Source: an optimization exercise on an open RTL-to-GDS flow (aim: small area, a short achievable clock period and few clock cycles per item). Production flows keep margins and buffers that such runs may drop. In this exercise RTL edits were held to simulation tests only and were not proved equivalent to the original. Not every run is shown, and edits may drop behaviour that the tests do not exercise.

**constraint.sdc**
```tcl
create_clock -name core_clock -period 10.0 [get_ports {clk}]
set_input_delay 2.0000 -clock core_clock [delete_from_list [all_inputs] [get_ports {clk}]]
set_output_delay 2.0000 -clock core_clock [all_outputs]
set_load 0.01 [all_outputs]
```
**design.v**
```verilog
module qoi_decompressor (
    input  wire        rstn,
    input  wire        clk,
    output wire        i_tready,
    input  wire        i_tvalid,
    input  wire        i_tlast,
    input  wire [31:0] i_tdata,      
    input  wire        o_tready,
    output reg         o_tvalid,
    output reg         o_tlast,
    output reg  [ 7:0] o_R, o_G, o_B,
    output wire [31:0] o_width, o_height
);
localparam [2:0] S_INIT   = 3'd0,
                 S_IDLE   = 3'd1,
                 S_WIDTH  = 3'd2,
                 S_HEIGHT = 3'd3,
                 S_2BYTE  = 3'd4,
                 S_WORK   = 3'd5,
                 S_RUN    = 3'd6;
reg  [ 2:0] state;
reg         finished;  
reg  [ 6:0] cnt;
reg  [ 5:0] run;
reg  [31:0] width, height;
assign {o_width, o_height} = {width, height};
reg  [ 1:0] rem_cnt;          
reg  [23:0] rem_bytes;        
reg         code_en;
reg  [31:0] code;
wire [55:0] m_bytes = (rem_cnt == 2'd0) ? {24'h0, i_tdata                 } :
                      (rem_cnt == 2'd1) ? {16'h0, i_tdata, rem_bytes[ 7:0]} :
                      (rem_cnt == 2'd2) ? { 8'h0, i_tdata, rem_bytes[15:0]} :
                                          {       i_tdata, rem_bytes      } ;
reg  [ 2:0] consume_cnt;    
always @(*) begin
    if      (m_bytes[7:6] == 2'b00) consume_cnt = 3'd1;   
    else if (m_bytes[7:6] == 2'b01) consume_cnt = 3'd1;   
    else if (m_bytes[7:6] == 2'b10) consume_cnt = 3'd2;   
    else if (m_bytes[5:0] <  6'h3E) consume_cnt = 3'd1;   
    else                            consume_cnt = 3'd4;   
end
wire [23:0] new_rem_bytes = (consume_cnt==3'd1) ? m_bytes[31: 8] :
                            (consume_cnt==3'd2) ? m_bytes[39:16] :
                                                  m_bytes[55:32] ;
wire is_run = (m_bytes[7:6] == 2'b11 && m_bytes[5:0] < 6'h3E);
wire enough = ({1'b0,rem_cnt} >= consume_cnt);   
always @ (posedge clk or negedge rstn)
    if (~rstn) begin
        state     <= S_INIT;
        finished  <= 1'b0;
        cnt       <= 7'd0;
        width     <= 0;
        height    <= 0;
        run       <= 6'd0;
        rem_cnt   <= 2'd0;
        rem_bytes <= 24'h0;
        code_en   <= 1'b0;
        code      <= 0;
    end else begin
        if (~o_tvalid | o_tready)
            code_en <= 1'b0;
        case (state)
            S_INIT : begin     
                if (cnt < 7'd72) begin
                    cnt <= cnt + 7'd1;
                end else begin
                    cnt <= 7'd0;
                    state <= S_IDLE;
                end
                code[5:0] <= cnt[5:0] + 6'd1;   
            end
            S_IDLE :
                if (i_tvalid && i_tdata==32'h66_69_6f_71)   
                    state <= i_tlast ? S_IDLE : S_WIDTH;
            S_WIDTH : begin
                if (i_tvalid)
                    state <= i_tlast ? S_IDLE : S_HEIGHT;
                width  <= {i_tdata[7:0], i_tdata[15:8], i_tdata[23:16], i_tdata[31:24]};
            end
            S_HEIGHT : begin
                if (i_tvalid)
                    state <= i_tlast ? S_IDLE : S_2BYTE;
                height <= {i_tdata[7:0], i_tdata[15:8], i_tdata[23:16], i_tdata[31:24]};
            end
            S_2BYTE : begin
                if (i_tvalid)
                    state <= i_tlast ? S_IDLE : S_WORK;
                rem_cnt   <= 2'd2;
                rem_bytes <= {8'h0, i_tdata[31:16]};
                finished  <= 1'b0;
            end
            S_WORK :
                if (enough) begin                
                    if  (~code_en | ~o_tvalid | o_tready) begin
                        if (is_run) begin
                            run <= m_bytes[5:0];
                            if (m_bytes[5:0]>6'd0) state <= S_RUN;
                        end
                        rem_cnt   <= rem_cnt - consume_cnt[1:0];
                        rem_bytes <= new_rem_bytes;
                        code_en   <= 1'b1;
                        code      <= m_bytes[31:0];
                    end
                end else if (~finished) begin    
                    if  (~code_en | ~o_tvalid | o_tready) begin
                        if (i_tvalid) begin
                            finished <= i_tlast;
                            if (is_run) begin
                                run <= m_bytes[5:0];
                                if (m_bytes[5:0]>6'd0) state <= S_RUN;
                            end
                            rem_cnt   <= rem_cnt - consume_cnt[1:0];
                            rem_bytes <= new_rem_bytes;
                            code_en   <= 1'b1;
                            code      <= m_bytes[31:0];
                        end
                    end
                end else begin
                    if (~code_en & ~o_tvalid)
                        state <= S_INIT;
                end
            default    :
                if (~code_en | ~o_tvalid | o_tready) begin
                    code_en   <= 1'b1;
                    if (run > 6'd1) run <= run - 6'd1;
                    else            state <= S_WORK;
                end
        endcase
    end
assign i_tready = (state == S_IDLE  ) ? 1'b1 :
                  (state == S_WIDTH ) ? 1'b1 :
                  (state == S_HEIGHT) ? 1'b1 :
                  (state == S_2BYTE ) ? 1'b1 :
                  (state == S_WORK  ) ? (~enough & ~finished & (~code_en | ~o_tvalid | o_tready)) :
                                        1'b0;
reg  [23:0] HASH_TAB [63:0];
wire [ 7:0] dR = o_R + code[5:4] - 8'd2;
wire [ 7:0] dG = o_G + code[3:2] - 8'd2;
wire [ 7:0] dB = o_B + code[1:0] - 8'd2;
wire [ 7:0] xG = o_G + code[5:0]               - 8'd32;
wire [ 7:0] xR = o_R + code[5:0] + code[15:12] - 8'd40;
wire [ 7:0] xB = o_B + code[5:0] + code[11: 8] - 8'd40;
wire [ 7:0] R, G, B;
assign {R, G, B} = (code[7] == 1'b0) ? {dR, dG, dB}  :
                   (code[6] == 1'b0) ? {xR, xG, xB}  :
                   (code[5:0]<6'h3E) ? {o_R,o_G,o_B} :
                                       {code[15:8], code[23:16], code[31:24]} ;
wire [ 5:0] hash = 6'd53 +
                   R[5:0] + {R[4:0],1'b0} +                  
                   G[5:0] + {G[3:0],2'b0} +                  
                   B[5:0] + {B[4:0],1'b0} + {B[3:0],2'b0};   
reg  [31:0] xpos, ypos;
always @ (posedge clk)
    if (state == S_INIT) begin
        HASH_TAB[code[5:0]] <= 24'h0;
        {o_R, o_G, o_B} <= 24'h0;
        xpos <= 1;
        ypos <= 1;
        o_tvalid <= 1'b0;
        o_tlast  <= 1'b0;
    end else if (~o_tvalid | o_tready) begin
        o_tvalid <= code_en && (ypos <= height);
        if (code_en) begin
            o_tlast <= (ypos == height) && (xpos == width);
            if (xpos < width) begin
                xpos <= xpos + 1;
            end else begin
                xpos <= 1;
                ypos <= (ypos<=height) ? (ypos+1) : ypos;
            end
            if (code[7:6] == 2'd0) begin
                {o_R, o_G, o_B} <= HASH_TAB[code[5:0]];
            end else begin
                {o_R, o_G, o_B} <= {R, G, B};
                HASH_TAB[hash]  <= {R, G, B};
            end
        end
    end
endmodule
```
**config.mk**
```make
export PLATFORM = sky130hd
export DESIGN_NAME = qoi_decompressor
export DESIGN_NICKNAME = qoi_decompressor
export VERILOG_FILES = /design/flow/design.v
export SDC_FILE = /design/flow/constraint.sdc
export NUM_CORES = 4
export LEC_CHECK = 0
export CAP_MARGIN = 20
export CORE_MARGIN = 2
export CORE_UTILIZATION = 40
export SLEW_MARGIN = 20
```
**run.sh**
```bash
#!/bin/bash
# synth_recipe.tcl (not shown) runs the flow's synth.tcl, then flattens the netlist and writes it again
# the make line also repeats each setting of config.mk as NAME=value (left out here)
make -C /OpenROAD-flow-scripts/flow DESIGN_CONFIG=/design/flow/config.mk WORK_HOME=/design/flow/orfs CLKGATE_MAP_FILE= SYNTH_SCRIPT=/design/flow/synth_recipe.tcl finish
```
==> metrics.yaml, run 1 <==
yosys:
  ys_types: 80
  synth_area_per_cell_sq_um: 17.9
  seq_area_frac_synth: 0.687
  syn-instance-count: 4186
  ys_seq_elements: 1766
  synth_edf_count: 1536
  synth_ff_type: "edfxtp_1"
critical_path:
  critPathCapture: "HASH_TAB[12][9]"
  rrSetupSlack_ns: 1.35
  crit_required_ns: 10.41
  startpoint: "code[2]"
  crit_top_cell: "inv_1"
  reg2reg_from: "code[2]"
  critPathBufInv: 7
  worstSetupStartpointType: "flip-flop"
  critical-path-slowest-cell: "a21oi_2"
placed_design:
  gp_congestion: 0.872
  placed_cells_incl_taps: 6659
layout:
  layout_common_cells: "edfxtp_1, mux4_2, nand2_1"
  fin_cells: 6993
  nets: 4577
sta:
  max_freq_ghz: 0.116
  worst_pin_slew_ns: 1.11
  hold_viol_final: 0
  min_period_ns: 8.65
  setup_viol: 0
  rsz0062_at_grt: "false"
  worst_clock_skew_ns: 0.0666
status:
  outcome: "no timing/DRC/antenna violations"
worst_hold_path:
  holdPathStages: 2
  hp-class: "reg2reg"
  whs_endpoint: "rem_bytes[13]"
clock_tree:
  clk_latency_ns: 0.82
  clk_pin_slew_ns: 0.06
  post_cts_buffers: 0
  cts.root.buffer_cell: "clkbuf_16"
global_route:
  grt_pass1_wl_um: 296000
  grt_max_degree: 119
floorplan:
  fp.dieArea_sq_um: 191000
  rows: 158
drt:
  vias_per_cell: 5.78
Testbench counts for the RTL of run 1, summed over its fixed seeds: cycles 56,922, pixels 48,510.
==> run 1: cells by family after synthesis <==
logic type	synth area share
muxes	0.169
DFF	0.687
AOI/OAI and AO/OA	0.0395
adders and majority gates	0.0321
and+or+nand+nor	0.0411
xor gates and xnor gates	0.0113
buffers and inverters	0.0202
==> run 1: sequential cells by signal, indices dropped and copies added (netlist names), 24 cells and up <==
| register | flops |
|---|---|
| HASH_TAB | 1536 |
| ypos | 32 |
| height | 32 |
| width | 32 |
| xpos | 32 |
| code | 32 |
| rem_bytes | 24 |
==> run 1: layout make-up <==
type,count,area (sq um)
Fill cell,15700,100000
Sequential cell,1766,51400
Multi-Input combinational cell,2037,22600
Clock buffer,237,4860
Tap cell,2480,3100
Timing Repair Buffer,205,1940
Clock inverter,90,1010
Inverter,172,653
Antenna cell,6,15.0
==> run 1: layer usage <==
layer  share of wire  up-vias  GRT usage
met5         0.00054        -          0
met4           0.028       10     0.0614
met3           0.078      300     0.0416
met2            0.47     1631      0.338
met1            0.42    21400      0.306
li1                -    17000          -
==> run 1: through the flow <==
stage	setup WS [ns]	util	hold WS, ns
6_report	1.35	0.461	0.477
2_1_floorplan	1.53	-	0.443
3_5_place_dp	1.36	0.430	0.466
3_3_place_gp	1.40	0.429	0.462
5_1_grt	0.939	0.461	0.506
4_1_cts	1.35	0.461	0.480
==> run 1: Yosys cell counts, types with 6 or more instances <==
master       n  area, sq um
edfxtp_1  1536        46100
mux4_2     504        11400
nor2_1     233          875
nand2_1    202          758
inv_1      170          638
o21ai_0    151          756
ha_1       149         1860
dfrtp_1    140         3500
a21oi_1    136          681
clkbuf_1   131          492
dfxtp_1     90         1800
mux2_2      60          676
mux2i_1     59          591
nand3_1     58          290
buf_2       50          250
xnor2_1     46          403
xor2_1      45          394
o211ai_1    35          263
a21o_1      34          255
buf_1       27          101
fa_1        27          541
nor3_1      26          130
and3_1      24          150
nand4_1     22          138
nor2b_1     17          106
nand2b_1    14         87.6
nor4_1      14         87.6
a211oi_1    13         97.6
or3_1       13         81.3
o41ai_1     11         96.3
a311oi_1    10         87.6
and2_1       8         50.1
o31ai_1      8         60.1
or2_2        8         50.1
o21bai_1     7         52.6
nand3b_1     6         45.0
or3b_2       6         52.6
Figure 1. Routing view (run 1).
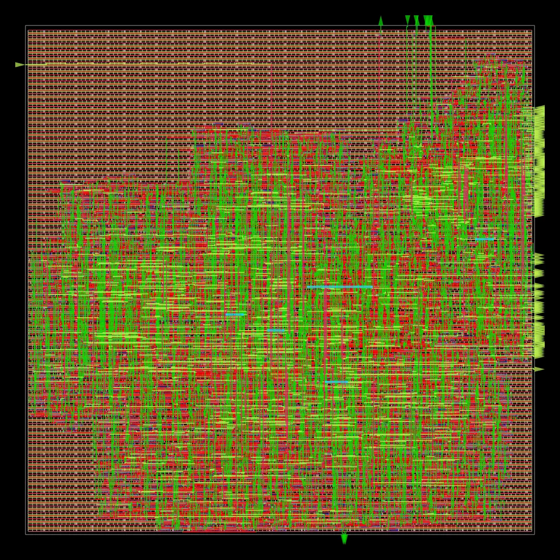
DR top layer: met5
total number of vias: 40,400
DR WL met3: 16,000 um
wire length on met2: 96,700 um

Figure 2. I/O nets highlighted (run 1).
Scale: 1 px per um.
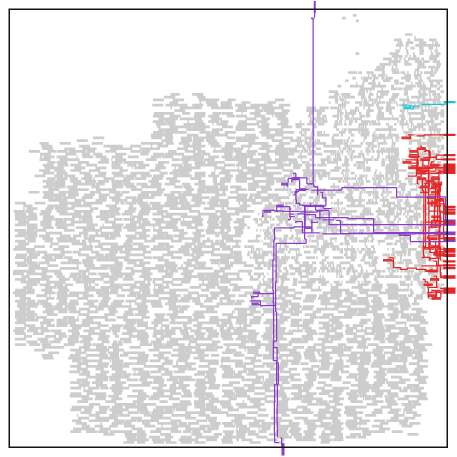
- purple: o_B (bits 8; direction output; edge 5 right, 2 bottom, 1 top; end cells 8; buffers 8; wire 1,960 um)
- cyan: o_tlast (bits 1; direction output; edge right; end cells 1; buffers 1; wire 50.5 um)
- red: o_height (bits 32; direction output; edge right; end cells 32; buffers 32; wire 1,640 um)
I/O Pins: 128
Port Buf Inserts: 127

Figure 3. M2 wires (run 1).
Scale: 1 px per um.
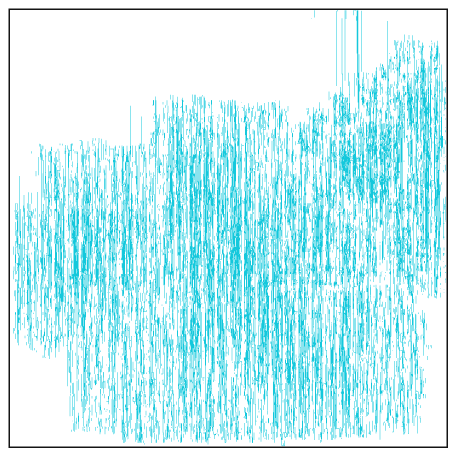
- nets with wire on the layer: 3,991
- main direction: vertical
- share of all routed wire: 47%

Figure 4. Metal 1 (run 1).
Scale: 1 px per um.
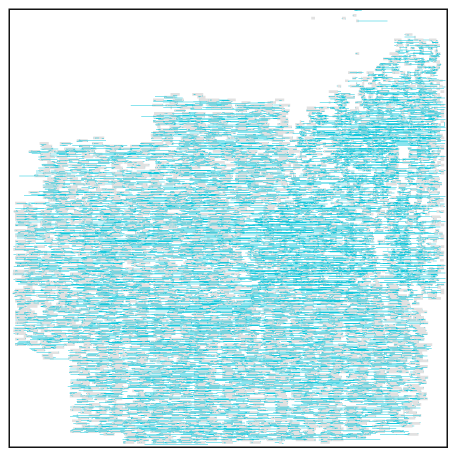

## Run 2: files that changed since run 1, shown whole
==> design.v <==
module qoi_decompressor (
    input  wire        rstn,
    input  wire        clk,
    output wire        i_tready,
    input  wire        i_tvalid,
    input  wire        i_tlast,
    input  wire [31:0] i_tdata,      
    input  wire        o_tready,
    output reg         o_tvalid,
    output reg         o_tlast,
    output reg  [ 7:0] o_R, o_G, o_B,
    output wire [31:0] o_width, o_height
);
localparam [2:0] H_MAGIC = 3'd0,
                 H_WIDTH = 3'd1,
                 H_HEIGHT= 3'd2,
                 H_2BYTE = 3'd3,
                 S_DATA  = 3'd4,
                 S_FLUSH = 3'd5;
reg  [ 2:0] state;
reg         finished;       
reg  [15:0] width, height;
assign o_width  = {16'd0, width};
assign o_height = {16'd0, height};
reg  [23:0] prev;           
reg  [ 5:0] hp;             
reg  [15:0] xr, yr;         
reg         done;           
reg         skid_v, skid_last;
reg         c1v;
reg  [31:0] c1;             
reg         c2v;
reg         c2_add;         
reg         c2_idx;         
reg  [23:0] c2_opnd;
reg  [ 5:0] c2_hv;          
reg  [ 5:0] c2_run;         
wire fire    = c2v & ~skid_v & ~done;
wire run0    = (c2_run == 6'd0);
wire c2_take = fire & run0;
wire c2_free = ~c2v | c2_take;
wire s2_adv  = c1v & c2_free;
wire c1_free = ~c1v | s2_adv;
reg  [ 1:0] rem_cnt;
reg  [23:0] rem;
function [2:0] clen_of(input [7:0] b);
    clen_of = (b[7:6] == 2'b10) ? 3'd2 :
              (b[7:1] == 7'b1111111) ? 3'd4 : 3'd1;
endfunction
wire [2:0] clen_rem = clen_of(rem[7:0]);
wire       enough   = ({1'b0, rem_cnt} >= clen_rem);
wire [55:0] m = (rem_cnt == 2'd0) ? {24'h0, i_tdata                } :
                (rem_cnt == 2'd1) ? {16'h0, i_tdata, rem[ 7:0]} :
                (rem_cnt == 2'd2) ? { 8'h0, i_tdata, rem[15:0]} :
                                    {       i_tdata, rem      } ;
wire [2:0] clen = clen_of(m[7:0]);
wire data_rdy = ~finished & ~enough & c1_free & ~done;
assign i_tready = (state == H_WIDTH) ? ~o_tvalid :
                  (state == S_DATA ) ? data_rdy  : 1'b1;
wire in_take = i_tvalid & i_tready;
wire s1_fire = (state == S_DATA) & ~done & c1_free & (enough | (i_tvalid & data_rdy));
wire [15:0] in_be = {i_tdata[23:16], i_tdata[31:24]};    
always @(posedge clk or negedge rstn)
    if (~rstn) begin
        state    <= H_MAGIC;
        finished <= 1'b0;
        rem_cnt  <= 2'd0;
        c1v      <= 1'b0;
    end else begin
        if (s1_fire)     c1v <= 1'b1;
        else if (s2_adv) c1v <= 1'b0;
        case (state)
            H_MAGIC : if (in_take) state <= H_WIDTH;
            H_WIDTH : if (in_take) state <= H_HEIGHT;
            H_HEIGHT: if (in_take) state <= H_2BYTE;
            H_2BYTE : if (in_take) begin
                state    <= S_DATA;
                rem_cnt  <= 2'd2;
                finished <= 1'b0;
            end
            S_DATA  : if (done) begin
                state   <= finished ? H_MAGIC : S_FLUSH;
                rem_cnt <= 2'd0;
                c1v     <= 1'b0;
            end else if (s1_fire) begin
                rem_cnt <= rem_cnt - clen[1:0];    
                if (~enough) finished <= i_tlast;
            end
            default : if (in_take & i_tlast) state <= H_MAGIC;    
        endcase
    end
always @(posedge clk) begin
    if (state == H_WIDTH && in_take) width  <= in_be;
    if (state == H_HEIGHT && in_take) height <= in_be;
    if (state == H_2BYTE) rem <= {8'h0, i_tdata[31:16]};
    else if (s1_fire) begin
        c1  <= m[31:0];
        rem <= (clen == 3'd1) ? m[31: 8] :
               (clen == 3'd2) ? m[39:16] : m[55:32];
    end
end
reg  [17:0] tab [0:63];     
function [5:0] hash6(input [23:0] p);
    hash6 = p[21:16] * 6'd3 + p[13:8] * 6'd5 + p[5:0] * 6'd7 + 6'd53;
endfunction
wire [ 7:0] t0 = c1[7:0];
wire [ 5:0] ci = t0[5:0];
wire [17:0] te = tab[ci];
wire [ 5:0] tb6 = (ci - 6'd53 - te[17:10] * 6'd3 - te[9:2] * 6'd5) * 6'd55;
wire [23:0] tv  = (ci == hp) ? prev : {te[17:2], te[1:0], tb6};
wire [ 7:0] df_r = {6'd0, t0[5:4]} - 8'd2;
wire [ 7:0] df_g = {6'd0, t0[3:2]} - 8'd2;
wire [ 7:0] df_b = {6'd0, t0[1:0]} - 8'd2;
wire [ 7:0] lu_g = {2'd0, t0[5:0]} - 8'd32;
wire [ 7:0] lu_r = lu_g + {4'd0, c1[15:12]} - 8'd8;
wire [ 7:0] lu_b = lu_g + {4'd0, c1[11: 8]} - 8'd8;
wire [23:0] rgb_lit = {c1[15:8], c1[23:16], c1[31:24]};
always @(posedge clk or negedge rstn)
    if (~rstn) c2v <= 1'b0;
    else if (done) c2v <= 1'b0;
    else if (s2_adv) c2v <= 1'b1;
    else if (c2_take) c2v <= 1'b0;
always @(posedge clk)
    if (s2_adv) begin
        c2_run <= 6'd0;
        case (t0[7:6])
            2'b00: begin
                c2_add <= 1'b0; c2_idx <= 1'b1;
                c2_opnd <= tv;
                c2_hv <= ci;
            end
            2'b01: begin
                c2_add <= 1'b1; c2_idx <= 1'b0;
                c2_opnd <= {df_r, df_g, df_b};
                c2_hv <= df_r[5:0] * 6'd3 + df_g[5:0] * 6'd5 + df_b[5:0] * 6'd7;
            end
            2'b10: begin
                c2_add <= 1'b1; c2_idx <= 1'b0;
                c2_opnd <= {lu_r, lu_g, lu_b};
                c2_hv <= lu_r[5:0] * 6'd3 + lu_g[5:0] * 6'd5 + lu_b[5:0] * 6'd7;
            end
            default: if (t0[5:1] != 5'b11111) begin
                c2_add <= 1'b1; c2_idx <= 1'b0;
                c2_opnd <= 24'd0;
                c2_hv <= 6'd0;
                c2_run <= ci;
            end else begin
                c2_add <= 1'b0; c2_idx <= 1'b0;
                c2_opnd <= rgb_lit;
                c2_hv <= hash6(rgb_lit);
            end
        endcase
    end else if (fire & ~run0)
        c2_run <= c2_run - 6'd1;
wire [ 7:0] a_r = prev[23:16] + c2_opnd[23:16];
wire [ 7:0] a_g = prev[15: 8] + c2_opnd[15: 8];
wire [ 7:0] a_b = prev[ 7: 0] + c2_opnd[ 7: 0];
wire        fwd = c2_idx & (c2_hv == hp);
wire [23:0] p   = c2_add ? {a_r, a_g, a_b} : fwd ? prev : c2_opnd;
wire [ 5:0] hpn = c2_add ? hp + c2_hv : c2_hv;
wire        xz  = (xr == 16'd0);
wire        last = xz & (yr == 16'd0);
always @(posedge clk)
    if (state == H_HEIGHT && in_take) begin
        prev <= 24'd0;
        hp   <= 6'd53;
        xr   <= width - 16'd1;
        yr   <= in_be - 16'd1;
    end else if (fire) begin
        prev <= p;
        hp   <= hpn;
        if (xz) begin
            xr <= width - 16'd1;
            yr <= yr - 16'd1;
        end else
            xr <= xr - 16'd1;
    end
always @(posedge clk or negedge rstn)
    if (~rstn) done <= 1'b1;
    else if (state == H_HEIGHT && in_take) done <= 1'b0;
    else if (fire & last) done <= 1'b1;
always @(posedge clk)
    tab[hp] <= {prev[23:8], prev[7:6]};
wire o_free = ~o_tvalid | o_tready;
always @(posedge clk or negedge rstn)
    if (~rstn) begin
        o_tvalid <= 1'b0;
        skid_v   <= 1'b0;
    end else if (o_free) begin
        o_tvalid <= skid_v | fire;
        skid_v   <= 1'b0;
    end else if (fire)
        skid_v   <= 1'b1;
always @(posedge clk)
    if (o_free) begin
        {o_R, o_G, o_B} <= skid_v ? prev : p;
        o_tlast         <= skid_v ? skid_last : last;
    end else if (fire)
        skid_last <= last;
endmodule
Figure 5. Metal 1 (run 2).
Scale: 1 px per um.
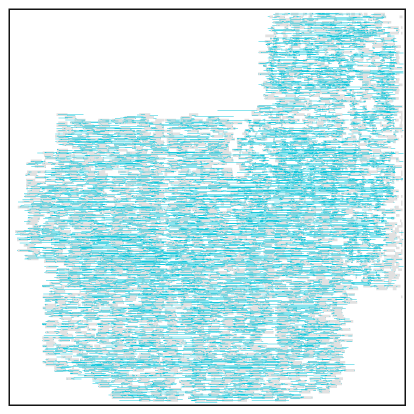
- share of all routed wire: 42%
- main direction: horizontal

Figure 6. M2 wires (run 2).
Scale: 1.5 px per um.
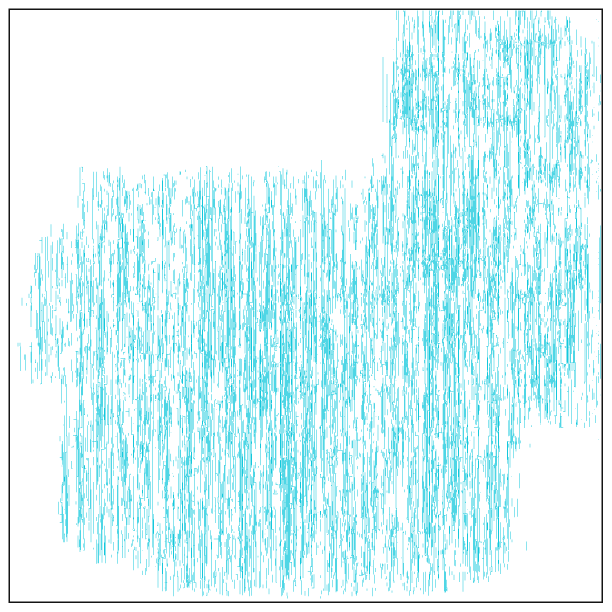
- nets with wire on the layer: 3,346
- share of all routed wire: 47%
- wire length on this layer: 75.6 mm
- longest straight run: 125 um
met2 Use GR: 0.324
total number of vias: 33,200

==> metrics.yaml, run 2 <==
status:
  outcome: "no timing/DRC/antenna violations"
yosys:
  synth_area_leaders: "edfxtp_1, mux4_2, ha_1"
  synth_edf_count: 1328  # -14%
  synth_top_area_cell: "edfxtp_1"
  seq_area_frac_synth: 0.673  # -0.0140
  synth_common_cells: "edfxtp_1, mux4_2, nor2_1, nand2_1, a21oi_1"
  synth_mux_area_frac: 0.153  # -0.0160
  ys_types: 67  # -16%
  ys_seq_elements: 1383  # -22%
  synth_compound_area_frac: 0.0423  # +0.00287
  synthAdderAreaFrac: 0.0440  # +0.0119
  synth_area_per_cell_sq_um: 17.3  # -3.2%
  synth.most_common_cell: "edfxtp_1"
  synthXorXnorAreaFrac: 0.0207  # +0.00948
  yosys.area_share.simple: 0.0410  # -0.0000839
  synth_ff_type: "edfxtp_1"
layout:
  top_regs: "tab: 1152 flops, c1: 32 flops"
  largest_reg_flops: 1152  # -25%
  fin_cells: 5838  # -17%
  largest_register: "tab"
  nets: 3901  # -15%
  layout_common_cells: "edfxtp_1, mux4_2, nand2_1"
  drive_gt1_frac: 0.214
clock_tree:
  post_cts_buffers: 0  # unchanged
  clk_latency_ns: 0.81  # about the same
sta:
  worst_clock_skew_ns: 0.0729  # +0.00631 ns
  setup_slack_ns: 1.31  # -0.0387 ns
  hold_viol_final: 0  # unchanged
  max_freq_ghz: 0.115  # -0.44%
  min_period_ns: 8.69  # +0.0387 ns
  setup_viol: 0  # unchanged
  rsz0062_at_grt: "false"
critical_path:
  worstSetupStartpointType: "flip-flop"
  critical-path-slowest-cell: "dfxtp_4"
  crit_required_ns: 10.52  # +0.11 ns
  rrSetupSlack_ns: 1.31  # -0.04 ns
  worst_setup_path_end_kind: "flip-flop"
floorplan:
  rows: 143  # -9.5%
  pin_count: 128  # unchanged
  fp.dieArea_sq_um: 156000  # -18%
placed_design:
  post-place-ws_ns: 1.22  # -0.137 ns
  gp_congestion: 0.872  # about the same
  placed_cells_incl_taps: 5565  # -16%
  port_buffers: 95  # -25%
drt:
  vias_per_cell: 5.68  # -1.6%
worst_hold_path:
  hp-class: "reg2reg"
global_route:
  grt_pass1_wl_um: 232000  # -22%
  grt_max_degree: 74  # -38%
Testbench counts for the RTL of run 2, summed over its fixed seeds: cycles 49,317, pixels 48,510.
Figure 7. Routed metal, one colour a layer (run 2).
Scale: 1.5 px per um.
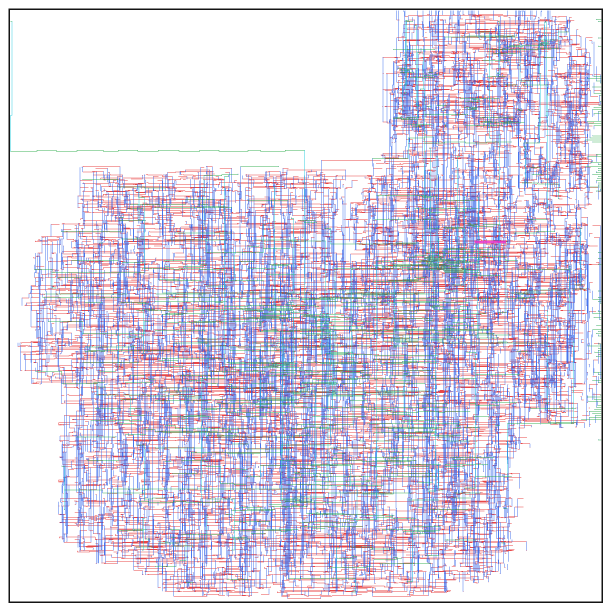
- green: M3 (wire length 12,100 um)
- blue: M2 (wire length 75.6 mm)
- magenta: M5 (wire length 19.3 um)
- red: M1 (wire length 67.6 mm)
- cyan: M4 (wire length 3,900 um)
Total Routing Usage GR: 0.205
wire per inst: 27.3 um

## run 2: changes by cell type in the layout (fill, tap and decap cells not counted), sizes merged, moves of 41 or more
cell,before,now
dfrtp,140,10
clkbuf,237,188
mux4,504,359
xnor2,46,96
dfxtp,90,44
inv,180,139
edfxtp,1536,1328
## run 2: worst paths after layout
kind                       depth (start not counted)       from    endpoint
max in group asynchronous                          1       rstn  rem_cnt[0]
min in group asynchronous                          1       rstn  rem_cnt[1]
setup / recovery                                  28  flip-flop  c2_opnd[5]
hold reg to reg                                    2    rem[22]     rem[22]
setup reg to reg                                  28  flip-flop  c2_opnd[5]
hold / removal                                     2    rem[22]     rem[22]
## run 2: worst max-delay path: cells and delay by family, from the launching register on
kind	cells	cell delay (ns)
compound gates	4	0.92
xor+xnor	9	1.74
fa+ha+maj	8	3.23
buf+inv	4	0.89
flops	1	0.76
mux	1	0.55
simple gates	2	0.28
## run 2: metal layers
| metal | vias up | global-route usage | wire length [um] |
|---|---|---|---|
| met2 | 1441 | 0.324 | 75600 |
| li1 | 14100 | - | - |
| met5 | - | 0 | 19 |
| met4 | 2 | 0.0592 | 3900 |
| met3 | 226 | 0.0348 | 12100 |
| met1 | 17400 | 0.292 | 67600 |
## run 2: per-stage QoR
stage           util  hold WS (ns)
3_5_place_dp   0.427         0.464
6_report       0.459         0.473
5_1_grt        0.459         0.500
2_1_floorplan      -         0.444
3_3_place_gp   0.427         0.457
4_1_cts        0.459         0.476
## run 2: layout make-up
cell class	count	area, sq um
Fill cell	13000	82100
Sequential cell	1383	41100
Multi-Input combinational cell	1811	18800
Clock buffer	188	3910
Tap cell	2030	2540
Timing Repair Buffer	204	1860
Clock inverter	81	882
Inverter	137	514
Antenna cell	4	10.0
--- run 3 (changed files replaced; the others as in run 2) ---
==> design.v <==
module qoi_decompressor (
    input  wire        rstn,
    input  wire        clk,
    output wire        i_tready,
    input  wire        i_tvalid,
    input  wire        i_tlast,
    input  wire [31:0] i_tdata,      
    input  wire        o_tready,
    output reg         o_tvalid,
    output reg         o_tlast,
    output reg  [ 7:0] o_R, o_G, o_B,
    output wire [31:0] o_width, o_height
);
localparam [2:0] H_MAGIC = 3'd0,
                 H_WIDTH = 3'd1,
                 H_HEIGHT= 3'd2,
                 H_2BYTE = 3'd3,
                 S_DATA  = 3'd4,
                 S_FLUSH = 3'd5;
reg  [ 2:0] state;
reg         finished;       
reg  [15:0] width, height;
assign o_width  = {16'd0, width};
assign o_height = {16'd0, height};
reg  [23:0] prev;           
reg  [ 5:0] hp;             
reg  [15:0] xr, yr;         
reg         done;           
reg         skid_v, skid_last;
reg         c1v;
reg  [31:0] c1;             
reg         c2v;
reg         c2_add;         
reg         c2_idx;         
reg         c2_rec;         
reg  [23:0] c2_opnd;
reg  [ 5:0] c2_hv;          
reg  [ 5:0] c2_hv2;
reg  [ 5:0] c2_run;         
reg         c3v;
reg         c3_add, c3_idx;
reg  [23:0] c3_opnd;
reg  [ 5:0] c3_hv;
reg  [ 5:0] c3_run;         
reg         c3_run0;        
wire fire    = c3v & ~skid_v & ~done;
wire c3_take = fire & c3_run0;
wire c3_free = ~c3v | c3_take;
wire c2_adv  = c2v & c3_free;
wire c2_free = ~c2v | c3_free;
wire s2_adv  = c1v & c2_free;
wire c1_free = ~c1v | s2_adv;
reg  [ 1:0] rem_cnt;
reg  [23:0] rem;
function [2:0] clen_of(input [7:0] b);
    clen_of = (b[7:6] == 2'b10) ? 3'd2 :
              (b[7:1] == 7'b1111111) ? 3'd4 : 3'd1;
endfunction
wire [2:0] clen_rem = clen_of(rem[7:0]);
wire       enough   = ({1'b0, rem_cnt} >= clen_rem);
wire [55:0] m = (rem_cnt == 2'd0) ? {24'h0, i_tdata                } :
                (rem_cnt == 2'd1) ? {16'h0, i_tdata, rem[ 7:0]} :
                (rem_cnt == 2'd2) ? { 8'h0, i_tdata, rem[15:0]} :
                                    {       i_tdata, rem      } ;
wire [2:0] clen = clen_of(m[7:0]);
wire data_rdy = ~finished & ~enough & c1_free & ~done;
assign i_tready = (state == H_WIDTH) ? ~o_tvalid :
                  (state == S_DATA ) ? data_rdy  : 1'b1;
wire in_take = i_tvalid & i_tready;
wire s1_fire = (state == S_DATA) & ~done & c1_free & (enough | (i_tvalid & data_rdy));
wire [15:0] in_be = {i_tdata[23:16], i_tdata[31:24]};    
always @(posedge clk or negedge rstn)
    if (~rstn) begin
        state    <= H_MAGIC;
        finished <= 1'b0;
        rem_cnt  <= 2'd0;
        c1v      <= 1'b0;
    end else begin
        if (s1_fire)     c1v <= 1'b1;
        else if (s2_adv) c1v <= 1'b0;
        case (state)
            H_MAGIC : if (in_take) state <= H_WIDTH;
            H_WIDTH : if (in_take) state <= H_HEIGHT;
            H_HEIGHT: if (in_take) state <= H_2BYTE;
            H_2BYTE : if (in_take) begin
                state    <= S_DATA;
                rem_cnt  <= 2'd2;
                finished <= 1'b0;
            end
            S_DATA  : if (done) begin
                state   <= finished ? H_MAGIC : S_FLUSH;
                rem_cnt <= 2'd0;
                c1v     <= 1'b0;
            end else if (s1_fire) begin
                rem_cnt <= rem_cnt - clen[1:0];    
                if (~enough) finished <= i_tlast;
            end
            default : if (in_take & i_tlast) state <= H_MAGIC;    
        endcase
    end
always @(posedge clk) begin
    if (state == H_WIDTH && in_take) width  <= in_be;
    if (state == H_HEIGHT && in_take) height <= in_be;
    if (state == H_2BYTE) rem <= {8'h0, i_tdata[31:16]};
    else if (s1_fire) begin
        c1  <= m[31:0];
        rem <= (clen == 3'd1) ? m[31: 8] :
               (clen == 3'd2) ? m[39:16] : m[55:32];
    end
end
reg  [17:0] tab [0:63];     
wire [ 7:0] t0 = c1[7:0];
wire [ 5:0] ci = t0[5:0];
wire [17:0] te = tab[ci];
wire        f2 = (ci == hp);
wire [23:0] tv = f2 ? prev : {te, ci - 6'd53};
wire [ 7:0] df_r = {6'd0, t0[5:4]} - 8'd2;
wire [ 7:0] df_g = {6'd0, t0[3:2]} - 8'd2;
wire [ 7:0] df_b = {6'd0, t0[1:0]} - 8'd2;
wire [ 5:0] df_h = {4'd0, t0[5:4]} * 6'd3 + {4'd0, t0[3:2]} * 6'd5 + {4'd0, t0[1:0]} * 6'd7 + 6'd34;
wire [ 5:0] lu_u = t0[5:0];
wire [ 3:0] lu_1 = c1[15:12];
wire [ 3:0] lu_2 = c1[11: 8];
wire [ 7:0] lu_g = {2'd0, lu_u} - 8'd32;
wire [ 7:0] lu_r = {2'd0, lu_u} + {4'd0, lu_1} - 8'd40;
wire [ 7:0] lu_b = {2'd0, lu_u} + {4'd0, lu_2} - 8'd40;
wire [ 5:0] lu_h1 = lu_u * 6'd15 + 6'd16;
wire [ 5:0] lu_h2 = {2'd0, lu_1} * 6'd3 + {2'd0, lu_2} * 6'd7;
wire [23:0] rgb_lit = {c1[15:8], c1[23:16], c1[31:24]};
wire [ 5:0] rgb_h1 = c1[13:8] * 6'd3 + c1[21:16] * 6'd5;
wire [ 5:0] rgb_h2 = c1[29:24] * 6'd7 + 6'd53;
always @(posedge clk or negedge rstn)
    if (~rstn) c2v <= 1'b0;
    else if (done) c2v <= 1'b0;
    else if (s2_adv) c2v <= 1'b1;
    else if (c2_adv) c2v <= 1'b0;
always @(posedge clk)
    if (s2_adv) begin
        c2_run <= 6'd0;
        c2_rec <= 1'b0;
        c2_hv2 <= 6'd0;
        case (t0[7:6])
            2'b00: begin
                c2_add <= 1'b0; c2_idx <= 1'b1; c2_rec <= ~f2;
                c2_opnd <= tv;
                c2_hv <= ci;
            end
            2'b01: begin
                c2_add <= 1'b1; c2_idx <= 1'b0;
                c2_opnd <= {df_r, df_g, df_b};
                c2_hv <= df_h;
            end
            2'b10: begin
                c2_add <= 1'b1; c2_idx <= 1'b0;
                c2_opnd <= {lu_r, lu_g, lu_b};
                c2_hv <= lu_h1; c2_hv2 <= lu_h2;
            end
            default: if (t0[5:1] != 5'b11111) begin
                c2_add <= 1'b1; c2_idx <= 1'b0;
                c2_opnd <= 24'd0;
                c2_hv <= 6'd0;
                c2_run <= ci;
            end else begin
                c2_add <= 1'b0; c2_idx <= 1'b0;
                c2_opnd <= rgb_lit;
                c2_hv <= rgb_h1; c2_hv2 <= rgb_h2;
            end
        endcase
    end
wire [ 5:0] e_l1 = c2_opnd[21:16];
wire [ 5:0] e_l2 = c2_opnd[13: 8];
wire [ 5:0] e_h  = c2_opnd[ 5: 0];
wire [ 5:0] e_r  = {e_h[4:0], 1'b0} - {e_l1[3:0], 2'b0} - e_l2;
wire [ 5:0] e_g  = e_l1 + {e_l2[4:0], 1'b0} - e_h;
wire [ 5:0] e_b  = e_l1 - e_l2;
wire [23:0] e_v  = {c2_opnd[23:22], e_r, c2_opnd[15:14], e_g, c2_opnd[7:6], e_b};
wire        f3  = c2_idx & (c2_hv == hp);
always @(posedge clk or negedge rstn)
    if (~rstn) c3v <= 1'b0;
    else if (done) c3v <= 1'b0;
    else if (c2_adv) c3v <= 1'b1;
    else if (c3_take) c3v <= 1'b0;
always @(posedge clk)
    if (c2_adv) begin
        c3_add  <= c2_add;
        c3_idx  <= c2_idx;
        c3_hv   <= c2_hv + c2_hv2;
        c3_run  <= c2_run;
        c3_run0 <= (c2_run == 6'd0);
        c3_opnd <= f3 ? prev : c2_rec ? e_v : c2_opnd;
    end else if (fire & ~c3_run0) begin
        c3_run  <= c3_run - 6'd1;
        c3_run0 <= (c3_run == 6'd1);
    end
wire [ 7:0] a_r = prev[23:16] + c3_opnd[23:16];
wire [ 7:0] a_g = prev[15: 8] + c3_opnd[15: 8];
wire [ 7:0] a_b = prev[ 7: 0] + c3_opnd[ 7: 0];
wire        fwd = c3_idx & (c3_hv == hp);
wire [23:0] p   = c3_add ? {a_r, a_g, a_b} : fwd ? prev : c3_opnd;
wire [ 5:0] hpn = c3_add ? hp + c3_hv : c3_hv;
wire        x1  = (xr == 16'd1);
wire        last = x1 & (yr == 16'd1);
always @(posedge clk)
    if (state == H_HEIGHT && in_take) begin
        prev <= 24'd0;
        hp   <= 6'd53;
        xr   <= width;
        yr   <= in_be;
    end else if (fire) begin
        prev <= p;
        hp   <= hpn;
        if (x1) begin
            xr <= width;
            yr <= yr - 16'd1;
        end else
            xr <= xr - 16'd1;
    end
always @(posedge clk or negedge rstn)
    if (~rstn) done <= 1'b1;
    else if (state == H_HEIGHT && in_take) done <= 1'b0;
    else if (fire & last) done <= 1'b1;
wire [ 5:0] w_l2 = prev[21:16] + {prev[12:8] + prev[4:0], 1'b0};
wire [ 5:0] w_l1 = w_l2 + prev[5:0];
always @(posedge clk)
    tab[hp] <= {prev[23:22], w_l1, prev[15:14], w_l2, prev[7:6]};
wire o_free = ~o_tvalid | o_tready;
always @(posedge clk or negedge rstn)
    if (~rstn) begin
        o_tvalid <= 1'b0;
        skid_v   <= 1'b0;
    end else if (o_free) begin
        o_tvalid <= skid_v | fire;
        skid_v   <= 1'b0;
    end else if (fire)
        skid_v   <= 1'b1;
always @(posedge clk)
    if (o_free) begin
        {o_R, o_G, o_B} <= skid_v ? prev : p;
        o_tlast         <= skid_v ? skid_last : last;
    end else if (fire)
        skid_last <= last;
endmodule
Figure 8. Metal 1 (run 3).
Scale: 1 px per um.
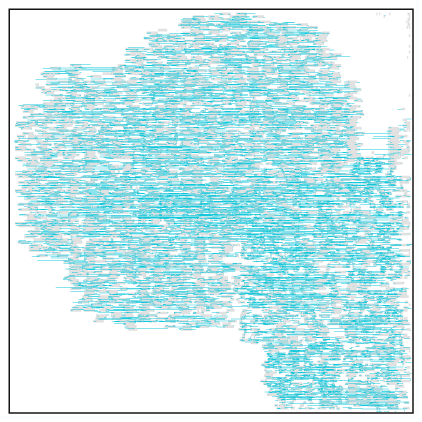
- main direction: horizontal
- nets with wire on the layer: 4,086
met1 GRT Util: 0.287
final WL: 165,000 um
total number of vias: 35,100

Figure 9. I/O nets highlighted (run 3).
Scale: 1.5 px per um.
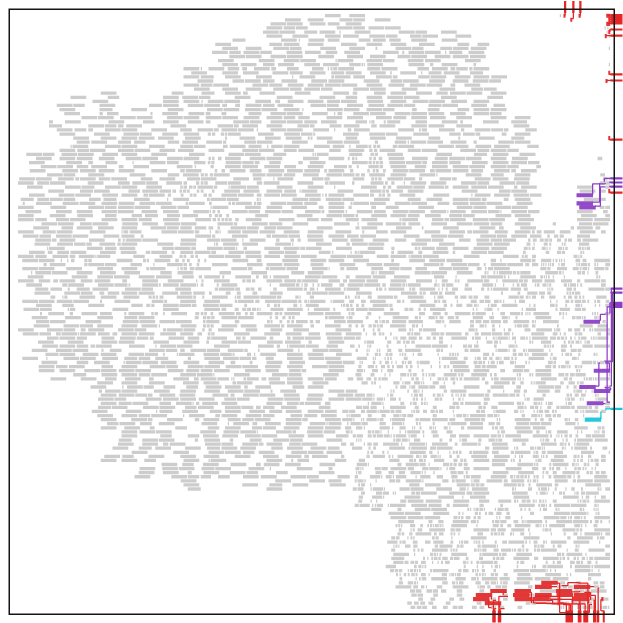
- purple: o_B (bits 8; direction output; edge right; end cells 8; buffers 8; wire 341 um)
- red: o_height (bits 32; direction output; edge 18 bottom, 11 right, 3 top; end cells 32; buffers 16; wire 414 um)
- cyan: o_tlast (bits 1; direction output; edge right; end cells 1; buffers 1; wire 9.90 um)
Port Buf Inserts: 95

==> metrics.yaml, run 3 <==
floorplan:
  fp.dieArea_sq_um: 162000  # +4.0%
  rows: 146  # +2.1%
  pin_count: 128  # unchanged
  tap-cell-count: 2072  # +2.1%
yosys:
  ys_types: 78  # +16%
  seq_area_frac_synth: 0.669  # -0.00419
  synth_common_cells: "edfxtp_1, mux4_2, nor2_1, nand2_1, a21oi_1"
  synth.most_common_cell: "edfxtp_1"
  ys_seq_elements: 1430  # +3.4%
  synth_edf_count: 1374  # +3.5%
  synth_area_leaders: "edfxtp_1, mux4_2, ha_1"
critical_path:
  worstSetupStartpointType: "flip-flop"
  rrSetupSlack_ns: 5.24  # +3.93 ns
  reg2reg_depth: 9  # -68%
  worst_setup_path_end_kind: "output port"
  reg2reg_from: "prev[0]"
layout:
  multi_input_area_sq_um: 19600  # +3.9%
  nClkBuffers: 187  # -0.53%
  seq_cells: 1430  # +3.4%
  clk_share: 0.0686  # -0.000206
  ff_latch_area_sq_um: 42500  # +3.4%
  area_dominant_class: "flip-flops and latches"
  buffers: 238  # +17%
  multi_input_area_share: 0.271  # +0.000379
  seq_area_frac: 0.588  # -0.00230
sta:
  max_freq_ghz: 0.165  # +43%
  rsz0062_at_grt: "false"
worst_hold_path:
  hp-start: "c2_add"
  whs_endpoint: "c3_add"
global_route:
  track_usage: 0.204  # -0.000659
placed_design:
  gp_congestion: 0.876  # +0.47%
drt:
  wl_met1_um: 70400  # +4.2%
  dr_wl_met3_um: 12600  # +4.0%
  dr.max_layer_used: "met4"
status:
  outcome: "no timing/DRC/antenna violations"
clock_tree:
  post_cts_buffers: 0  # unchanged
Testbench counts for the RTL of run 3, summed over its fixed seeds: cycles 49,382, pixels 48,510.
Figure 10. M2 wires (run 3).
Scale: 1.5 px per um.
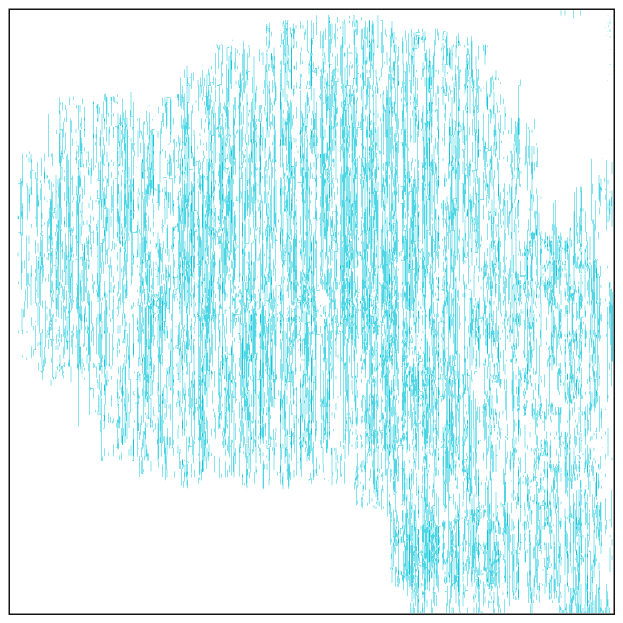
met2 Use GR: 0.323

==> run 3: cell count changes after synthesis, sizes merged, moves of 24 or more <==
cell    before   now
edfxtp    1328  1374
ha         120   144
mux4       359   288
mux2i       75   144
a211oi      11    39
==> run 3: how the worst max path moves through the flow <==
| stage | start | endpoint | slack, ns | depth (start not counted) |
|---|---|---|---|---|
| detailed placement | rem_cnt[0] | i_tready | 4.76 | 11 |
| finish | rem_cnt[0] | i_tready | 3.92 | 11 |
| floorplan | prev[0] | tab[0][15] | 3.47 | 9 |
| CTS | rem_cnt[0] | i_tready | 3.87 | 11 |
| global placement | rem[7] | i_tready | 4.71 | 12 |
| global route | rem_cnt[0] | i_tready | 3.70 | 11 |
==> run 3: layer usage <==
layer / track usage / vias to the layer above
met5: 0 / -
met3: 0.0397 / 244
met1: 0.287 / 18100
met4: 0.0588 / 0
met2: 0.323 / 1365
li1: - / 15400
==> run 3: cells by family (layout without fill, tap and decap cells) <==
logic type,after synthesis,count (layout),synth area share
xor+xnor,135,135,0.0186
compound gates,606,606,0.0616
mux,492,492,0.136
flops,1430,1430,0.669
other cells,1,32,0.0000591
simple gates,587,587,0.0426
fa+ha+maj,193,193,0.0439
buf+inv,390,680,0.0287
==> run 3: critical path, stage by stage, from the launching register on <==
cell	delay, ns
dfrtp_1	0.33
buf_4	0.44
inv_1	0.21
ha_1	0.33
nand2b_1	0.14
a21oi_1	0.16
a21oi_1	0.12
or2_2	0.34
or3b_2	0.46
nand3b_1	0.11
a21o_1	0.12
clkdlybuf4s50_1	0.53
==> run 3: through the flow <==
step | worst slack (ns) | instance area (sq um) | util | cells
2_1_floorplan | 3.47 | 63600 | - | 3865
3_3_place_gp | 4.71 | 67300 | 0.426 | 5940
3_5_place_dp | 4.76 | 67300 | 0.426 | 5940
4_1_cts | 3.87 | 72200 | 0.457 | 6225
5_1_grt | 3.70 | 72300 | 0.457 | 6227
6_report | 3.92 | 72300 | 0.457 | 6227
==> run 4, diff against run 3 <==
--- a/config.mk
+++ b/config.mk
@@ -10,2 +10,3 @@
 export CORE_UTILIZATION = 40
+export SETUP_SLACK_MARGIN = 5
 export SLEW_MARGIN = 20
Figure 11. I/O nets highlighted (run 4).
Scale: 1.5 px per um.
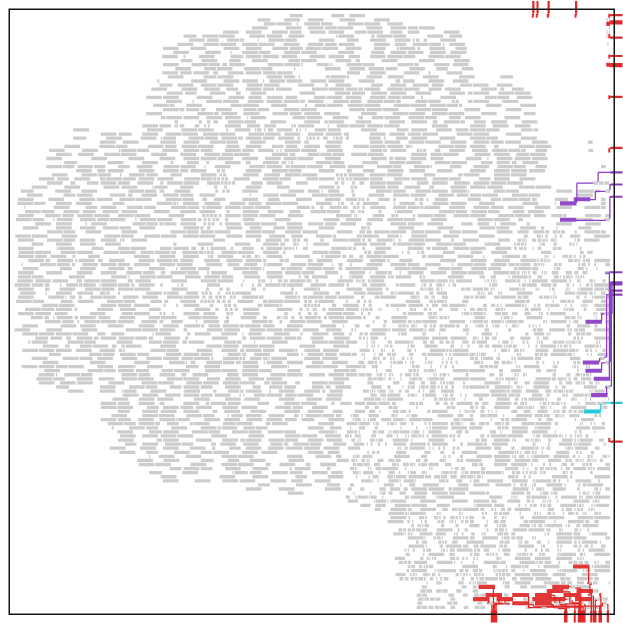

Figure 12. Metal 1 (run 4).
Scale: 1 px per um.
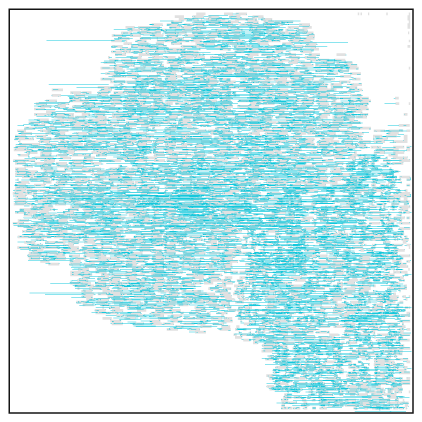
- nets with wire on the layer: 4,053
- wire length on this layer: 71.7 mm
total number of vias: 35,300
final WL: 166,000 um
met1 GRT Util: 0.289

==> metrics.yaml, run 4 <==
critical_path:
  worstPathCellList: "nand4_1 > nor2_4 > a21boi_2 > ha_1 > nand2b_4 > a21oi_2 > a21oi_2 > or2_4 > or3b_4 > nand3b_1 > a21o_1 > buf_2"
  rrSetupSlack_ns: 5.25  # about the same
  critical-path-slowest-cell: "edfxtp_1"
  critPathBufInv: 1  # -2
  cpPeakStageDelay_ns: 0.40  # -0.13 ns
  crit_top_cell: "a21oi_2"
  cp_top_family: "simple AND/OR/NAND/NOR gates"
  worst_setup_path_end_kind: "output port"
  worstSetupStartpointType: "flip-flop"
  reg2reg_depth: 12  # +3
  reg2reg_from: "prev[0]"
yosys:
  synth_mux_area_frac: 0.136  # unchanged
  synth_edf_count: 1374  # unchanged
  ys_types: 78  # unchanged
  synth_area_leaders: "edfxtp_1, mux4_2, ha_1"
  yosys.area_share.simple: 0.0426  # unchanged
  synth_compound_area_frac: 0.0616  # unchanged
  async_flop_share: 0.00839
  synthAdderAreaFrac: 0.0439  # unchanged
  synth_top_family_by_area: "multiplexers"
  ys_seq_elements: 1430  # unchanged
  seq_area_frac_synth: 0.669  # unchanged
  synthXorXnorAreaFrac: 0.0186  # unchanged
  synth_common_cells: "edfxtp_1, mux4_2, nor2_1, nand2_1, a21oi_1"
worst_hold_path:
  hp-start: "c2_add"
  whs_endpoint: "c3_add"
sta:
  rsz0062_at_grt: "true"
  max_freq_ghz: 0.196  # +19%
status:
  outcome: "no timing/DRC/antenna violations"
layout:
  top_regs: "tab: 1152 flops, c1: 32 flops"
  ff_latch_area_sq_um: 42500  # unchanged
clock_tree:
  cts_tree: "built"
  clock-sinks: 1430
placed_design:
  port_buffers: 95  # unchanged
  gp_congestion: 0.853  # -2.7%
  post-place-ws_ns: 4.79  # +0.0302 ns
drt:
  ant_nets: 0
  dr.pass1.iters: 6
floorplan:
  pin_count: 128  # unchanged
  rows: 146  # unchanged
  fp.dieArea_sq_um: 162000  # unchanged
Figure 13. Routing view (run 4).
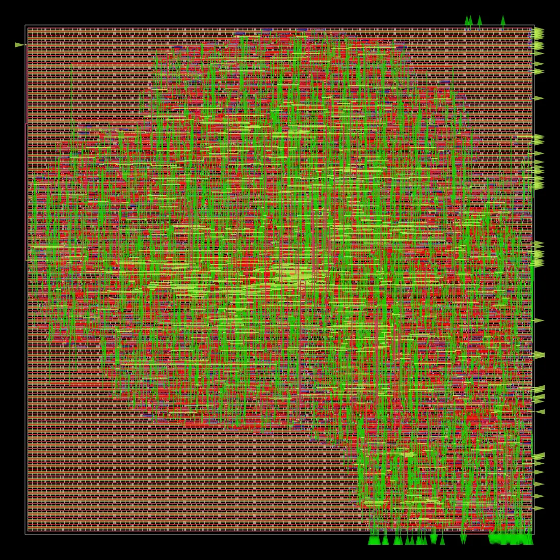
Total Routing Usage GR: 0.204
DR top layer: met4
wire per inst: 26.8 um
wire length on met2: 78,300 um
DR WL met3: 11,700 um

## run 4: changes by cell type in the layout (fill, tap and decap cells not counted), moves of 5 or more
cell | before | now
xnor2_2 | 5 | 0
clkinv_1 | 36 | 23
clkinv_4 | 6 | 1
nor2_4 | 0 | 6
clkbuf_8 | 1 | 8
clkinvlp_4 | 10 | 3
xnor2_4 | 1 | 6
## run 4: cell type report
| class | instances | share of cell area |
|---|---|---|
| tap | 2072 | 0.0359 |
| multi-input combinational | 2045 | 0.272 |
| clock buffer | 196 | 0.0566 |
| timing repair buffer | 236 | 0.0291 |
| sequential | 1430 | 0.587 |
| clock inverter | 71 | 0.0106 |
| inverter | 157 | 0.00815 |
| antenna | 1 | 0.0000346 |
## run 4: worst max path at each step
stage                    start         end  slack [ns]  cells after the start
detailed placement  rem_cnt[0]    i_tready        4.79                     11
global placement    rem_cnt[0]    i_tready        4.73                     11
CTS                     rem[7]    i_tready        4.81                     12
finish                  rem[7]    i_tready        4.89                     12
floorplan              prev[0]  tab[0][12]        5.05                      7
global route            rem[7]    i_tready        4.74                     12
## run 4: timing repair
action	in CTS	in global routing
setup endpoints to repair	1	1
endpoints found under the hold margin	0	0
gates resized for setup	16	2
setup buffers	3	1
pin swaps	3	3
cloned	1	0
## run 4: per-stage QoR
step | hold slack [ns] | instance area (sq um) | util | std cells
after CTS | 0.424 | 72300 | 0.457 | 6205
after detailed placement | 0.410 | 67300 | 0.426 | 5934
after global routing | 0.436 | 72300 | 0.458 | 6207
after global placement | 0.411 | 67300 | 0.426 | 5934
final | 0.422 | 72300 | 0.458 | 6208
after floorplan | 0.400 | 63600 | - | 3865
## run 4: layer usage
layer / up-vias / share of wire / track usage
li1: 15300 / - / -
met2: 1336 / 0.47 / 0.324
met1: 18400 / 0.43 / 0.289
met5: - / 0 / 0
met4: 0 / 0.028 / 0.0617
met3: 269 / 0.070 / 0.0364
Figure 14. M2 wires (run 4).
Scale: 1.5 px per um.
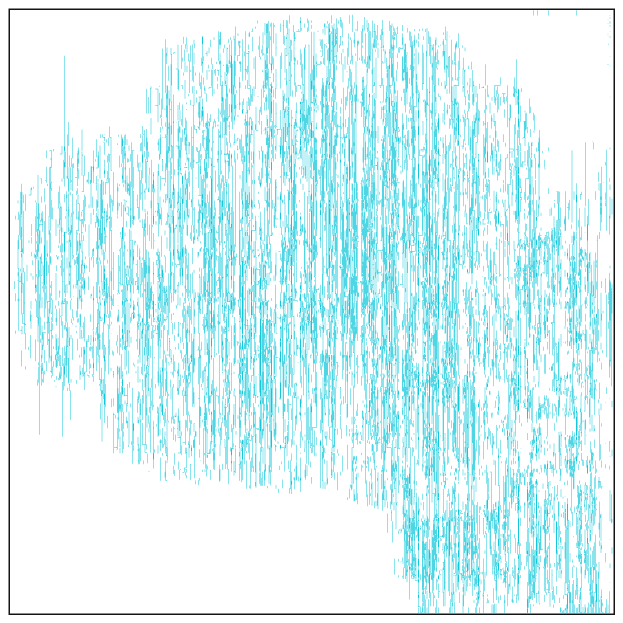

==> run 5, diff against run 4 <==
==> flow/run.sh (new file) <==
#!/bin/bash
set -euo pipefail
bash standard.sh SETUP_SLACK_MARGIN=6.5 finish > flow_make.log 2>&1
==> standard.sh (new file) <==
#!/bin/bash
# synth_recipe.tcl (not shown) runs the flow's synth.tcl, then flattens the netlist and writes it again
# the make line also repeats each setting of config.mk as NAME=value (left out here)
make -C /OpenROAD-flow-scripts/flow DESIGN_CONFIG=/design/flow/config.mk WORK_HOME=/design/flow/orfs CLKGATE_MAP_FILE= SYNTH_SCRIPT=/design/flow/synth_recipe.tcl "${@:-finish}"
--- a/config.mk
+++ b/config.mk
@@ -10,3 +10,2 @@
 export CORE_UTILIZATION = 40
-export SETUP_SLACK_MARGIN = 5
 export SLEW_MARGIN = 20
removed: run.sh
Figure 15. M2 wires (run 5).
Scale: 1.5 px per um.
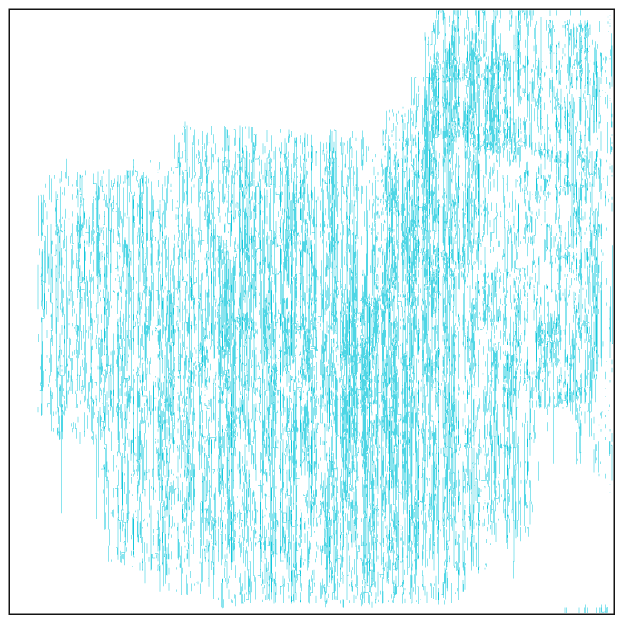
- longest straight run: 124 um
- wire length on this layer: 79.7 mm
- nets with wire on the layer: 3,619
- share of all routed wire: 47%
- main direction: vertical

Figure 16. Metal 1 (run 5).
Scale: 1 px per um.
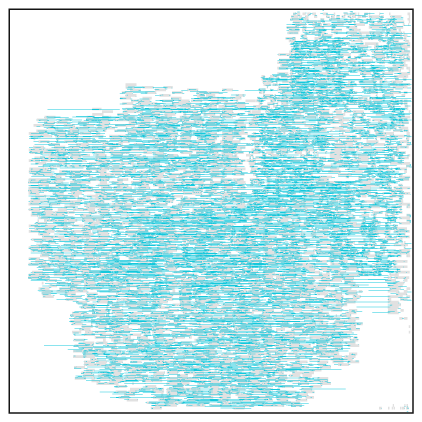
met1 GRT Util: 0.303
final WL: 170,000 um
total number of vias: 35,900

==> metrics.yaml, run 5 <==
status:
  outcome: "no timing/DRC/antenna violations"
critical_path:
  cp.depth: 12  # unchanged
  critPathCapture: "i_tready"
  cpPeakStageDelay_ns: 0.42  # +0.02 ns
  startpoint: "rem[7]"
  critical-path-slowest-cell: "edfxtp_1"
clock_tree:
  cts_tree: "built"
  clock-sinks: 1430  # unchanged
layout:
  final_core_util: 0.464  # +0.00640
  top_regs: "tab: 1152 flops, c1: 32 flops"
  final_area_sq_um: 73300  # +1.4%
  antennaDiodeCount: 0  # -1
  fin_cells: 6278  # +1.1%
drt:
  dr.pass1.iters: 6  # unchanged
yosys:
  synth_common_cells: "edfxtp_1, mux4_2, nor2_1, nand2_1, a21oi_1"
  ys_types: 78  # unchanged
  seq_area_frac_synth: 0.669  # unchanged
  synth_area_leaders: "edfxtp_1, mux4_2, ha_1"
  async_flop_share: 0.00839  # unchanged
placed_design:
  placed_cells_incl_taps: 5935  # +0.017%
  port_buffers: 95  # unchanged
  post-place-ws_ns: 5.08  # +0.285 ns
  gp_congestion: 0.853  # about the same
  placed_area_sq_um: 67500  # +0.25%
sta:
  holdWs_ns: 0.419  # -0.00272 ns
  rsz0062_at_grt: "true"
  max_freq_ghz: 0.197  # +0.72%
floorplan:
  rows: 146  # unchanged
  pin_count: 128  # unchanged
  fp.dieArea_sq_um: 162000  # unchanged
global_route:
  use_met2: 0.325  # +0.00121
  grtUsageMet3: 0.0353  # -0.00119
Figure 17. Routed metal, one colour a layer (run 5).
Scale: 1.5 px per um.
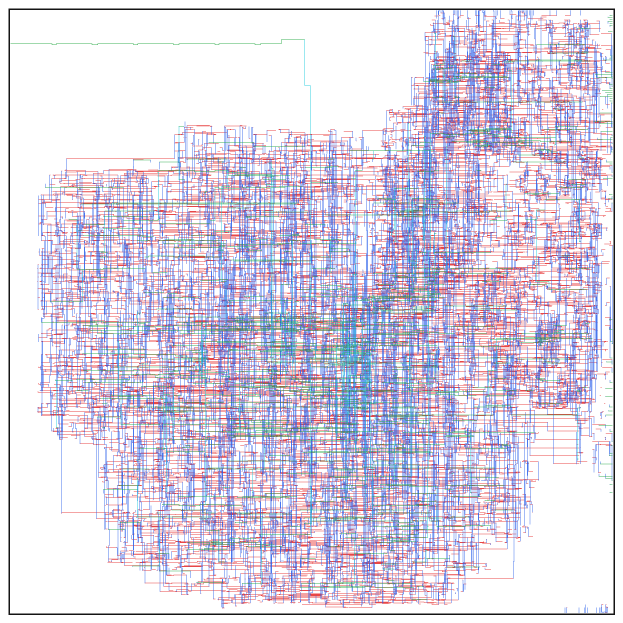
- cyan: M4 (wire length 4,350 um)
- red: M1 (wire length 73.3 mm)
- green: M3 (wire length 13,100 um)
- blue: M2 (wire length 79.7 mm)
wire per inst: 27.2 um
Total Routing Usage GR: 0.209

==> run 5: cell counts after synthesis <==
No cell type changed its count.
==> run 5: worst min-delay path by stage <==
stage               startpoint      to
floorplan               c2_add  c3_add
global placement        c2_add  c3_add
detailed placement      c2_add  c3_add
CTS                     c2_add  c3_add
global route            c2_add  c3_add
finish                  c2_add  c3_add
==> run 5: logic make-up after synthesis <==
group,synth area share
and+or+nand+nor,0.0426
adders and majority gates,0.0439
buffers and inverters,0.0287
other,0.0000591
AOI/OAI and AO/OA,0.0616
DFF,0.669
muxes,0.136
xor gates and xnor gates,0.0186
==> run 5: what timing repair did <==
| item | 4_1_cts | 5_1_grt |
|---|---|---|
| buffers inserted | 36 | 20 |
| hold buffers | 0 | 0 |
| cloned | 6 | 2 |
| pin swaps | 10 | 11 |
| endpoints found under the setup margin | 502 | 236 |
| resized for setup | 205 | 31 |
==> run 5: layer usage <==
layer | up-vias | share of wire
met3 | 235 | 0.077
met1 | 18600 | 0.43
met2 | 1573 | 0.47
li1 | 15500 | -
met5 | - | 0
met4 | 0 | 0.026
==> run 5: final cells by class <==
type / instances / area (sq um)
timing repair buffer: 292 / 2760
clock buffer: 190 / 4020
timing repair inverter: 3 / 20.0
sequential: 1430 / 42500
fill: 13400 / 84700
clock inverter: 89 / 848
multi-input combinational: 2045 / 20000
tap: 2072 / 2590
inverter: 157 / 612
==> run 5: worst reg2reg max path, cell delays in order, from the launching register on <==
cell      delay (ns)
edfxtp_1        0.42
buf_12          0.16
fa_1            0.56
inv_1           0.06
fa_1            0.47
inv_1           0.04
ha_1            0.27
ha_2            0.15
inv_1           0.04
fa_2            0.35
xnor2_2         0.16
xnor2_2         0.15
xnor2_1         0.15
a21o_1          0.17
a221oi_2        0.25
o22ai_1         0.12
==> run 6, diff against run 5 <==
--- a/design.v
+++ b/design.v
@@ -37,3 +37,3 @@
 reg  [ 5:0] c2_hv;          
-reg  [ 5:0] c2_hv2;
+reg  [ 5:0] c2_hv2, c2_hv3;
 reg  [ 5:0] c2_run;         
@@ -58,4 +58,5 @@
 endfunction
-wire [2:0] clen_rem = clen_of(rem[7:0]);
-wire       enough   = ({1'b0, rem_cnt} >= clen_rem);
+wire       rem_rgb  = (rem[7:1] == 7'b1111111);
+wire       rem_luma = (rem[7:6] == 2'b10);
+wire       enough   = ~rem_rgb & (rem_luma ? rem_cnt[1] : (rem_cnt != 2'd0));
 wire [55:0] m = (rem_cnt == 2'd0) ? {24'h0, i_tdata                } :
@@ -65,7 +66,8 @@
 wire [2:0] clen = clen_of(m[7:0]);
-wire data_rdy = ~finished & ~enough & c1_free & ~done;
-assign i_tready = (state == H_WIDTH) ? ~o_tvalid :
-                  (state == S_DATA ) ? data_rdy  : 1'b1;
+reg         st_any, st_w, st_d;    
+wire c1_free_d = ~c1v | ~c2v | ~c3v | (~skid_v & c3_run0);
+wire data_rdy = st_d & ~enough & c1_free_d;
+assign i_tready = st_any | (st_w & ~o_tvalid) | data_rdy;
 wire in_take = i_tvalid & i_tready;
-wire s1_fire = (state == S_DATA) & ~done & c1_free & (enough | (i_tvalid & data_rdy));
+wire s1_fire = (state == S_DATA) & ~done & c1_free & (enough | (i_tvalid & ~finished));
 wire [15:0] in_be = {i_tdata[23:16], i_tdata[31:24]};    
@@ -78,23 +80,38 @@
     end else begin
-        if (s1_fire)     c1v <= 1'b1;
-        else if (s2_adv) c1v <= 1'b0;
-        case (state)
-            H_MAGIC : if (in_take) state <= H_WIDTH;
-            H_WIDTH : if (in_take) state <= H_HEIGHT;
-            H_HEIGHT: if (in_take) state <= H_2BYTE;
-            H_2BYTE : if (in_take) begin
-                state    <= S_DATA;
-                rem_cnt  <= 2'd2;
-                finished <= 1'b0;
-            end
-            S_DATA  : if (done) begin
-                state   <= finished ? H_MAGIC : S_FLUSH;
+        if (c1_free) c1v <= s1_fire;
+        state    <= state_n;
+        finished <= finished_n;
+        if (state == H_2BYTE) rem_cnt <= 2'd2;
+        else if (state == S_DATA) begin
+            if (done) begin
                 rem_cnt <= 2'd0;
                 c1v     <= 1'b0;
-            end else if (s1_fire) begin
+            end else if (s1_fire)
                 rem_cnt <= rem_cnt - clen[1:0];    
-                if (~enough) finished <= i_tlast;
-            end
-            default : if (in_take & i_tlast) state <= H_MAGIC;    
-        endcase
+        end
+    end
+reg  [2:0] state_n;
+reg        finished_n;
+always @(*) begin
+    state_n    = state;
+    finished_n = finished;
+    case (state)
+        H_MAGIC : if (in_take) state_n = H_WIDTH;
+        H_WIDTH : if (in_take) state_n = H_HEIGHT;
+        H_HEIGHT: if (in_take) state_n = H_2BYTE;
+        H_2BYTE : if (in_take) begin state_n = S_DATA; finished_n = 1'b0; end
+        S_DATA  : if (done) state_n = finished ? H_MAGIC : S_FLUSH;
+                  else if (s1_fire & ~enough) finished_n = i_tlast;
+        default : if (in_take & i_tlast) state_n = H_MAGIC;
+    endcase
+end
+always @(posedge clk or negedge rstn)
+    if (~rstn) begin
+        st_any <= 1'b1;
+        st_w   <= 1'b0;
+        st_d   <= 1'b0;
+    end else begin
+        st_any <= (state_n != H_WIDTH) & (state_n != S_DATA);
+        st_w   <= (state_n == H_WIDTH);
+        st_d   <= (state_n == S_DATA) & ~finished_n & ~(done | (fire & last));
     end
@@ -104,7 +121,6 @@
     if (state == H_2BYTE) rem <= {8'h0, i_tdata[31:16]};
-    else if (s1_fire) begin
-        c1  <= m[31:0];
+    else if (s1_fire)
         rem <= (clen == 3'd1) ? m[31: 8] :
                (clen == 3'd2) ? m[39:16] : m[55:32];
-    end
+    if (c1_free) c1 <= m[31:0];
 end
@@ -119,3 +135,5 @@
 wire [ 7:0] df_b = {6'd0, t0[1:0]} - 8'd2;
-wire [ 5:0] df_h = {4'd0, t0[5:4]} * 6'd3 + {4'd0, t0[3:2]} * 6'd5 + {4'd0, t0[1:0]} * 6'd7 + 6'd34;
+wire [ 5:0] df_h1 = {3'd0, t0[5:4], 1'b0} + {4'd0, t0[5:4]};                 
+wire [ 5:0] df_h2 = {2'd0, t0[3:2], 2'b0} + {4'd0, t0[3:2]};                 
+wire [ 5:0] df_h3 = {1'b0, t0[1:0], 3'b0} + 6'd34 - {4'd0, t0[1:0]};         
 wire [ 5:0] lu_u = t0[5:0];
@@ -126,7 +144,9 @@
 wire [ 7:0] lu_b = {2'd0, lu_u} + {4'd0, lu_2} - 8'd40;
-wire [ 5:0] lu_h1 = lu_u * 6'd15 + 6'd16;
-wire [ 5:0] lu_h2 = {2'd0, lu_1} * 6'd3 + {2'd0, lu_2} * 6'd7;
+wire [ 5:0] lu_h1 = {lu_u[1:0] + 2'd1, 4'd0} - lu_u;                        
+wire [ 5:0] lu_h2 = {1'b0, lu_1, 1'b0} + {2'd0, lu_1};                       
+wire [ 5:0] lu_h3 = {lu_2[2:0], 3'd0} - {2'd0, lu_2};                        
 wire [23:0] rgb_lit = {c1[15:8], c1[23:16], c1[31:24]};
-wire [ 5:0] rgb_h1 = c1[13:8] * 6'd3 + c1[21:16] * 6'd5;
-wire [ 5:0] rgb_h2 = c1[29:24] * 6'd7 + 6'd53;
+wire [ 5:0] rgb_h1 = {c1[12:8], 1'b0} + c1[13:8];                           
+wire [ 5:0] rgb_h2 = {c1[19:16], 2'b0} + c1[21:16];                         
+wire [ 5:0] rgb_h3 = {c1[26:24] + 3'd6, 3'd5} - c1[29:24];                  
 always @(posedge clk or negedge rstn)
@@ -137,3 +157,3 @@
 always @(posedge clk)
-    if (s2_adv) begin
+    if (c2_free) begin
         c2_run <= 6'd0;
@@ -141,2 +161,3 @@
         c2_hv2 <= 6'd0;
+        c2_hv3 <= 6'd0;
         case (t0[7:6])
@@ -150,3 +171,3 @@
                 c2_opnd <= {df_r, df_g, df_b};
-                c2_hv <= df_h;
+                c2_hv <= df_h1; c2_hv2 <= df_h2; c2_hv3 <= df_h3;
             end
@@ -155,3 +176,3 @@
                 c2_opnd <= {lu_r, lu_g, lu_b};
-                c2_hv <= lu_h1; c2_hv2 <= lu_h2;
+                c2_hv <= lu_h1; c2_hv2 <= lu_h2; c2_hv3 <= lu_h3;
             end
@@ -165,3 +186,3 @@
                 c2_opnd <= rgb_lit;
-                c2_hv <= rgb_h1; c2_hv2 <= rgb_h2;
+                c2_hv <= rgb_h1; c2_hv2 <= rgb_h2; c2_hv3 <= rgb_h3;
             end
@@ -183,6 +204,6 @@
 always @(posedge clk)
-    if (c2_adv) begin
+    if (c3_free) begin
         c3_add  <= c2_add;
         c3_idx  <= c2_idx;
-        c3_hv   <= c2_hv + c2_hv2;
+        c3_hv   <= c2_hv + c2_hv2 + c2_hv3;
         c3_run  <= c2_run;
==> metrics.yaml, run 6 <==
worst_hold_path:
  hp-start: "c2_idx"
  whs_endpoint: "c3_idx"
critical_path:
  crit_required_ns: 8.00
  worst_setup_path_end_kind: "output port"
  cpPeakStageDelay_ns: 0.40  # -0.02 ns
  critical-path-slowest-cell: "edfxtp_1"
layout:
  top_regs: "tab: 1152 flops, c1: 32 flops"
  syn2layout_area_growth_pct: 15.9
  fillers: 13100  # -1.8%
  largest_reg_flops: 1152
  antennaDiodeCount: 0  # unchanged
clock_tree:
  cts_tree: "built"
  clock-sinks: 1439  # +0.63%
  hold_buffers: 0  # unchanged
yosys:
  synth_common_cells: "edfxtp_1, mux4_2, nor2_1, nand2_1, a21oi_1"
  async_flop_share: 0.0104  # +0.00203
  synth_area_leaders: "edfxtp_1, mux4_2, ha_1"
  ys_types: 80  # +2.6%
  seq_area_frac_synth: 0.680  # +0.0111
placed_design:
  post-place-ws_ns: 5.33  # +0.255 ns
  port_buffers: 95  # unchanged
  gp_congestion: 0.874  # +2.5%
global_route:
  overflow: 0
  grt_pass1_vias: 34600
  grt_max_degree: 108
floorplan:
  rows: 145  # -0.68%
  fp.dieArea_sq_um: 160000  # -1.0%
  die_y_um: 400
  pin_count: 128  # unchanged
sta:
  slew_headroom: 0.313
  hold_viol_final: 0
  rsz0062_at_grt: "true"
  max_freq_ghz: 0.249  # +26%
  drv_slew: 0
  holdWs_ns: 0.462  # +0.0432 ns
status:
  outcome: "no timing/DRC/antenna violations"
drt:
  first_iter_violations: 4058
  dr.pass1.iters: 6  # unchanged
Testbench counts for the RTL of run 6, summed over its fixed seeds: cycles 49,382, pixels 48,510.
-- run 6: cell count changes after synthesis, sizes merged, moves of 17 or more --
cell / delta
nor2: +26
mux2i: -24
inv: -41
mux4: +20
fa: -21
a211oi: -18
nand2: +32
and3: -20
a22o: +17
ha: -35
-- run 6: critical path: cells and delay by family, from the launching register on --
kind	cells	cell delay, ns
flops	1	0.40
simple gates	3	0.35
buf+inv	2	0.28
compound gates	1	0.20
-- run 6: kinds of logic after synthesis --
logic type,Yosys count,share of synthesized area
DFF,1439,0.680
other,1,0.0000597
buffers and inverters,350,0.0264
adders and majority gates,137,0.0306
xor gates and xnor gates,121,0.0169
and+or+nand+nor,668,0.0487
muxes,479,0.139
AOI/OAI and AO/OA,583,0.0585
-- run 6: how the worst max path moves through the flow --
stage	start	end	slack, ns	cells past startpoint
6_report	rem[2]	i_tready	5.98	6
5_1_grt	rem[2]	i_tready	5.89	6
4_1_cts	rem[1]	i_tready	5.84	5
3_5_place_dp	i_tvalid	xr[0]	5.33	7
3_3_place_gp	i_tvalid	xr[0]	5.37	7
2_1_floorplan	prev[0]	tab[0][15]	4.60	11
-- run 6: per-stage QoR --
stage           util  area [sq um]  std cells
2_1_floorplan      -         63100       3809
3_3_place_gp   0.427         66600       5840
3_5_place_dp   0.427         66600       5840
4_1_cts        0.465         72500       6158
5_1_grt        0.466         72800       6173
6_report       0.466         72800       6173
-- run 6: area by class of cell --
class / count / area [sq um] / area share
clock buffer: 189 / 3990 / 0.0549
inverter: 115 / 435 / 0.00598
timing repair buffer: 261 / 2710 / 0.0372
sequential: 1439 / 42700 / 0.587
clock inverter: 90 / 1050 / 0.0145
tap: 2058 / 2570 / 0.0354
multi-input combinational: 2021 / 19300 / 0.265
-- run 6: repair_timing --
item,CTS,global route
setup endpoints to repair,408,222
pin swaps,13,9
setup buffers,29,11
hold endpoints to repair,0,0
resized for setup,215,33
gates cloned,10,4
-- run 6: layer usage --
layer,vias up,global-route usage
li1,15300,-
met1,18400,0.294
met2,1432,0.329
met3,239,0.0340
met4,2,0.0617
met5,-,0
Figure 18. Metal 1 (run 6).
Scale: 1 px per um.
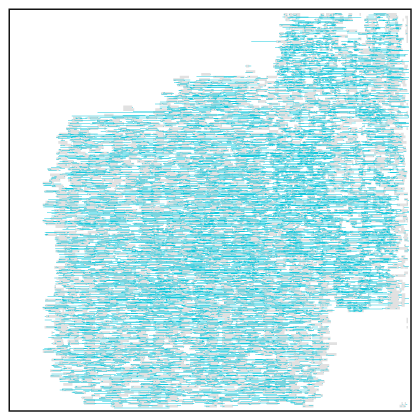
- longest straight run: 159 um
- wire length on this layer: 72.2 mm
- share of all routed wire: 43%
- nets with wire on the layer: 3,986
- main direction: horizontal
met1 GRT Util: 0.294
total number of vias: 35,400

Figure 19. Routing view (run 6).
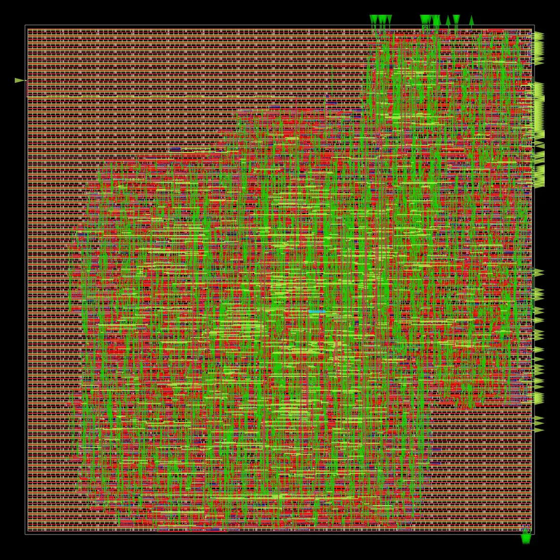
DR top layer: met5
final WL: 168,000 um
DR WL met3: 11,800 um
wire length on met2: 79,600 um
DRT met1 WL: 72,200 um

Figure 20. Routed metal, one colour a layer (run 6).
Scale: 1.5 px per um.
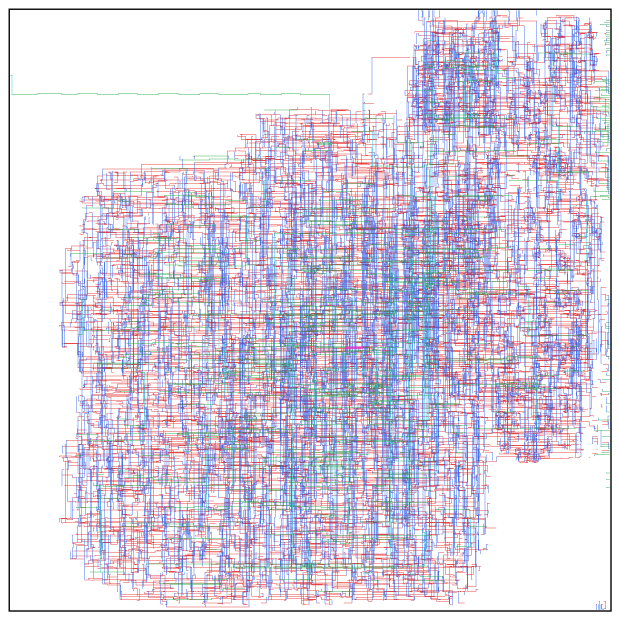
- red: M1 (wire length 72.2 mm)
- cyan: M4 (wire length 4,580 um)
- magenta: M5 (wire length 11.0 um)
- green: M3 (wire length 11,800 um)
- blue: M2 (wire length 79.6 mm)
wire per inst: 27.2 um
Total Routing Usage GR: 0.207

==> run 7, diff against run 6 <==
==> flow/run.sh (replaced) <==
#!/bin/bash
set -euo pipefail
bash standard.sh SETUP_SLACK_MARGIN=7 finish > flow_make.log 2>&1
--- a/config.mk
+++ b/config.mk
@@ -10,2 +10,3 @@
 export CORE_UTILIZATION = 40
+export CTS_CLUSTER_SIZE = 24
 export SLEW_MARGIN = 20
Figure 21. Metal 1 (run 7).
Scale: 1 px per um.
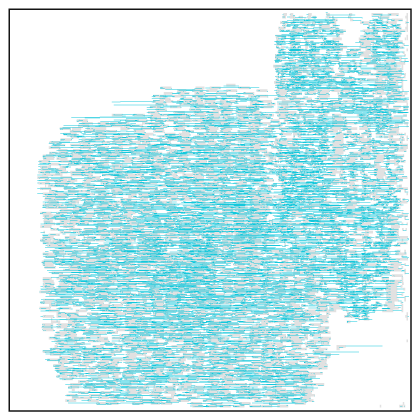
final WL: 175,000 um
met1 GRT Util: 0.298
total number of vias: 36,000

Figure 22. Routing view (run 7).
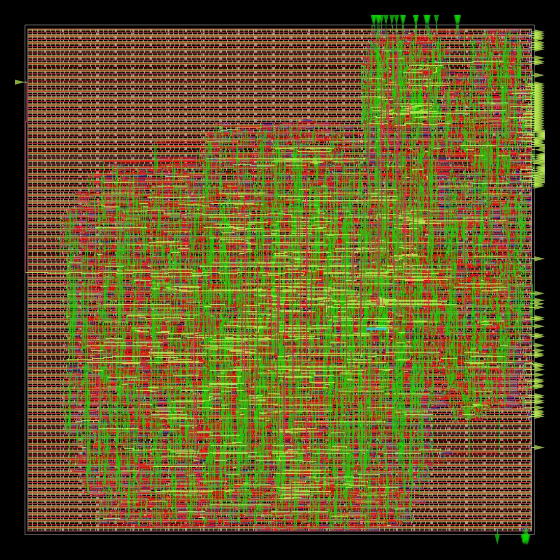
Total Routing Usage GR: 0.214
wire length on met2: 83,400 um
DRT met1 WL: 72,600 um
wire per inst: 27.8 um

==> metrics.yaml, run 7 <==
status:
  outcome: "no timing/DRC/antenna violations"
layout:
  fillers: 13000  # -0.85%
  fin_cells: 6280  # +1.7%
placed_design:
  post-place-ws_ns: 5.02  # -0.307 ns
yosys:
  synth_area_leaders: "edfxtp_1, mux4_2, ha_1"
  synth_common_cells: "edfxtp_1, mux4_2, nor2_1, nand2_1, a21oi_1"
critical_path:
  worst_setup_path_end_kind: "output port"
  critPathBufInv: 2  # unchanged
  critical-path-slowest-cell: "edfxtp_1"
  startpoint: "rem[2]"
sta:
  slew_headroom: 0.310  # -0.00255
  hold_viol_final: 0  # unchanged
  max_freq_ghz: 0.251  # +0.99%
  drv_slew: 0  # unchanged
drt:
  first_iter_violations: 4222  # +4.0%
clock_tree:
  clock-sinks: 1439  # unchanged
global_route:
  grt_pass1_vias: 35600  # +2.6%
  grt_max_degree: 107  # -0.93%
  overflow: 0  # unchanged
worst_hold_path:
  hp-start: "c2_idx"
floorplan:
  die_y_um: 400  # unchanged
Figure 23. Routed metal, one colour a layer (run 7).
Scale: 1.5 px per um.
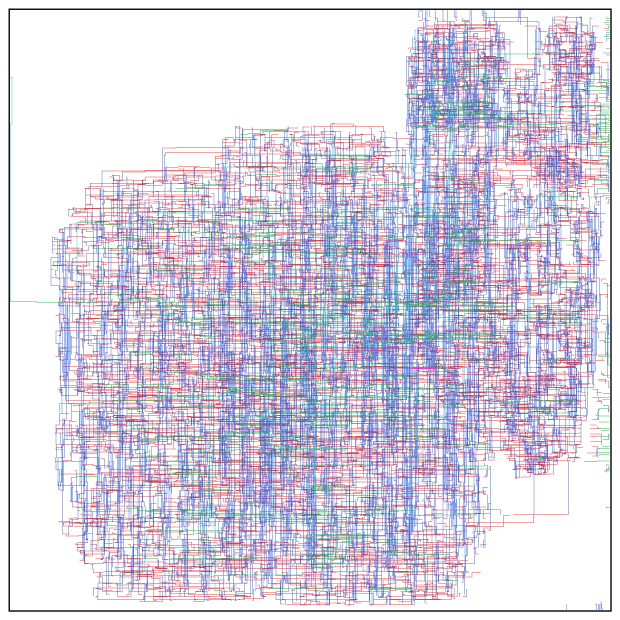

run 7: cell counts after synthesis:
No cell type changed its count.
run 7: worst register-to-register path: stages, from the launching register on:
cell and delay, ns:
dfxtp_4 0.37, ha_4 0.14, inv_2 0.04, fa_2 0.50, fa_2 0.62, clkinvlp_4 0.15
ha_4 0.29, a21oi_4 0.17, o21bai_4 0.08, a21oi_4 0.16, xor2_2 0.20, xnor2_2 0.10
buf_6 0.16, buf_12 0.15, buf_16 0.13
run 7: per-layer routing:
metal  routed length [um]  GRT usage
met1                72600      0.298
met2                83400      0.342
met3                13200     0.0375
met4                 5520     0.0671
met5                   13          0
run 7: layout make-up:
cell class                      instances  area share
Sequential cell                      1439       0.572
Multi-Input combinational cell       2022       0.262
Timing Repair Buffer                  367      0.0570
Clock buffer                          180      0.0526
Tap cell                             2058      0.0345
Clock inverter                         95      0.0149
Inverter                              115     0.00603
Timing Repair inverter                  2    0.000201
Antenna cell                            2   0.0000670
run 7: what timing repair did:
item	CTS	global route
setup buffers	80	30
cloned	38	9
pin swaps	26	20
gates resized for setup	425	60
hold endpoints to repair	0	0
endpoints found under the setup margin	714	418
run 7: per-stage QoR:
stage,area [sq um],util
after floorplan,63300,-
after detailed placement,66800,0.428
after global placement,66800,0.428
after CTS,74100,0.475
after global routing,74700,0.479
final,74700,0.479
run 7: cells by family after synthesis:
kind of cell / after synthesis / share of synthesized area
AO/OA/AOI/OAI: 583 / 0.0585
adder cells (fa/ha/maj): 137 / 0.0306
buffers and inverters: 350 / 0.0264
XOR/XNOR: 121 / 0.0169
other: 1 / 0.0000597
multiplexers: 479 / 0.139
flip-flops: 1439 / 0.680
AND/OR/NAND/NOR: 668 / 0.0487
run 7: final timing paths:
path	endpoint	slack [ns]	depth (start not counted)
min in group asynchronous	state[2]	1.68	1
max in group asynchronous	rem_cnt[1]	7.76	1
hold / removal	c3_idx	0.44	0
setup / recovery	i_tready	6.02	6
hold reg to reg	c3_idx	0.44	0
setup reg to reg	tab[32][15]	6.50	14
Figure 24. I/O nets highlighted (run 7).
Scale: 1.5 px per um.
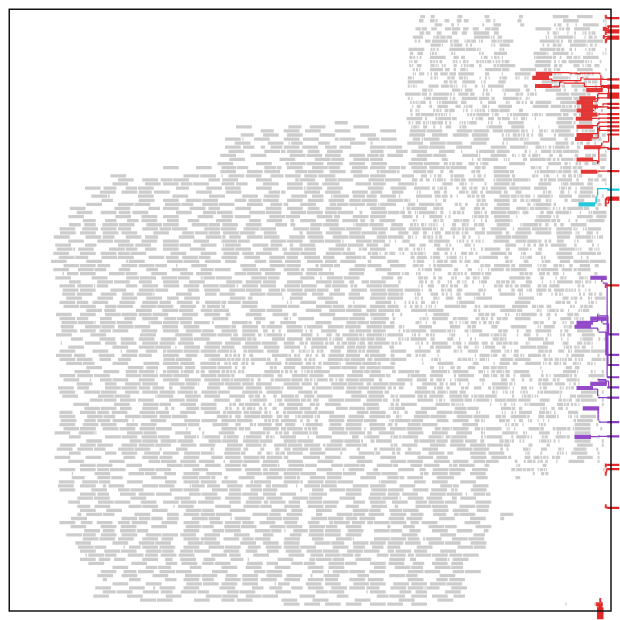

==> run 8, diff against run 7 <==
--- a/design.v
+++ b/design.v
@@ -58,5 +58,6 @@
 endfunction
-wire       rem_rgb  = (rem[7:1] == 7'b1111111);
-wire       rem_luma = (rem[7:6] == 2'b10);
-wire       enough   = ~rem_rgb & (rem_luma ? rem_cnt[1] : (rem_cnt != 2'd0));
+function enough_of(input [7:0] b, input [1:0] n);    
+    enough_of = (b[7:1] != 7'b1111111) & ((b[7:6] == 2'b10) ? n[1] : (n != 2'd0));
+endfunction
+reg         enough;         
 wire [55:0] m = (rem_cnt == 2'd0) ? {24'h0, i_tdata                } :
@@ -70,5 +71,35 @@
 assign i_tready = st_any | (st_w & ~o_tvalid) | data_rdy;
-wire in_take = i_tvalid & i_tready;
 wire s1_fire = (state == S_DATA) & ~done & c1_free & (enough | (i_tvalid & ~finished));
 wire [15:0] in_be = {i_tdata[23:16], i_tdata[31:24]};    
+reg  [ 2:0] state_n;
+reg         finished_n;
+reg  [ 1:0] rem_cnt_n;
+reg  [23:0] rem_n;
+always @(*) begin
+    state_n    = state;
+    finished_n = finished;
+    rem_cnt_n  = rem_cnt;
+    rem_n      = rem;
+    case (state)
+        H_MAGIC : if (i_tvalid) state_n = H_WIDTH;
+        H_WIDTH : if (i_tvalid & ~o_tvalid) state_n = H_HEIGHT;
+        H_HEIGHT: if (i_tvalid) state_n = H_2BYTE;
+        H_2BYTE : if (i_tvalid) begin
+            state_n    = S_DATA;
+            finished_n = 1'b0;
+            rem_cnt_n  = 2'd2;
+            rem_n      = {8'h0, i_tdata[31:16]};
+        end
+        S_DATA  : if (done) begin
+            state_n   = finished ? H_MAGIC : S_FLUSH;
+            rem_cnt_n = 2'd0;
+        end else if (s1_fire) begin
+            if (~enough) finished_n = i_tlast;
+            rem_cnt_n = rem_cnt - clen[1:0];    
+            rem_n     = (clen == 3'd1) ? m[31: 8] :
+                        (clen == 3'd2) ? m[39:16] : m[55:32];
+        end
+        default : if (i_tvalid & i_tlast) state_n = H_MAGIC;    
+    endcase
+end
 always @(posedge clk or negedge rstn)
@@ -78,48 +109,22 @@
         rem_cnt  <= 2'd0;
+        enough   <= 1'b0;
         c1v      <= 1'b0;
+        st_any   <= 1'b1;
+        st_w     <= 1'b0;
+        st_d     <= 1'b0;
     end else begin
-        if (c1_free) c1v <= s1_fire;
         state    <= state_n;
         finished <= finished_n;
-        if (state == H_2BYTE) rem_cnt <= 2'd2;
-        else if (state == S_DATA) begin
-            if (done) begin
-                rem_cnt <= 2'd0;
-                c1v     <= 1'b0;
-            end else if (s1_fire)
-                rem_cnt <= rem_cnt - clen[1:0];    
-        end
-    end
-reg  [2:0] state_n;
-reg        finished_n;
-always @(*) begin
-    state_n    = state;
-    finished_n = finished;
-    case (state)
-        H_MAGIC : if (in_take) state_n = H_WIDTH;
-        H_WIDTH : if (in_take) state_n = H_HEIGHT;
-        H_HEIGHT: if (in_take) state_n = H_2BYTE;
-        H_2BYTE : if (in_take) begin state_n = S_DATA; finished_n = 1'b0; end
-        S_DATA  : if (done) state_n = finished ? H_MAGIC : S_FLUSH;
-                  else if (s1_fire & ~enough) finished_n = i_tlast;
-        default : if (in_take & i_tlast) state_n = H_MAGIC;
-    endcase
-end
-always @(posedge clk or negedge rstn)
-    if (~rstn) begin
-        st_any <= 1'b1;
-        st_w   <= 1'b0;
-        st_d   <= 1'b0;
-    end else begin
-        st_any <= (state_n != H_WIDTH) & (state_n != S_DATA);
-        st_w   <= (state_n == H_WIDTH);
-        st_d   <= (state_n == S_DATA) & ~finished_n & ~(done | (fire & last));
+        rem_cnt  <= rem_cnt_n;
+        enough   <= enough_of(rem_n[7:0], rem_cnt_n);
+        if (c1_free) c1v <= s1_fire;
+        if (state == S_DATA && done) c1v <= 1'b0;
+        st_any   <= (state_n != H_WIDTH) & (state_n != S_DATA);
+        st_w     <= (state_n == H_WIDTH);
+        st_d     <= (state_n == S_DATA) & ~finished_n & ~(done | (fire & last));
     end
 always @(posedge clk) begin
-    if (state == H_WIDTH && in_take) width  <= in_be;
-    if (state == H_HEIGHT && in_take) height <= in_be;
-    if (state == H_2BYTE) rem <= {8'h0, i_tdata[31:16]};
-    else if (s1_fire)
-        rem <= (clen == 3'd1) ? m[31: 8] :
-               (clen == 3'd2) ? m[39:16] : m[55:32];
+    if (state == H_WIDTH && i_tvalid && ~o_tvalid) width <= in_be;
+    if (state == H_HEIGHT && i_tvalid) height <= in_be;
+    rem <= rem_n;
     if (c1_free) c1 <= m[31:0];
@@ -224,3 +229,3 @@
 always @(posedge clk)
-    if (state == H_HEIGHT && in_take) begin
+    if (state == H_HEIGHT && i_tvalid) begin
         prev <= 24'd0;
@@ -240,3 +245,3 @@
     if (~rstn) done <= 1'b1;
-    else if (state == H_HEIGHT && in_take) done <= 1'b0;
+    else if (state == H_HEIGHT && i_tvalid) done <= 1'b0;
     else if (fire & last) done <= 1'b1;
==> flow/run.sh (replaced) <==
#!/bin/bash
set -euo pipefail
bash standard.sh SETUP_SLACK_MARGIN=6.5 finish > flow_make.log 2>&1
--- a/config.mk
+++ b/config.mk
@@ -10,3 +10,2 @@
 export CORE_UTILIZATION = 40
-export CTS_CLUSTER_SIZE = 24
 export SLEW_MARGIN = 20
Figure 25. I/O nets highlighted (run 8).
Scale: 1.5 px per um.
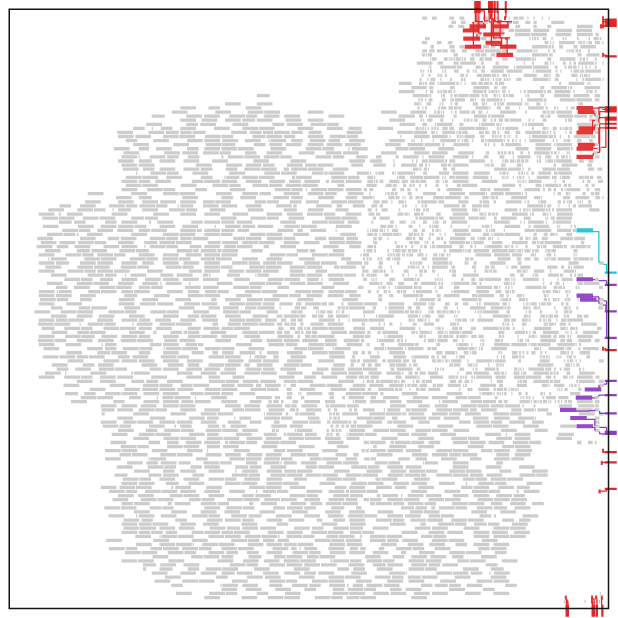

Figure 26. Routing view (run 8).
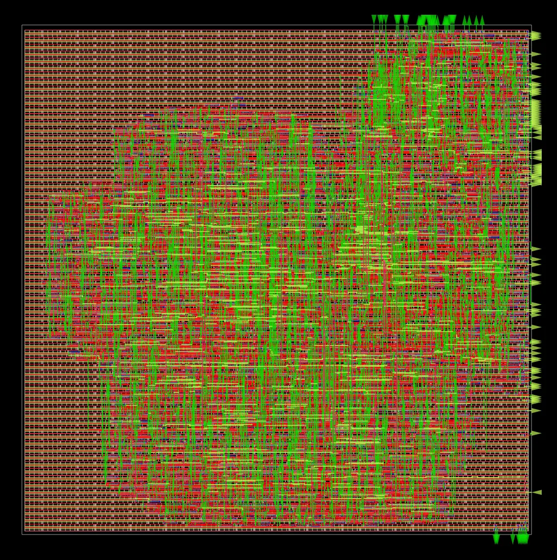
total number of vias: 33,600
DRT met1 WL: 69,800 um
wire length on met2: 76,000 um
DR WL met3: 11,000 um
final WL: 161,000 um

Figure 27. M2 wires (run 8).
Scale: 1.5 px per um.
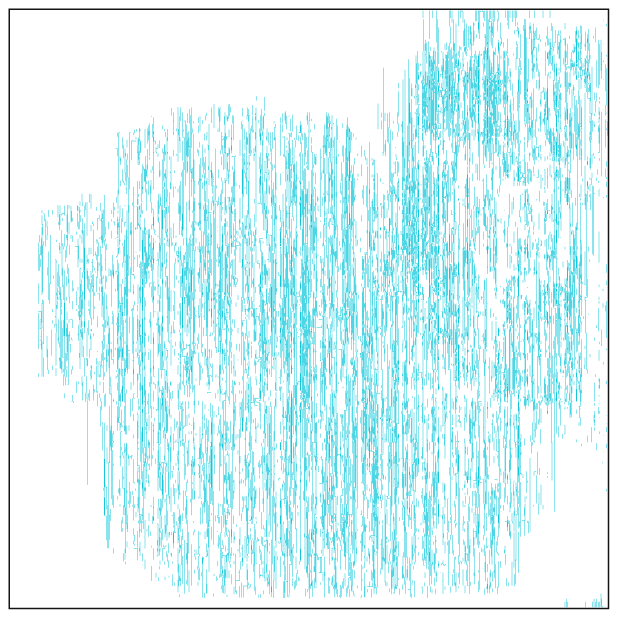
- nets with wire on the layer: 3,347
- share of all routed wire: 47%
- longest straight run: 161 um
met2 Use GR: 0.319

==> metrics.yaml, run 8 <==
sta:
  slew_headroom: 0.275  # -0.0355
  drv_slew: 0  # unchanged
  worst_pin_slew_ns: 1.08
  holdWs_ns: 0.437
  hold_viol_final: 0  # unchanged
  max_freq_ghz: 0.256  # +2.1%
placed_design:
  post-place-ws_ns: 4.85  # -0.175 ns
global_route:
  grt_pass1_vias: 33100  # -6.8%
  grt_max_degree: 73  # -32%
  track_usage: 0.202  # -0.0115
  overflow: 0  # unchanged
clock_tree:
  cts.root.buffer_cell: "clkbuf_16"
  clock-sinks: 1440  # +0.069%
critical_path:
  worst_setup_path_end_kind: "output port"
  critical-path-slowest-cell: "dfrtp_2"
  rrSetupSlack_ns: 6.56  # +0.06 ns
  critPathBufInv: 2  # unchanged
drt:
  wire_per_inst_um: 27.2  # -2.3%
  first_iter_violations: 3940  # -6.7%
layout:
  fin_cells: 5910  # -5.9%
yosys:
  synth_area_leaders: "edfxtp_1, mux4_2, ha_1"
floorplan:
  die_y_um: 399  # -0.43%
  start_util: 0.404
status:
  outcome: "no timing/DRC/antenna violations"
Testbench counts for the RTL of run 8, summed over its fixed seeds: cycles 49,382, pixels 48,510.
==> run 8: per-stage QoR <==
stage,util,area (sq um)
after floorplan,-,62600
after global placement,0.429,66200
after detailed placement,0.429,66200
after CTS,0.463,71400
after global routing,0.464,71600
final,0.464,71600
==> run 8: timing repair <==
item	4_1_cts	5_1_grt
hold endpoints to repair	0	0
gates cloned	11	3
endpoints found under the setup margin	433	197
pin swaps	6	6
setup buffers	24	10
gates resized for setup	166	39
==> run 8: cell families after synthesis <==
kind of cell | Yosys count | share of synthesized area
buf+inv | 345 | 0.0244
compound gates | 462 | 0.0466
mux | 502 | 0.155
xor+xnor | 117 | 0.0165
fa+ha+maj | 137 | 0.0309
other cells | 1 | 0.0000602
simple gates | 548 | 0.0402
flops | 1440 | 0.686
==> run 8: layout make-up <==
class                           instances  area (sq um)
Inverter                              133           515
Multi-Input combinational cell       1801         18800
Timing Repair inverter                  2          12.5
Fill cell                           13100         82600
Timing Repair Buffer                  224          2270
Clock inverter                         60           573
Tap cell                             2044          2560
Sequential cell                      1440         42800
Antenna cell                            2          5.00
Clock buffer                          204          4060
==> run 8: final timing paths <==
path,cells after the start,from,to
worst max-delay path,5,skid_v,i_tready
worst min-delay path,0,c2_add,c3_add
min in group asynchronous,1,rstn,rem_cnt[0]
max in group asynchronous,1,rstn,c3v
worst max register to register,7,flip-flop,c2_opnd[16]
worst min register to register,0,c2_add,c3_add
==> run 8: metal layers <==
layer  GRT usage  part of all wire  up-vias
met4      0.0548             0.024        0
met5           0                 0        -
met1       0.292              0.43    17600
li1            -                 -    14500
met3      0.0321             0.069      229
met2       0.319              0.47     1315
==> run 8: worst reg2reg max path, stage by stage (launching register included) <==
cell and delay, ns:
dfxtp_4 0.64, buf_12 0.36, buf_12 0.46, mux4_2 0.41
mux4_2 0.52, mux2_2 0.35, a221oi_1 0.31, o31ai_1 0.12
==> run 9, diff against run 8 <==
--- a/config.mk
+++ b/config.mk
@@ -10,2 +10,3 @@
 export CORE_UTILIZATION = 40
+export CTS_BUF_LIST = sky130_fd_sc_hd__clkbuf_8
 export SLEW_MARGIN = 20
==> metrics.yaml, run 9 <==
status:
  outcome: "no timing/DRC/antenna violations"
sta:
  hold_viol_final: 0  # unchanged
  slew_headroom: 0.265  # -0.00983
  drv_slew: 0  # unchanged
  worst_pin_slew_ns: 1.10  # +0.0237 ns
  max_freq_ghz: 0.245  # -4.4%
  rsz0062_at_grt: "true"
  worst_clock_skew_ns: 0.0720
drt:
  wl_met2_um: 76300  # +0.43%
  wl_met1_um: 69600  # -0.35%
  first_iter_violations: 3539  # -10%
clock_tree:
  cts_made_buffers: 228
  h-tree-depth: 4
  cts.root.buffer_cell: "clkbuf_8"
  clk_latency_ns: 0.99
  clock-sinks: 1440  # unchanged
yosys:
  synth_ff_type: "edfxtp_1"
  netlist_area_sq_um: 62300
  synth.most_common_cell: "edfxtp_1"
  synth_warnings: 1
  synth_area_leaders: "edfxtp_1, mux4_2, ha_1"
layout:
  fin_cells: 6064  # +2.6%
  final_core_util: 0.462  # -0.00269
  fillers: 13200  # +0.76%
  multi_input_area_sq_um: 18800  # about the same
  ff_latch_area_sq_um: 42800  # unchanged
worst_hold_path:
  hp-class: "reg2reg"
floorplan:
  start_util: 0.404  # unchanged
  die_w_um: 399
  die_y_um: 399  # unchanged
global_route:
  antenna_found_initial: 9
  grt_max_degree: 73  # unchanged
  grt_pass1_vias: 33700  # +1.8%
  overflow: 0  # unchanged
placed_design:
  port_buffers: 95
critical_path:
  worst_setup_path_end_kind: "output port"
  crit_type: "reg2out"
run 9: cell counts after synthesis:
No cell type changed its count.
run 9: worst paths after layout:
path | startpoint | endpoint | slack, ns | cells past startpoint
setup / recovery | skid_v | i_tready | 5.92 | 5
hold / removal | c2_add | c3_add | 0.42 | 0
setup reg to reg | prev[0] | tab[30][15] | 6.59 | 10
hold reg to reg | c2_add | c3_add | 0.42 | 0
max in group asynchronous | rstn | c3v | 7.91 | 1
min in group asynchronous | rstn | state[0] | 1.51 | 1
run 9: timing repair:
item | CTS | global route
resized for setup | 287 | 20
pin swaps | 3 | 6
cloned | 8 | 4
setup endpoints to repair | 402 | 204
setup buffers | 22 | 16
endpoints found under the hold margin | 0 | 0
run 9: kinds of logic after synthesis:
group,count (synthesis),synth area share
DFF,1440,0.686
AOI/OAI and AO/OA,462,0.0466
xor gates and xnor gates,117,0.0165
adders and majority gates,137,0.0309
muxes,502,0.155
and+or+nand+nor,548,0.0402
buffers and inverters,345,0.0244
other,1,0.0000602
run 9: metal layers:
layer | up-vias | GRT usage
li1 | 14700 | -
met1 | 17700 | 0.290
met2 | 1383 | 0.317
met5 | - | 0
met3 | 238 | 0.0352
met4 | 0 | 0.0613
run 9: cell type report:
class | instances | area share
sequential | 1440 | 0.601
multi-input combinational | 1801 | 0.265
clock buffer | 234 | 0.0452
tap | 2044 | 0.0359
timing repair buffer | 226 | 0.0289
clock inverter | 183 | 0.0172
inverter | 133 | 0.00721
timing repair inverter | 2 | 0.000176
antenna | 1 | 0.0000352
run 9: through the flow:
| stage | setup slack, ns | area (sq um) | hold WS, ns |
|---|---|---|---|
| 2_1_floorplan | 6.03 | 62600 | 0.400 |
| 3_3_place_gp | 4.88 | 66200 | 0.404 |
| 3_5_place_dp | 4.85 | 66200 | 0.406 |
| 4_1_cts | 5.82 | 70900 | 0.420 |
| 5_1_grt | 5.83 | 71200 | 0.429 |
| 6_report | 5.92 | 71200 | 0.419 |
run 9: critical path, cell delays in order (launching register included):
cell and delay (ns):
dfrtp_2 0.38, buf_12 0.10, nand2b_4 0.11, nand2b_1 0.06, a311o_1 0.33, buf_2 0.15
Figure 28. I/O nets highlighted (run 9).
Scale: 1.5 px per um.
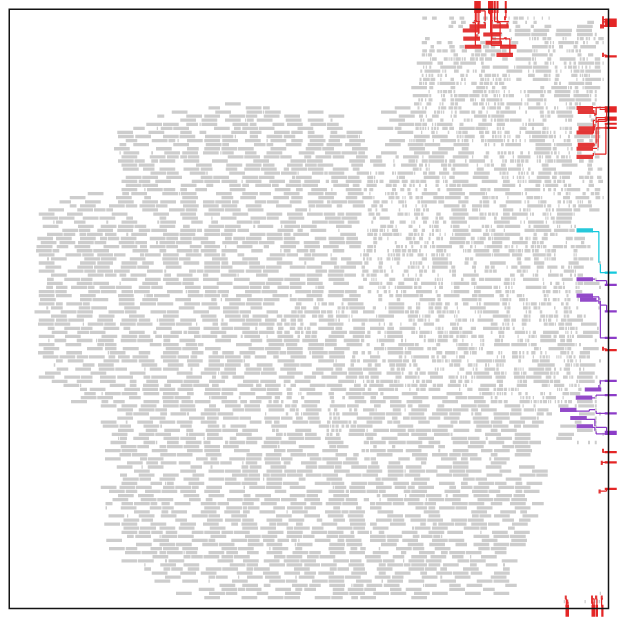
- purple: o_B (bits 8; direction output; edge right; end cells 8; buffers 8; wire 134 um)
- red: o_height (bits 32; direction output; edge 16 right, 10 top, 6 bottom; end cells 32; buffers 16; wire 431 um)
- cyan: o_tlast (bits 1; direction output; edge right; end cells 1; buffers 1; wire 35.1 um)

Figure 29. Routing view (run 9).
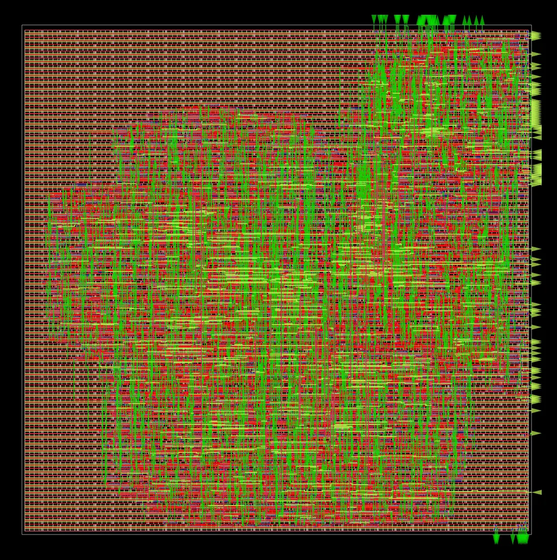
DR WL met3: 11,500 um
wire per inst: 26.6 um
total number of vias: 34,000
DR top layer: met4
Total Routing Usage GR: 0.202

Figure 30. Metal 1 (run 9).
Scale: 1 px per um.
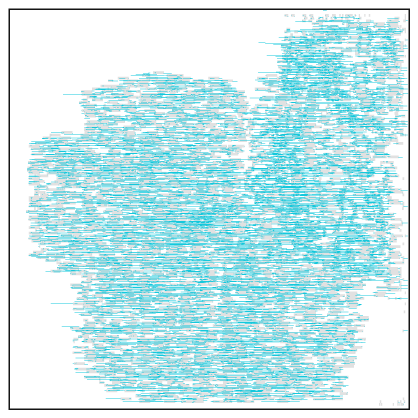
met1 GRT Util: 0.290
final WL: 161,000 um

==> run 10, diff against run 9 <==
--- a/design.v
+++ b/design.v
@@ -67,5 +67,16 @@
 wire [2:0] clen = clen_of(m[7:0]);
-reg         st_any, st_w, st_d;    
+wire [6:0] m_rgb, m_luma;
+genvar gi;
+generate for (gi = 0; gi < 7; gi = gi + 1) begin : g_tag
+    assign m_rgb[gi]  = (m[8*gi+7:8*gi+1] == 7'b1111111);
+    assign m_luma[gi] = (m[8*gi+7:8*gi+6] == 2'b10);
+end endgenerate
+wire [1:0] cnt_f = rem_cnt - clen[1:0];    
+wire       rgb_f  = (clen == 3'd1) ? m_rgb[1]  : (clen == 3'd2) ? m_rgb[2]  : m_rgb[4];
+wire       luma_f = (clen == 3'd1) ? m_luma[1] : (clen == 3'd2) ? m_luma[2] : m_luma[4];
+wire       enough_f = ~rgb_f & (luma_f ? cnt_f[1] : (cnt_f != 2'd0));
+reg         st_any, st_w;    
+reg         st_dn;           
 wire c1_free_d = ~c1v | ~c2v | ~c3v | (~skid_v & c3_run0);
-wire data_rdy = st_d & ~enough & c1_free_d;
+wire data_rdy = st_dn & c1_free_d;
 assign i_tready = st_any | (st_w & ~o_tvalid) | data_rdy;
@@ -77,2 +88,3 @@
 reg  [23:0] rem_n;
+reg         enough_n;
 always @(*) begin
@@ -82,2 +94,3 @@
     rem_n      = rem;
+    enough_n   = enough;
     case (state)
@@ -91,2 +104,3 @@
             rem_n      = {8'h0, i_tdata[31:16]};
+            enough_n   = enough_of(i_tdata[23:16], 2'd2);
         end
@@ -95,2 +109,3 @@
             rem_cnt_n = 2'd0;
+            enough_n  = 1'b0;
         end else if (s1_fire) begin
@@ -100,2 +115,3 @@
                         (clen == 3'd2) ? m[39:16] : m[55:32];
+            enough_n  = enough_f;
         end
@@ -113,3 +129,3 @@
         st_w     <= 1'b0;
-        st_d     <= 1'b0;
+        st_dn    <= 1'b0;
     end else begin
@@ -118,3 +134,3 @@
         rem_cnt  <= rem_cnt_n;
-        enough   <= enough_of(rem_n[7:0], rem_cnt_n);
+        enough   <= enough_n;
         if (c1_free) c1v <= s1_fire;
@@ -123,7 +139,7 @@
         st_w     <= (state_n == H_WIDTH);
-        st_d     <= (state_n == S_DATA) & ~finished_n & ~(done | (fire & last));
+        st_dn    <= (state_n == S_DATA) & ~finished_n & ~(done | (fire & last)) & ~enough_n;
     end
 always @(posedge clk) begin
-    if (state == H_WIDTH && i_tvalid && ~o_tvalid) width <= in_be;
-    if (state == H_HEIGHT && i_tvalid) height <= in_be;
+    if (state == H_WIDTH && ~o_tvalid) width <= in_be;
+    if (state == H_HEIGHT) height <= in_be;
     rem <= rem_n;
@@ -229,3 +245,3 @@
 always @(posedge clk)
-    if (state == H_HEIGHT && i_tvalid) begin
+    if (state == H_HEIGHT) begin
         prev <= 24'd0;
@@ -245,3 +261,3 @@
     if (~rstn) done <= 1'b1;
-    else if (state == H_HEIGHT && i_tvalid) done <= 1'b0;
+    else if (state == H_HEIGHT) done <= 1'b0;
     else if (fire & last) done <= 1'b1;
Figure 31. Metal 1 (run 10).
Scale: 1 px per um.
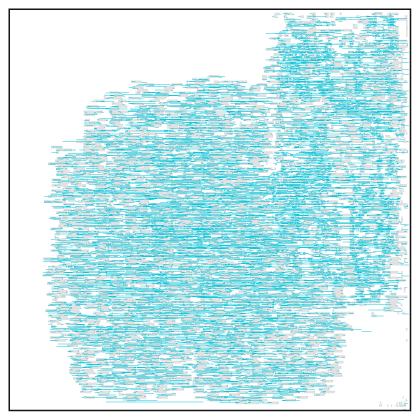
final WL: 173,000 um
met1 GRT Util: 0.296

Figure 32. M2 wires (run 10).
Scale: 1.5 px per um.
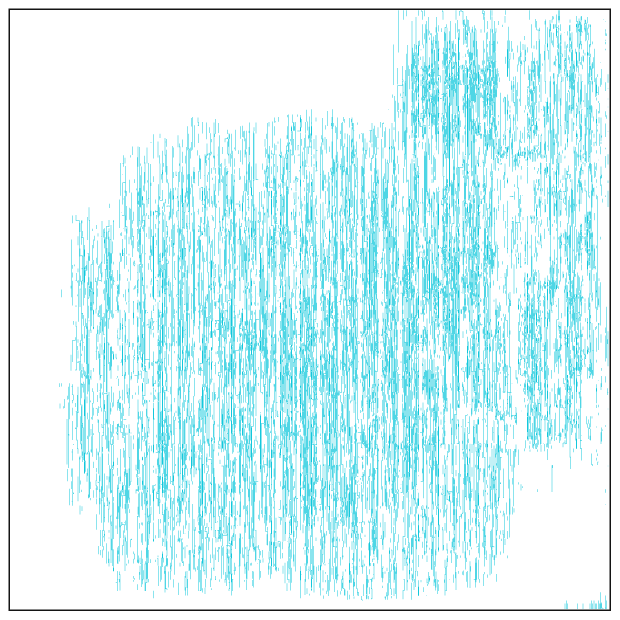
- nets with wire on the layer: 3,669
- wire length on this layer: 82.4 mm
- share of all routed wire: 48%
- main direction: vertical
- longest straight run: 131 um
met2 Use GR: 0.342
total number of vias: 36,400

==> metrics.yaml, run 10 <==
sta:
  slew_headroom: 0.241  # -0.0245
  drv_slew: 0  # unchanged
  hold_viol_final: 0  # unchanged
  worst_pin_slew_ns: 1.13  # +0.0248 ns
  rsz0062_at_grt: "true"
clock_tree:
  cts_made_buffers: 228  # unchanged
  cts-resized-gates: 309  # +7.7%
  cts.root.buffer_cell: "clkbuf_8"
  post_cts_buffers: 53  # +140%
  clk_latency_ns: 0.99  # about the same
  h-tree-depth: 4  # unchanged
drt:
  first_iter_violations: 4256  # +20%
  dr.max_layer_used: "met4"
  dr_wl_met3_um: 14600  # +27%
  wl_met1_um: 71000  # +2.0%
yosys:
  netlist_area_sq_um: 62600  # +0.60%
  synth.most_common_cell: "edfxtp_1"
  synth_area_leaders: "edfxtp_1, mux4_2, ha_1"
  synth_warnings: 1  # unchanged
critical_path:
  cpPeakStageDelay_ns: 0.42  # +0.04 ns
  critical-path-slowest-cell: "dfrtp_2"
  critPathCapture: "i_tready"
  reg2reg_depth: 15  # +5
global_route:
  overflow: 0  # unchanged
  grt_max_degree: 94  # +29%
  grt_pass1_vias: 35900  # +6.4%
  antenna_found_initial: 6  # -3
  track_usage: 0.214  # +0.0118
status:
  outcome: "no timing/DRC/antenna violations"
floorplan:
  start_util: 0.402  # -0.00180
Testbench counts for the RTL of run 10, summed over its fixed seeds: cycles 49,382, pixels 48,510.
Figure 33. I/O nets highlighted (run 10).
Scale: 1.5 px per um.
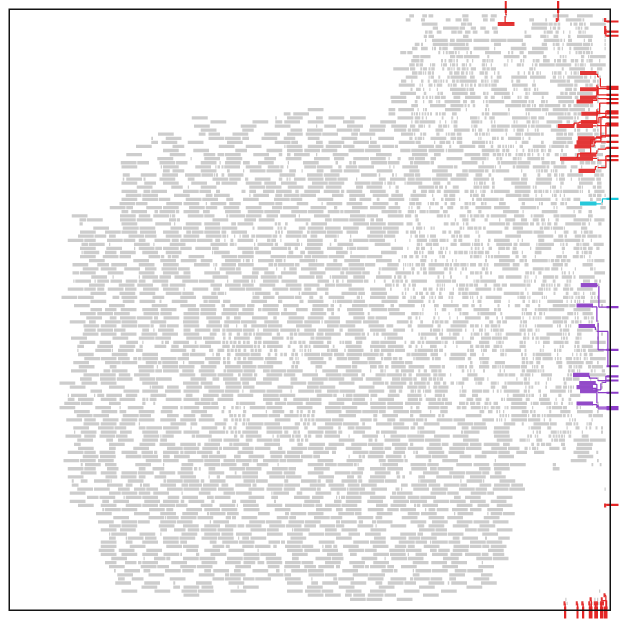
- red: o_height (bits 32; direction output; edge 19 right, 11 bottom, 2 top; end cells 32; buffers 16; wire 353 um)
- purple: o_B (bits 8; direction output; edge right; end cells 8; buffers 8; wire 170 um)
- cyan: o_tlast (bits 1; direction output; edge right; end cells 1; buffers 1; wire 10.0 um)

==> run 10: changes by cell type in the layout (fill, tap and decap cells not counted), moves of 38 or more <==
cell     before  now
nand2_1     150  256
buf_4       103  182
mux4_2      361  301
nor2_1      153  114
o21ai_0     117  156
nor2_4       44    6
==> run 10: final cells by class <==
| class | count | area [sq um] |
|---|---|---|
| clock inverter | 186 | 1070 |
| fill | 13300 | 83600 |
| antenna | 3 | 7.51 |
| inverter | 110 | 420 |
| sequential | 1440 | 42800 |
| clock buffer | 232 | 3190 |
| tap | 2058 | 2570 |
| timing repair buffer | 333 | 3320 |
| multi-input combinational | 2006 | 18800 |
==> run 10: worst min-delay path by stage <==
| stage | from | endpoint | slack (ns) |
|---|---|---|---|
| 2_1_floorplan | c2_add | c3_add | 0.40 |
| 3_3_place_gp | c2_idx | c3_idx | 0.44 |
| 3_5_place_dp | c2_idx | c3_idx | 0.45 |
| 4_1_cts | c2_idx | c3_idx | 0.46 |
| 5_1_grt | c2_idx | c3_idx | 0.48 |
| 6_report | c2_idx | c3_idx | 0.47 |
==> run 10: per-layer routing <==
metal,global-route usage,vias to the layer above
li1,-,15600
met1,0.296,18900
met2,0.342,1690
met3,0.0412,280
met4,0.0693,0
met5,0,-
==> run 10: cells by family after synthesis <==
logic type,count (synthesis),share of synthesized area
other cells,1,0.0000599
simple gates,662,0.0483
mux,403,0.126
buf+inv,348,0.0269
flops,1440,0.684
fa+ha+maj,137,0.0307
xor+xnor,127,0.0178
compound gates,644,0.0673
==> run 10: worst max-delay path: cells and delay by family, from the launching register on <==
family,cells,cell delay [ns]
compound gates,2,0.21
buf+inv,3,0.38
flops,1,0.42
==> run 10: per-stage QoR <==
stage	worst slack [ns]	hold slack (ns)	util	cells
after floorplan	4.56	0.400	-	3793
after global placement	5.11	0.440	0.427	5847
after detailed placement	5.18	0.448	0.427	5847
after CTS	5.90	0.464	0.461	6337
after global routing	5.90	0.483	0.463	6367
final	5.99	0.466	0.463	6368
Figure 34. Routing view (run 10).
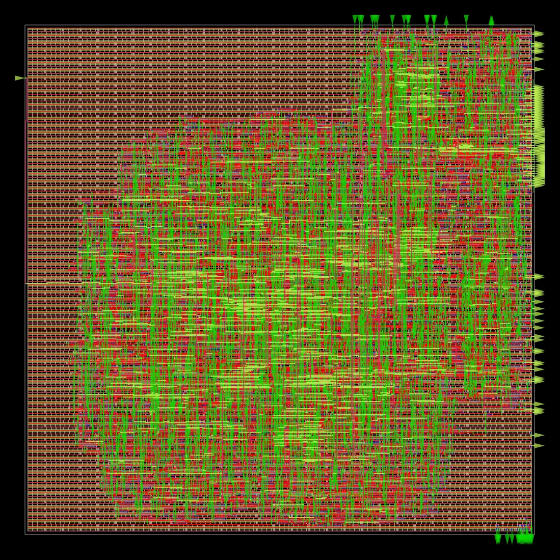

==> run 11, diff against run 10 <==
--- a/config.mk
+++ b/config.mk
@@ -10,3 +10,2 @@
 export CORE_UTILIZATION = 40
-export CTS_BUF_LIST = sky130_fd_sc_hd__clkbuf_8
 export SLEW_MARGIN = 20
Figure 35. Routing view (run 11).
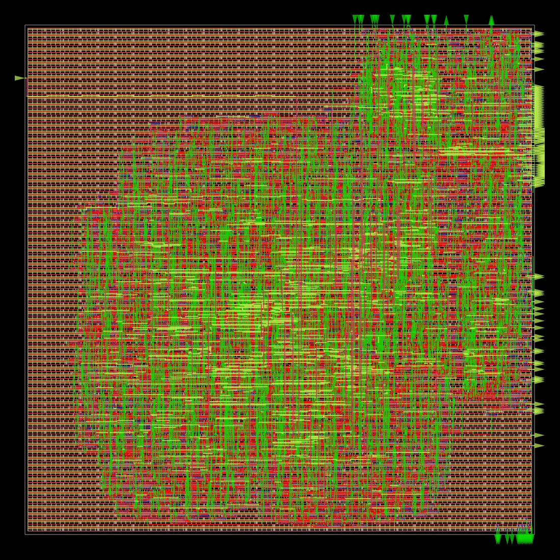
DRT met1 WL: 71,000 um
wire length on met2: 81,700 um

Figure 36. I/O nets highlighted (run 11).
Scale: 1.5 px per um.
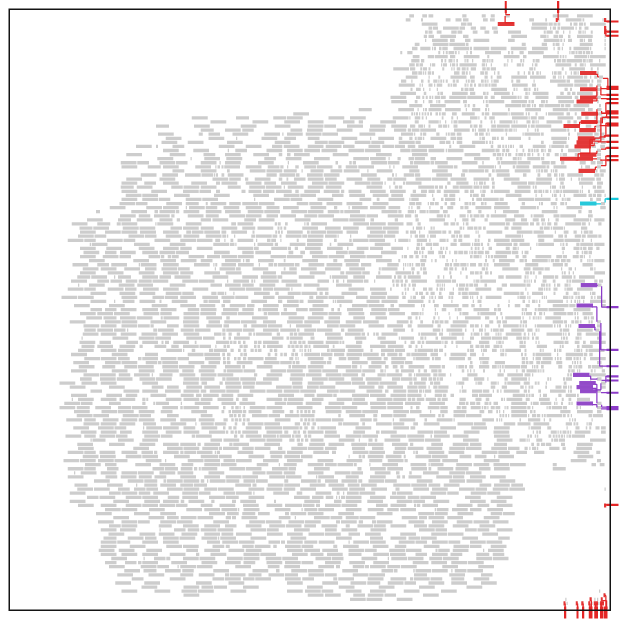
- purple: o_B (bits 8; direction output; edge right; end cells 8; buffers 8; wire 154 um)
- red: o_height (bits 32; direction output; edge 19 right, 11 bottom, 2 top; end cells 32; buffers 16; wire 319 um)
- cyan: o_tlast (bits 1; direction output; edge right; end cells 1; buffers 1; wire 8.20 um)

Figure 37. M2 wires (run 11).
Scale: 1.5 px per um.
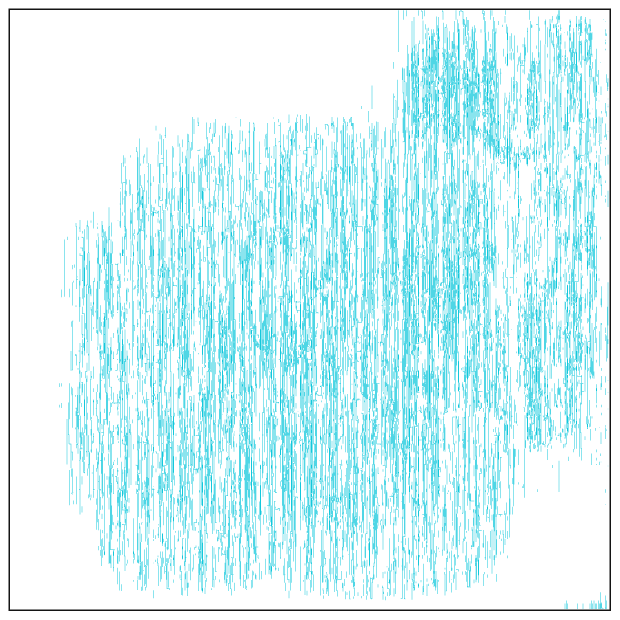
met2 Use GR: 0.338
final WL: 172,000 um

==> metrics.yaml, run 11 <==
global_route:
  grt_pass1_vias: 35300  # -1.7%
  overflow: 0  # unchanged
  antenna_found_initial: 2  # -4
  grt_max_degree: 94  # unchanged
  track_usage: 0.212  # -0.00181
critical_path:
  cpPeakStageDelay_ns: 0.42  # about the same
  critPathBufInv: 3  # unchanged
  critical-path-slowest-cell: "dfrtp_2"
clock_tree:
  cts-resized-gates: 193  # -38%
  cts_made_buffers: 153  # -33%
  post_cts_buffers: 55  # +3.8%
  cts.root.buffer_cell: "clkbuf_16"
sta:
  slew_headroom: 0.311  # +0.0700
  worst_pin_slew_ns: 1.03  # -0.0930 ns
  drv_slew: 0  # unchanged
  rsz0062_at_grt: "true"
yosys:
  synth_area_leaders: "edfxtp_1, mux4_2, ha_1"
  netlist_area_sq_um: 62600  # unchanged
  synth.most_common_cell: "edfxtp_1"
layout:
  ff_latch_area_sq_um: 42800  # about the same
  final_core_util: 0.468  # +0.00486
  multi_input_area_sq_um: 18900  # +0.39%
drt:
  dr_total_vias: 35800  # -1.6%
  first_iter_violations: 3989  # -6.3%
status:
  outcome: "no timing/DRC/antenna violations"
==> run 11: cell counts after synthesis <==
No cell type changed its count.
==> run 11: per-layer routing <==
layer	global-route usage	vias up	part of all wire
met5	0	-	0
met4	0.0700	0	0.031
met3	0.0414	292	0.080
met2	0.338	1549	0.48
met1	0.293	18600	0.41
li1	-	15400	-
==> run 11: path summary, 6_finish.rpt <==
path | start | to | slack (ns) | depth (start not counted)
worst min register to register | c2_idx | c3_idx | 0.48 | 0
max in group asynchronous | rstn | o_tvalid | 7.75 | 1
min in group asynchronous | rstn | state[0] | 1.68 | 1
worst min-delay path | c2_idx | c3_idx | 0.48 | 0
worst max register to register | prev[8] | tab[13][15] | 6.23 | 16
worst max-delay path | skid_v | i_tready | 6.20 | 5
==> run 11: stage by stage <==
step / hold WS [ns] / instances / cell area, sq um
6_report: 0.475 / 6210 / 73000
5_1_grt: 0.486 / 6209 / 73000
4_1_cts: 0.473 / 6191 / 72700
3_5_place_dp: 0.448 / 5847 / 66500
3_3_place_gp: 0.440 / 5847 / 66500
2_1_floorplan: 0.400 / 3793 / 62900
==> run 11: layout make-up <==
class                           instances  area share
Clock inverter                         69     0.00943
Multi-Input combinational cell       2007       0.259
Tap cell                             2058      0.0353
Timing Repair Buffer                  324      0.0468
Sequential cell                      1440       0.587
Antenna cell                            1   0.0000343
Clock buffer                          201      0.0571
Inverter                              110     0.00576
==> run 11: kinds of logic after synthesis <==
kind of cell | synth area share
xor+xnor | 0.0178
buf+inv | 0.0269
fa+ha+maj | 0.0307
other cells | 0.0000599
compound gates | 0.0673
simple gates | 0.0483
mux | 0.126
flops | 0.684

==> screenshots <==
M2 wires.
Scale: 1.5 px per um.
Plate I
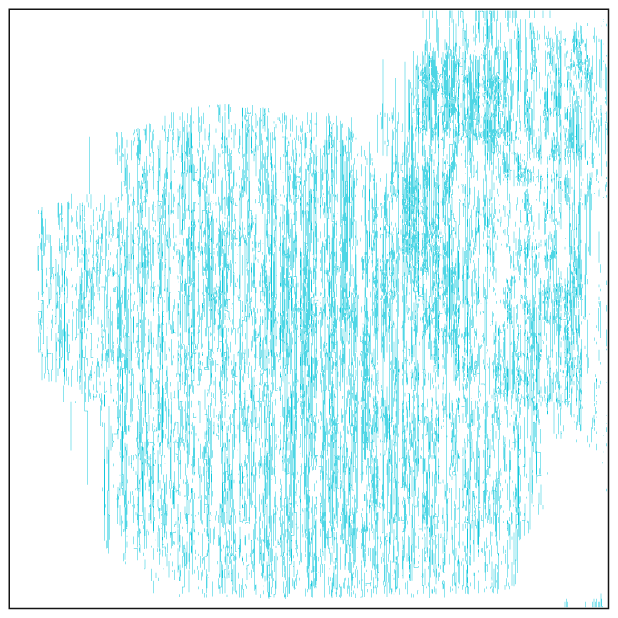
Plate II
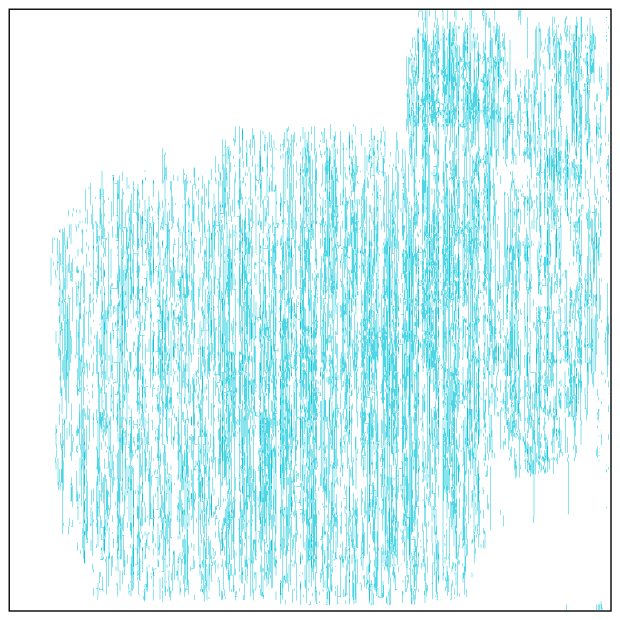
| from | picture |
|---|---|
| run 7 | Plate II |
| run 9 | Plate I |

Key to Plate II:
- longest straight run: 170 um
- main direction: vertical
- share of all routed wire: 48%
- wire length on this layer: 83.4 mm
- nets with wire on the layer: 3,598

what the ideal ports hide:
In the flow no input, the clock included, has a driving cell. The finished layouts below were timed again as built, in two steps.
Step 1 (the two cells are an assumption about what drives the block):
set clk [get_ports {clk}]
set_driving_cell -lib_cell sky130_fd_sc_hd__clkbuf_16 $clk
set_driving_cell -lib_cell sky130_fd_sc_hd__buf_2 [delete_from_list [all_inputs] $clk]
Step 2, shift: input delay + t, output delay - t, t = (earliest + latest rising clock arrival at the registers) / 2. This alone moves slack from input paths to output paths.
Three values: no drivers, after step 1, after step 2; two values: the first two.
| run | shift t [ns] | setup slack, ns | worst setup path at the end | latest minus earliest clock arrival (ns) | worst register clock-pin slew, ns |
|---|---|---|---|---|---|
| run 1 | 0.865 | 1.349 / 1.349 / 1.349 | register to register | 0.067 / 0.067 | 0.07 / 0.07 |
| run 2 | 0.844 | 1.311 / 1.311 / 1.311 | register to register | 0.079 / 0.079 | 0.07 / 0.07 |
| run 3 | 0.847 | 3.924 / 3.844 / 4.690 | register to output | 0.043 / 0.043 | 0.06 / 0.06 |
| run 4 | 0.837 | 4.886 / 4.810 / 5.147 | input to register | 0.052 / 0.052 | 0.06 / 0.06 |
| run 5 | 0.871 | 4.923 / 4.845 / 5.551 | input to register | 0.050 / 0.050 | 0.06 / 0.06 |
| run 6 | 0.863 | 5.977 / 5.901 / 5.687 | input to register | 0.061 / 0.061 | 0.07 / 0.07 |
| run 7 | 0.857 | 6.016 / 5.938 / 6.235 | input to register | 0.059 / 0.059 | 0.07 / 0.07 |
| run 8 | 0.871 | 6.098 / 6.017 / 5.705 | input to register | 0.033 / 0.033 | 0.06 / 0.06 |
| run 9 | 1.034 | 5.916 / 5.835 / 5.551 | input to register | 0.078 / 0.078 | 0.07 / 0.07 |
| run 10 | 1.024 | 5.994 / 5.921 / 5.584 | input to register | 0.102 / 0.103 | 0.08 / 0.08 |
| run 11 | 0.855 | 6.202 / 6.126 / 5.770 | input to register | 0.051 / 0.051 | 0.07 / 0.07 |
After both steps setup and hold are still met in every run listed. For run 11, which loses most, drivers alone change the setup slack by -0.076 ns; drivers and shift together by -0.432 ns.
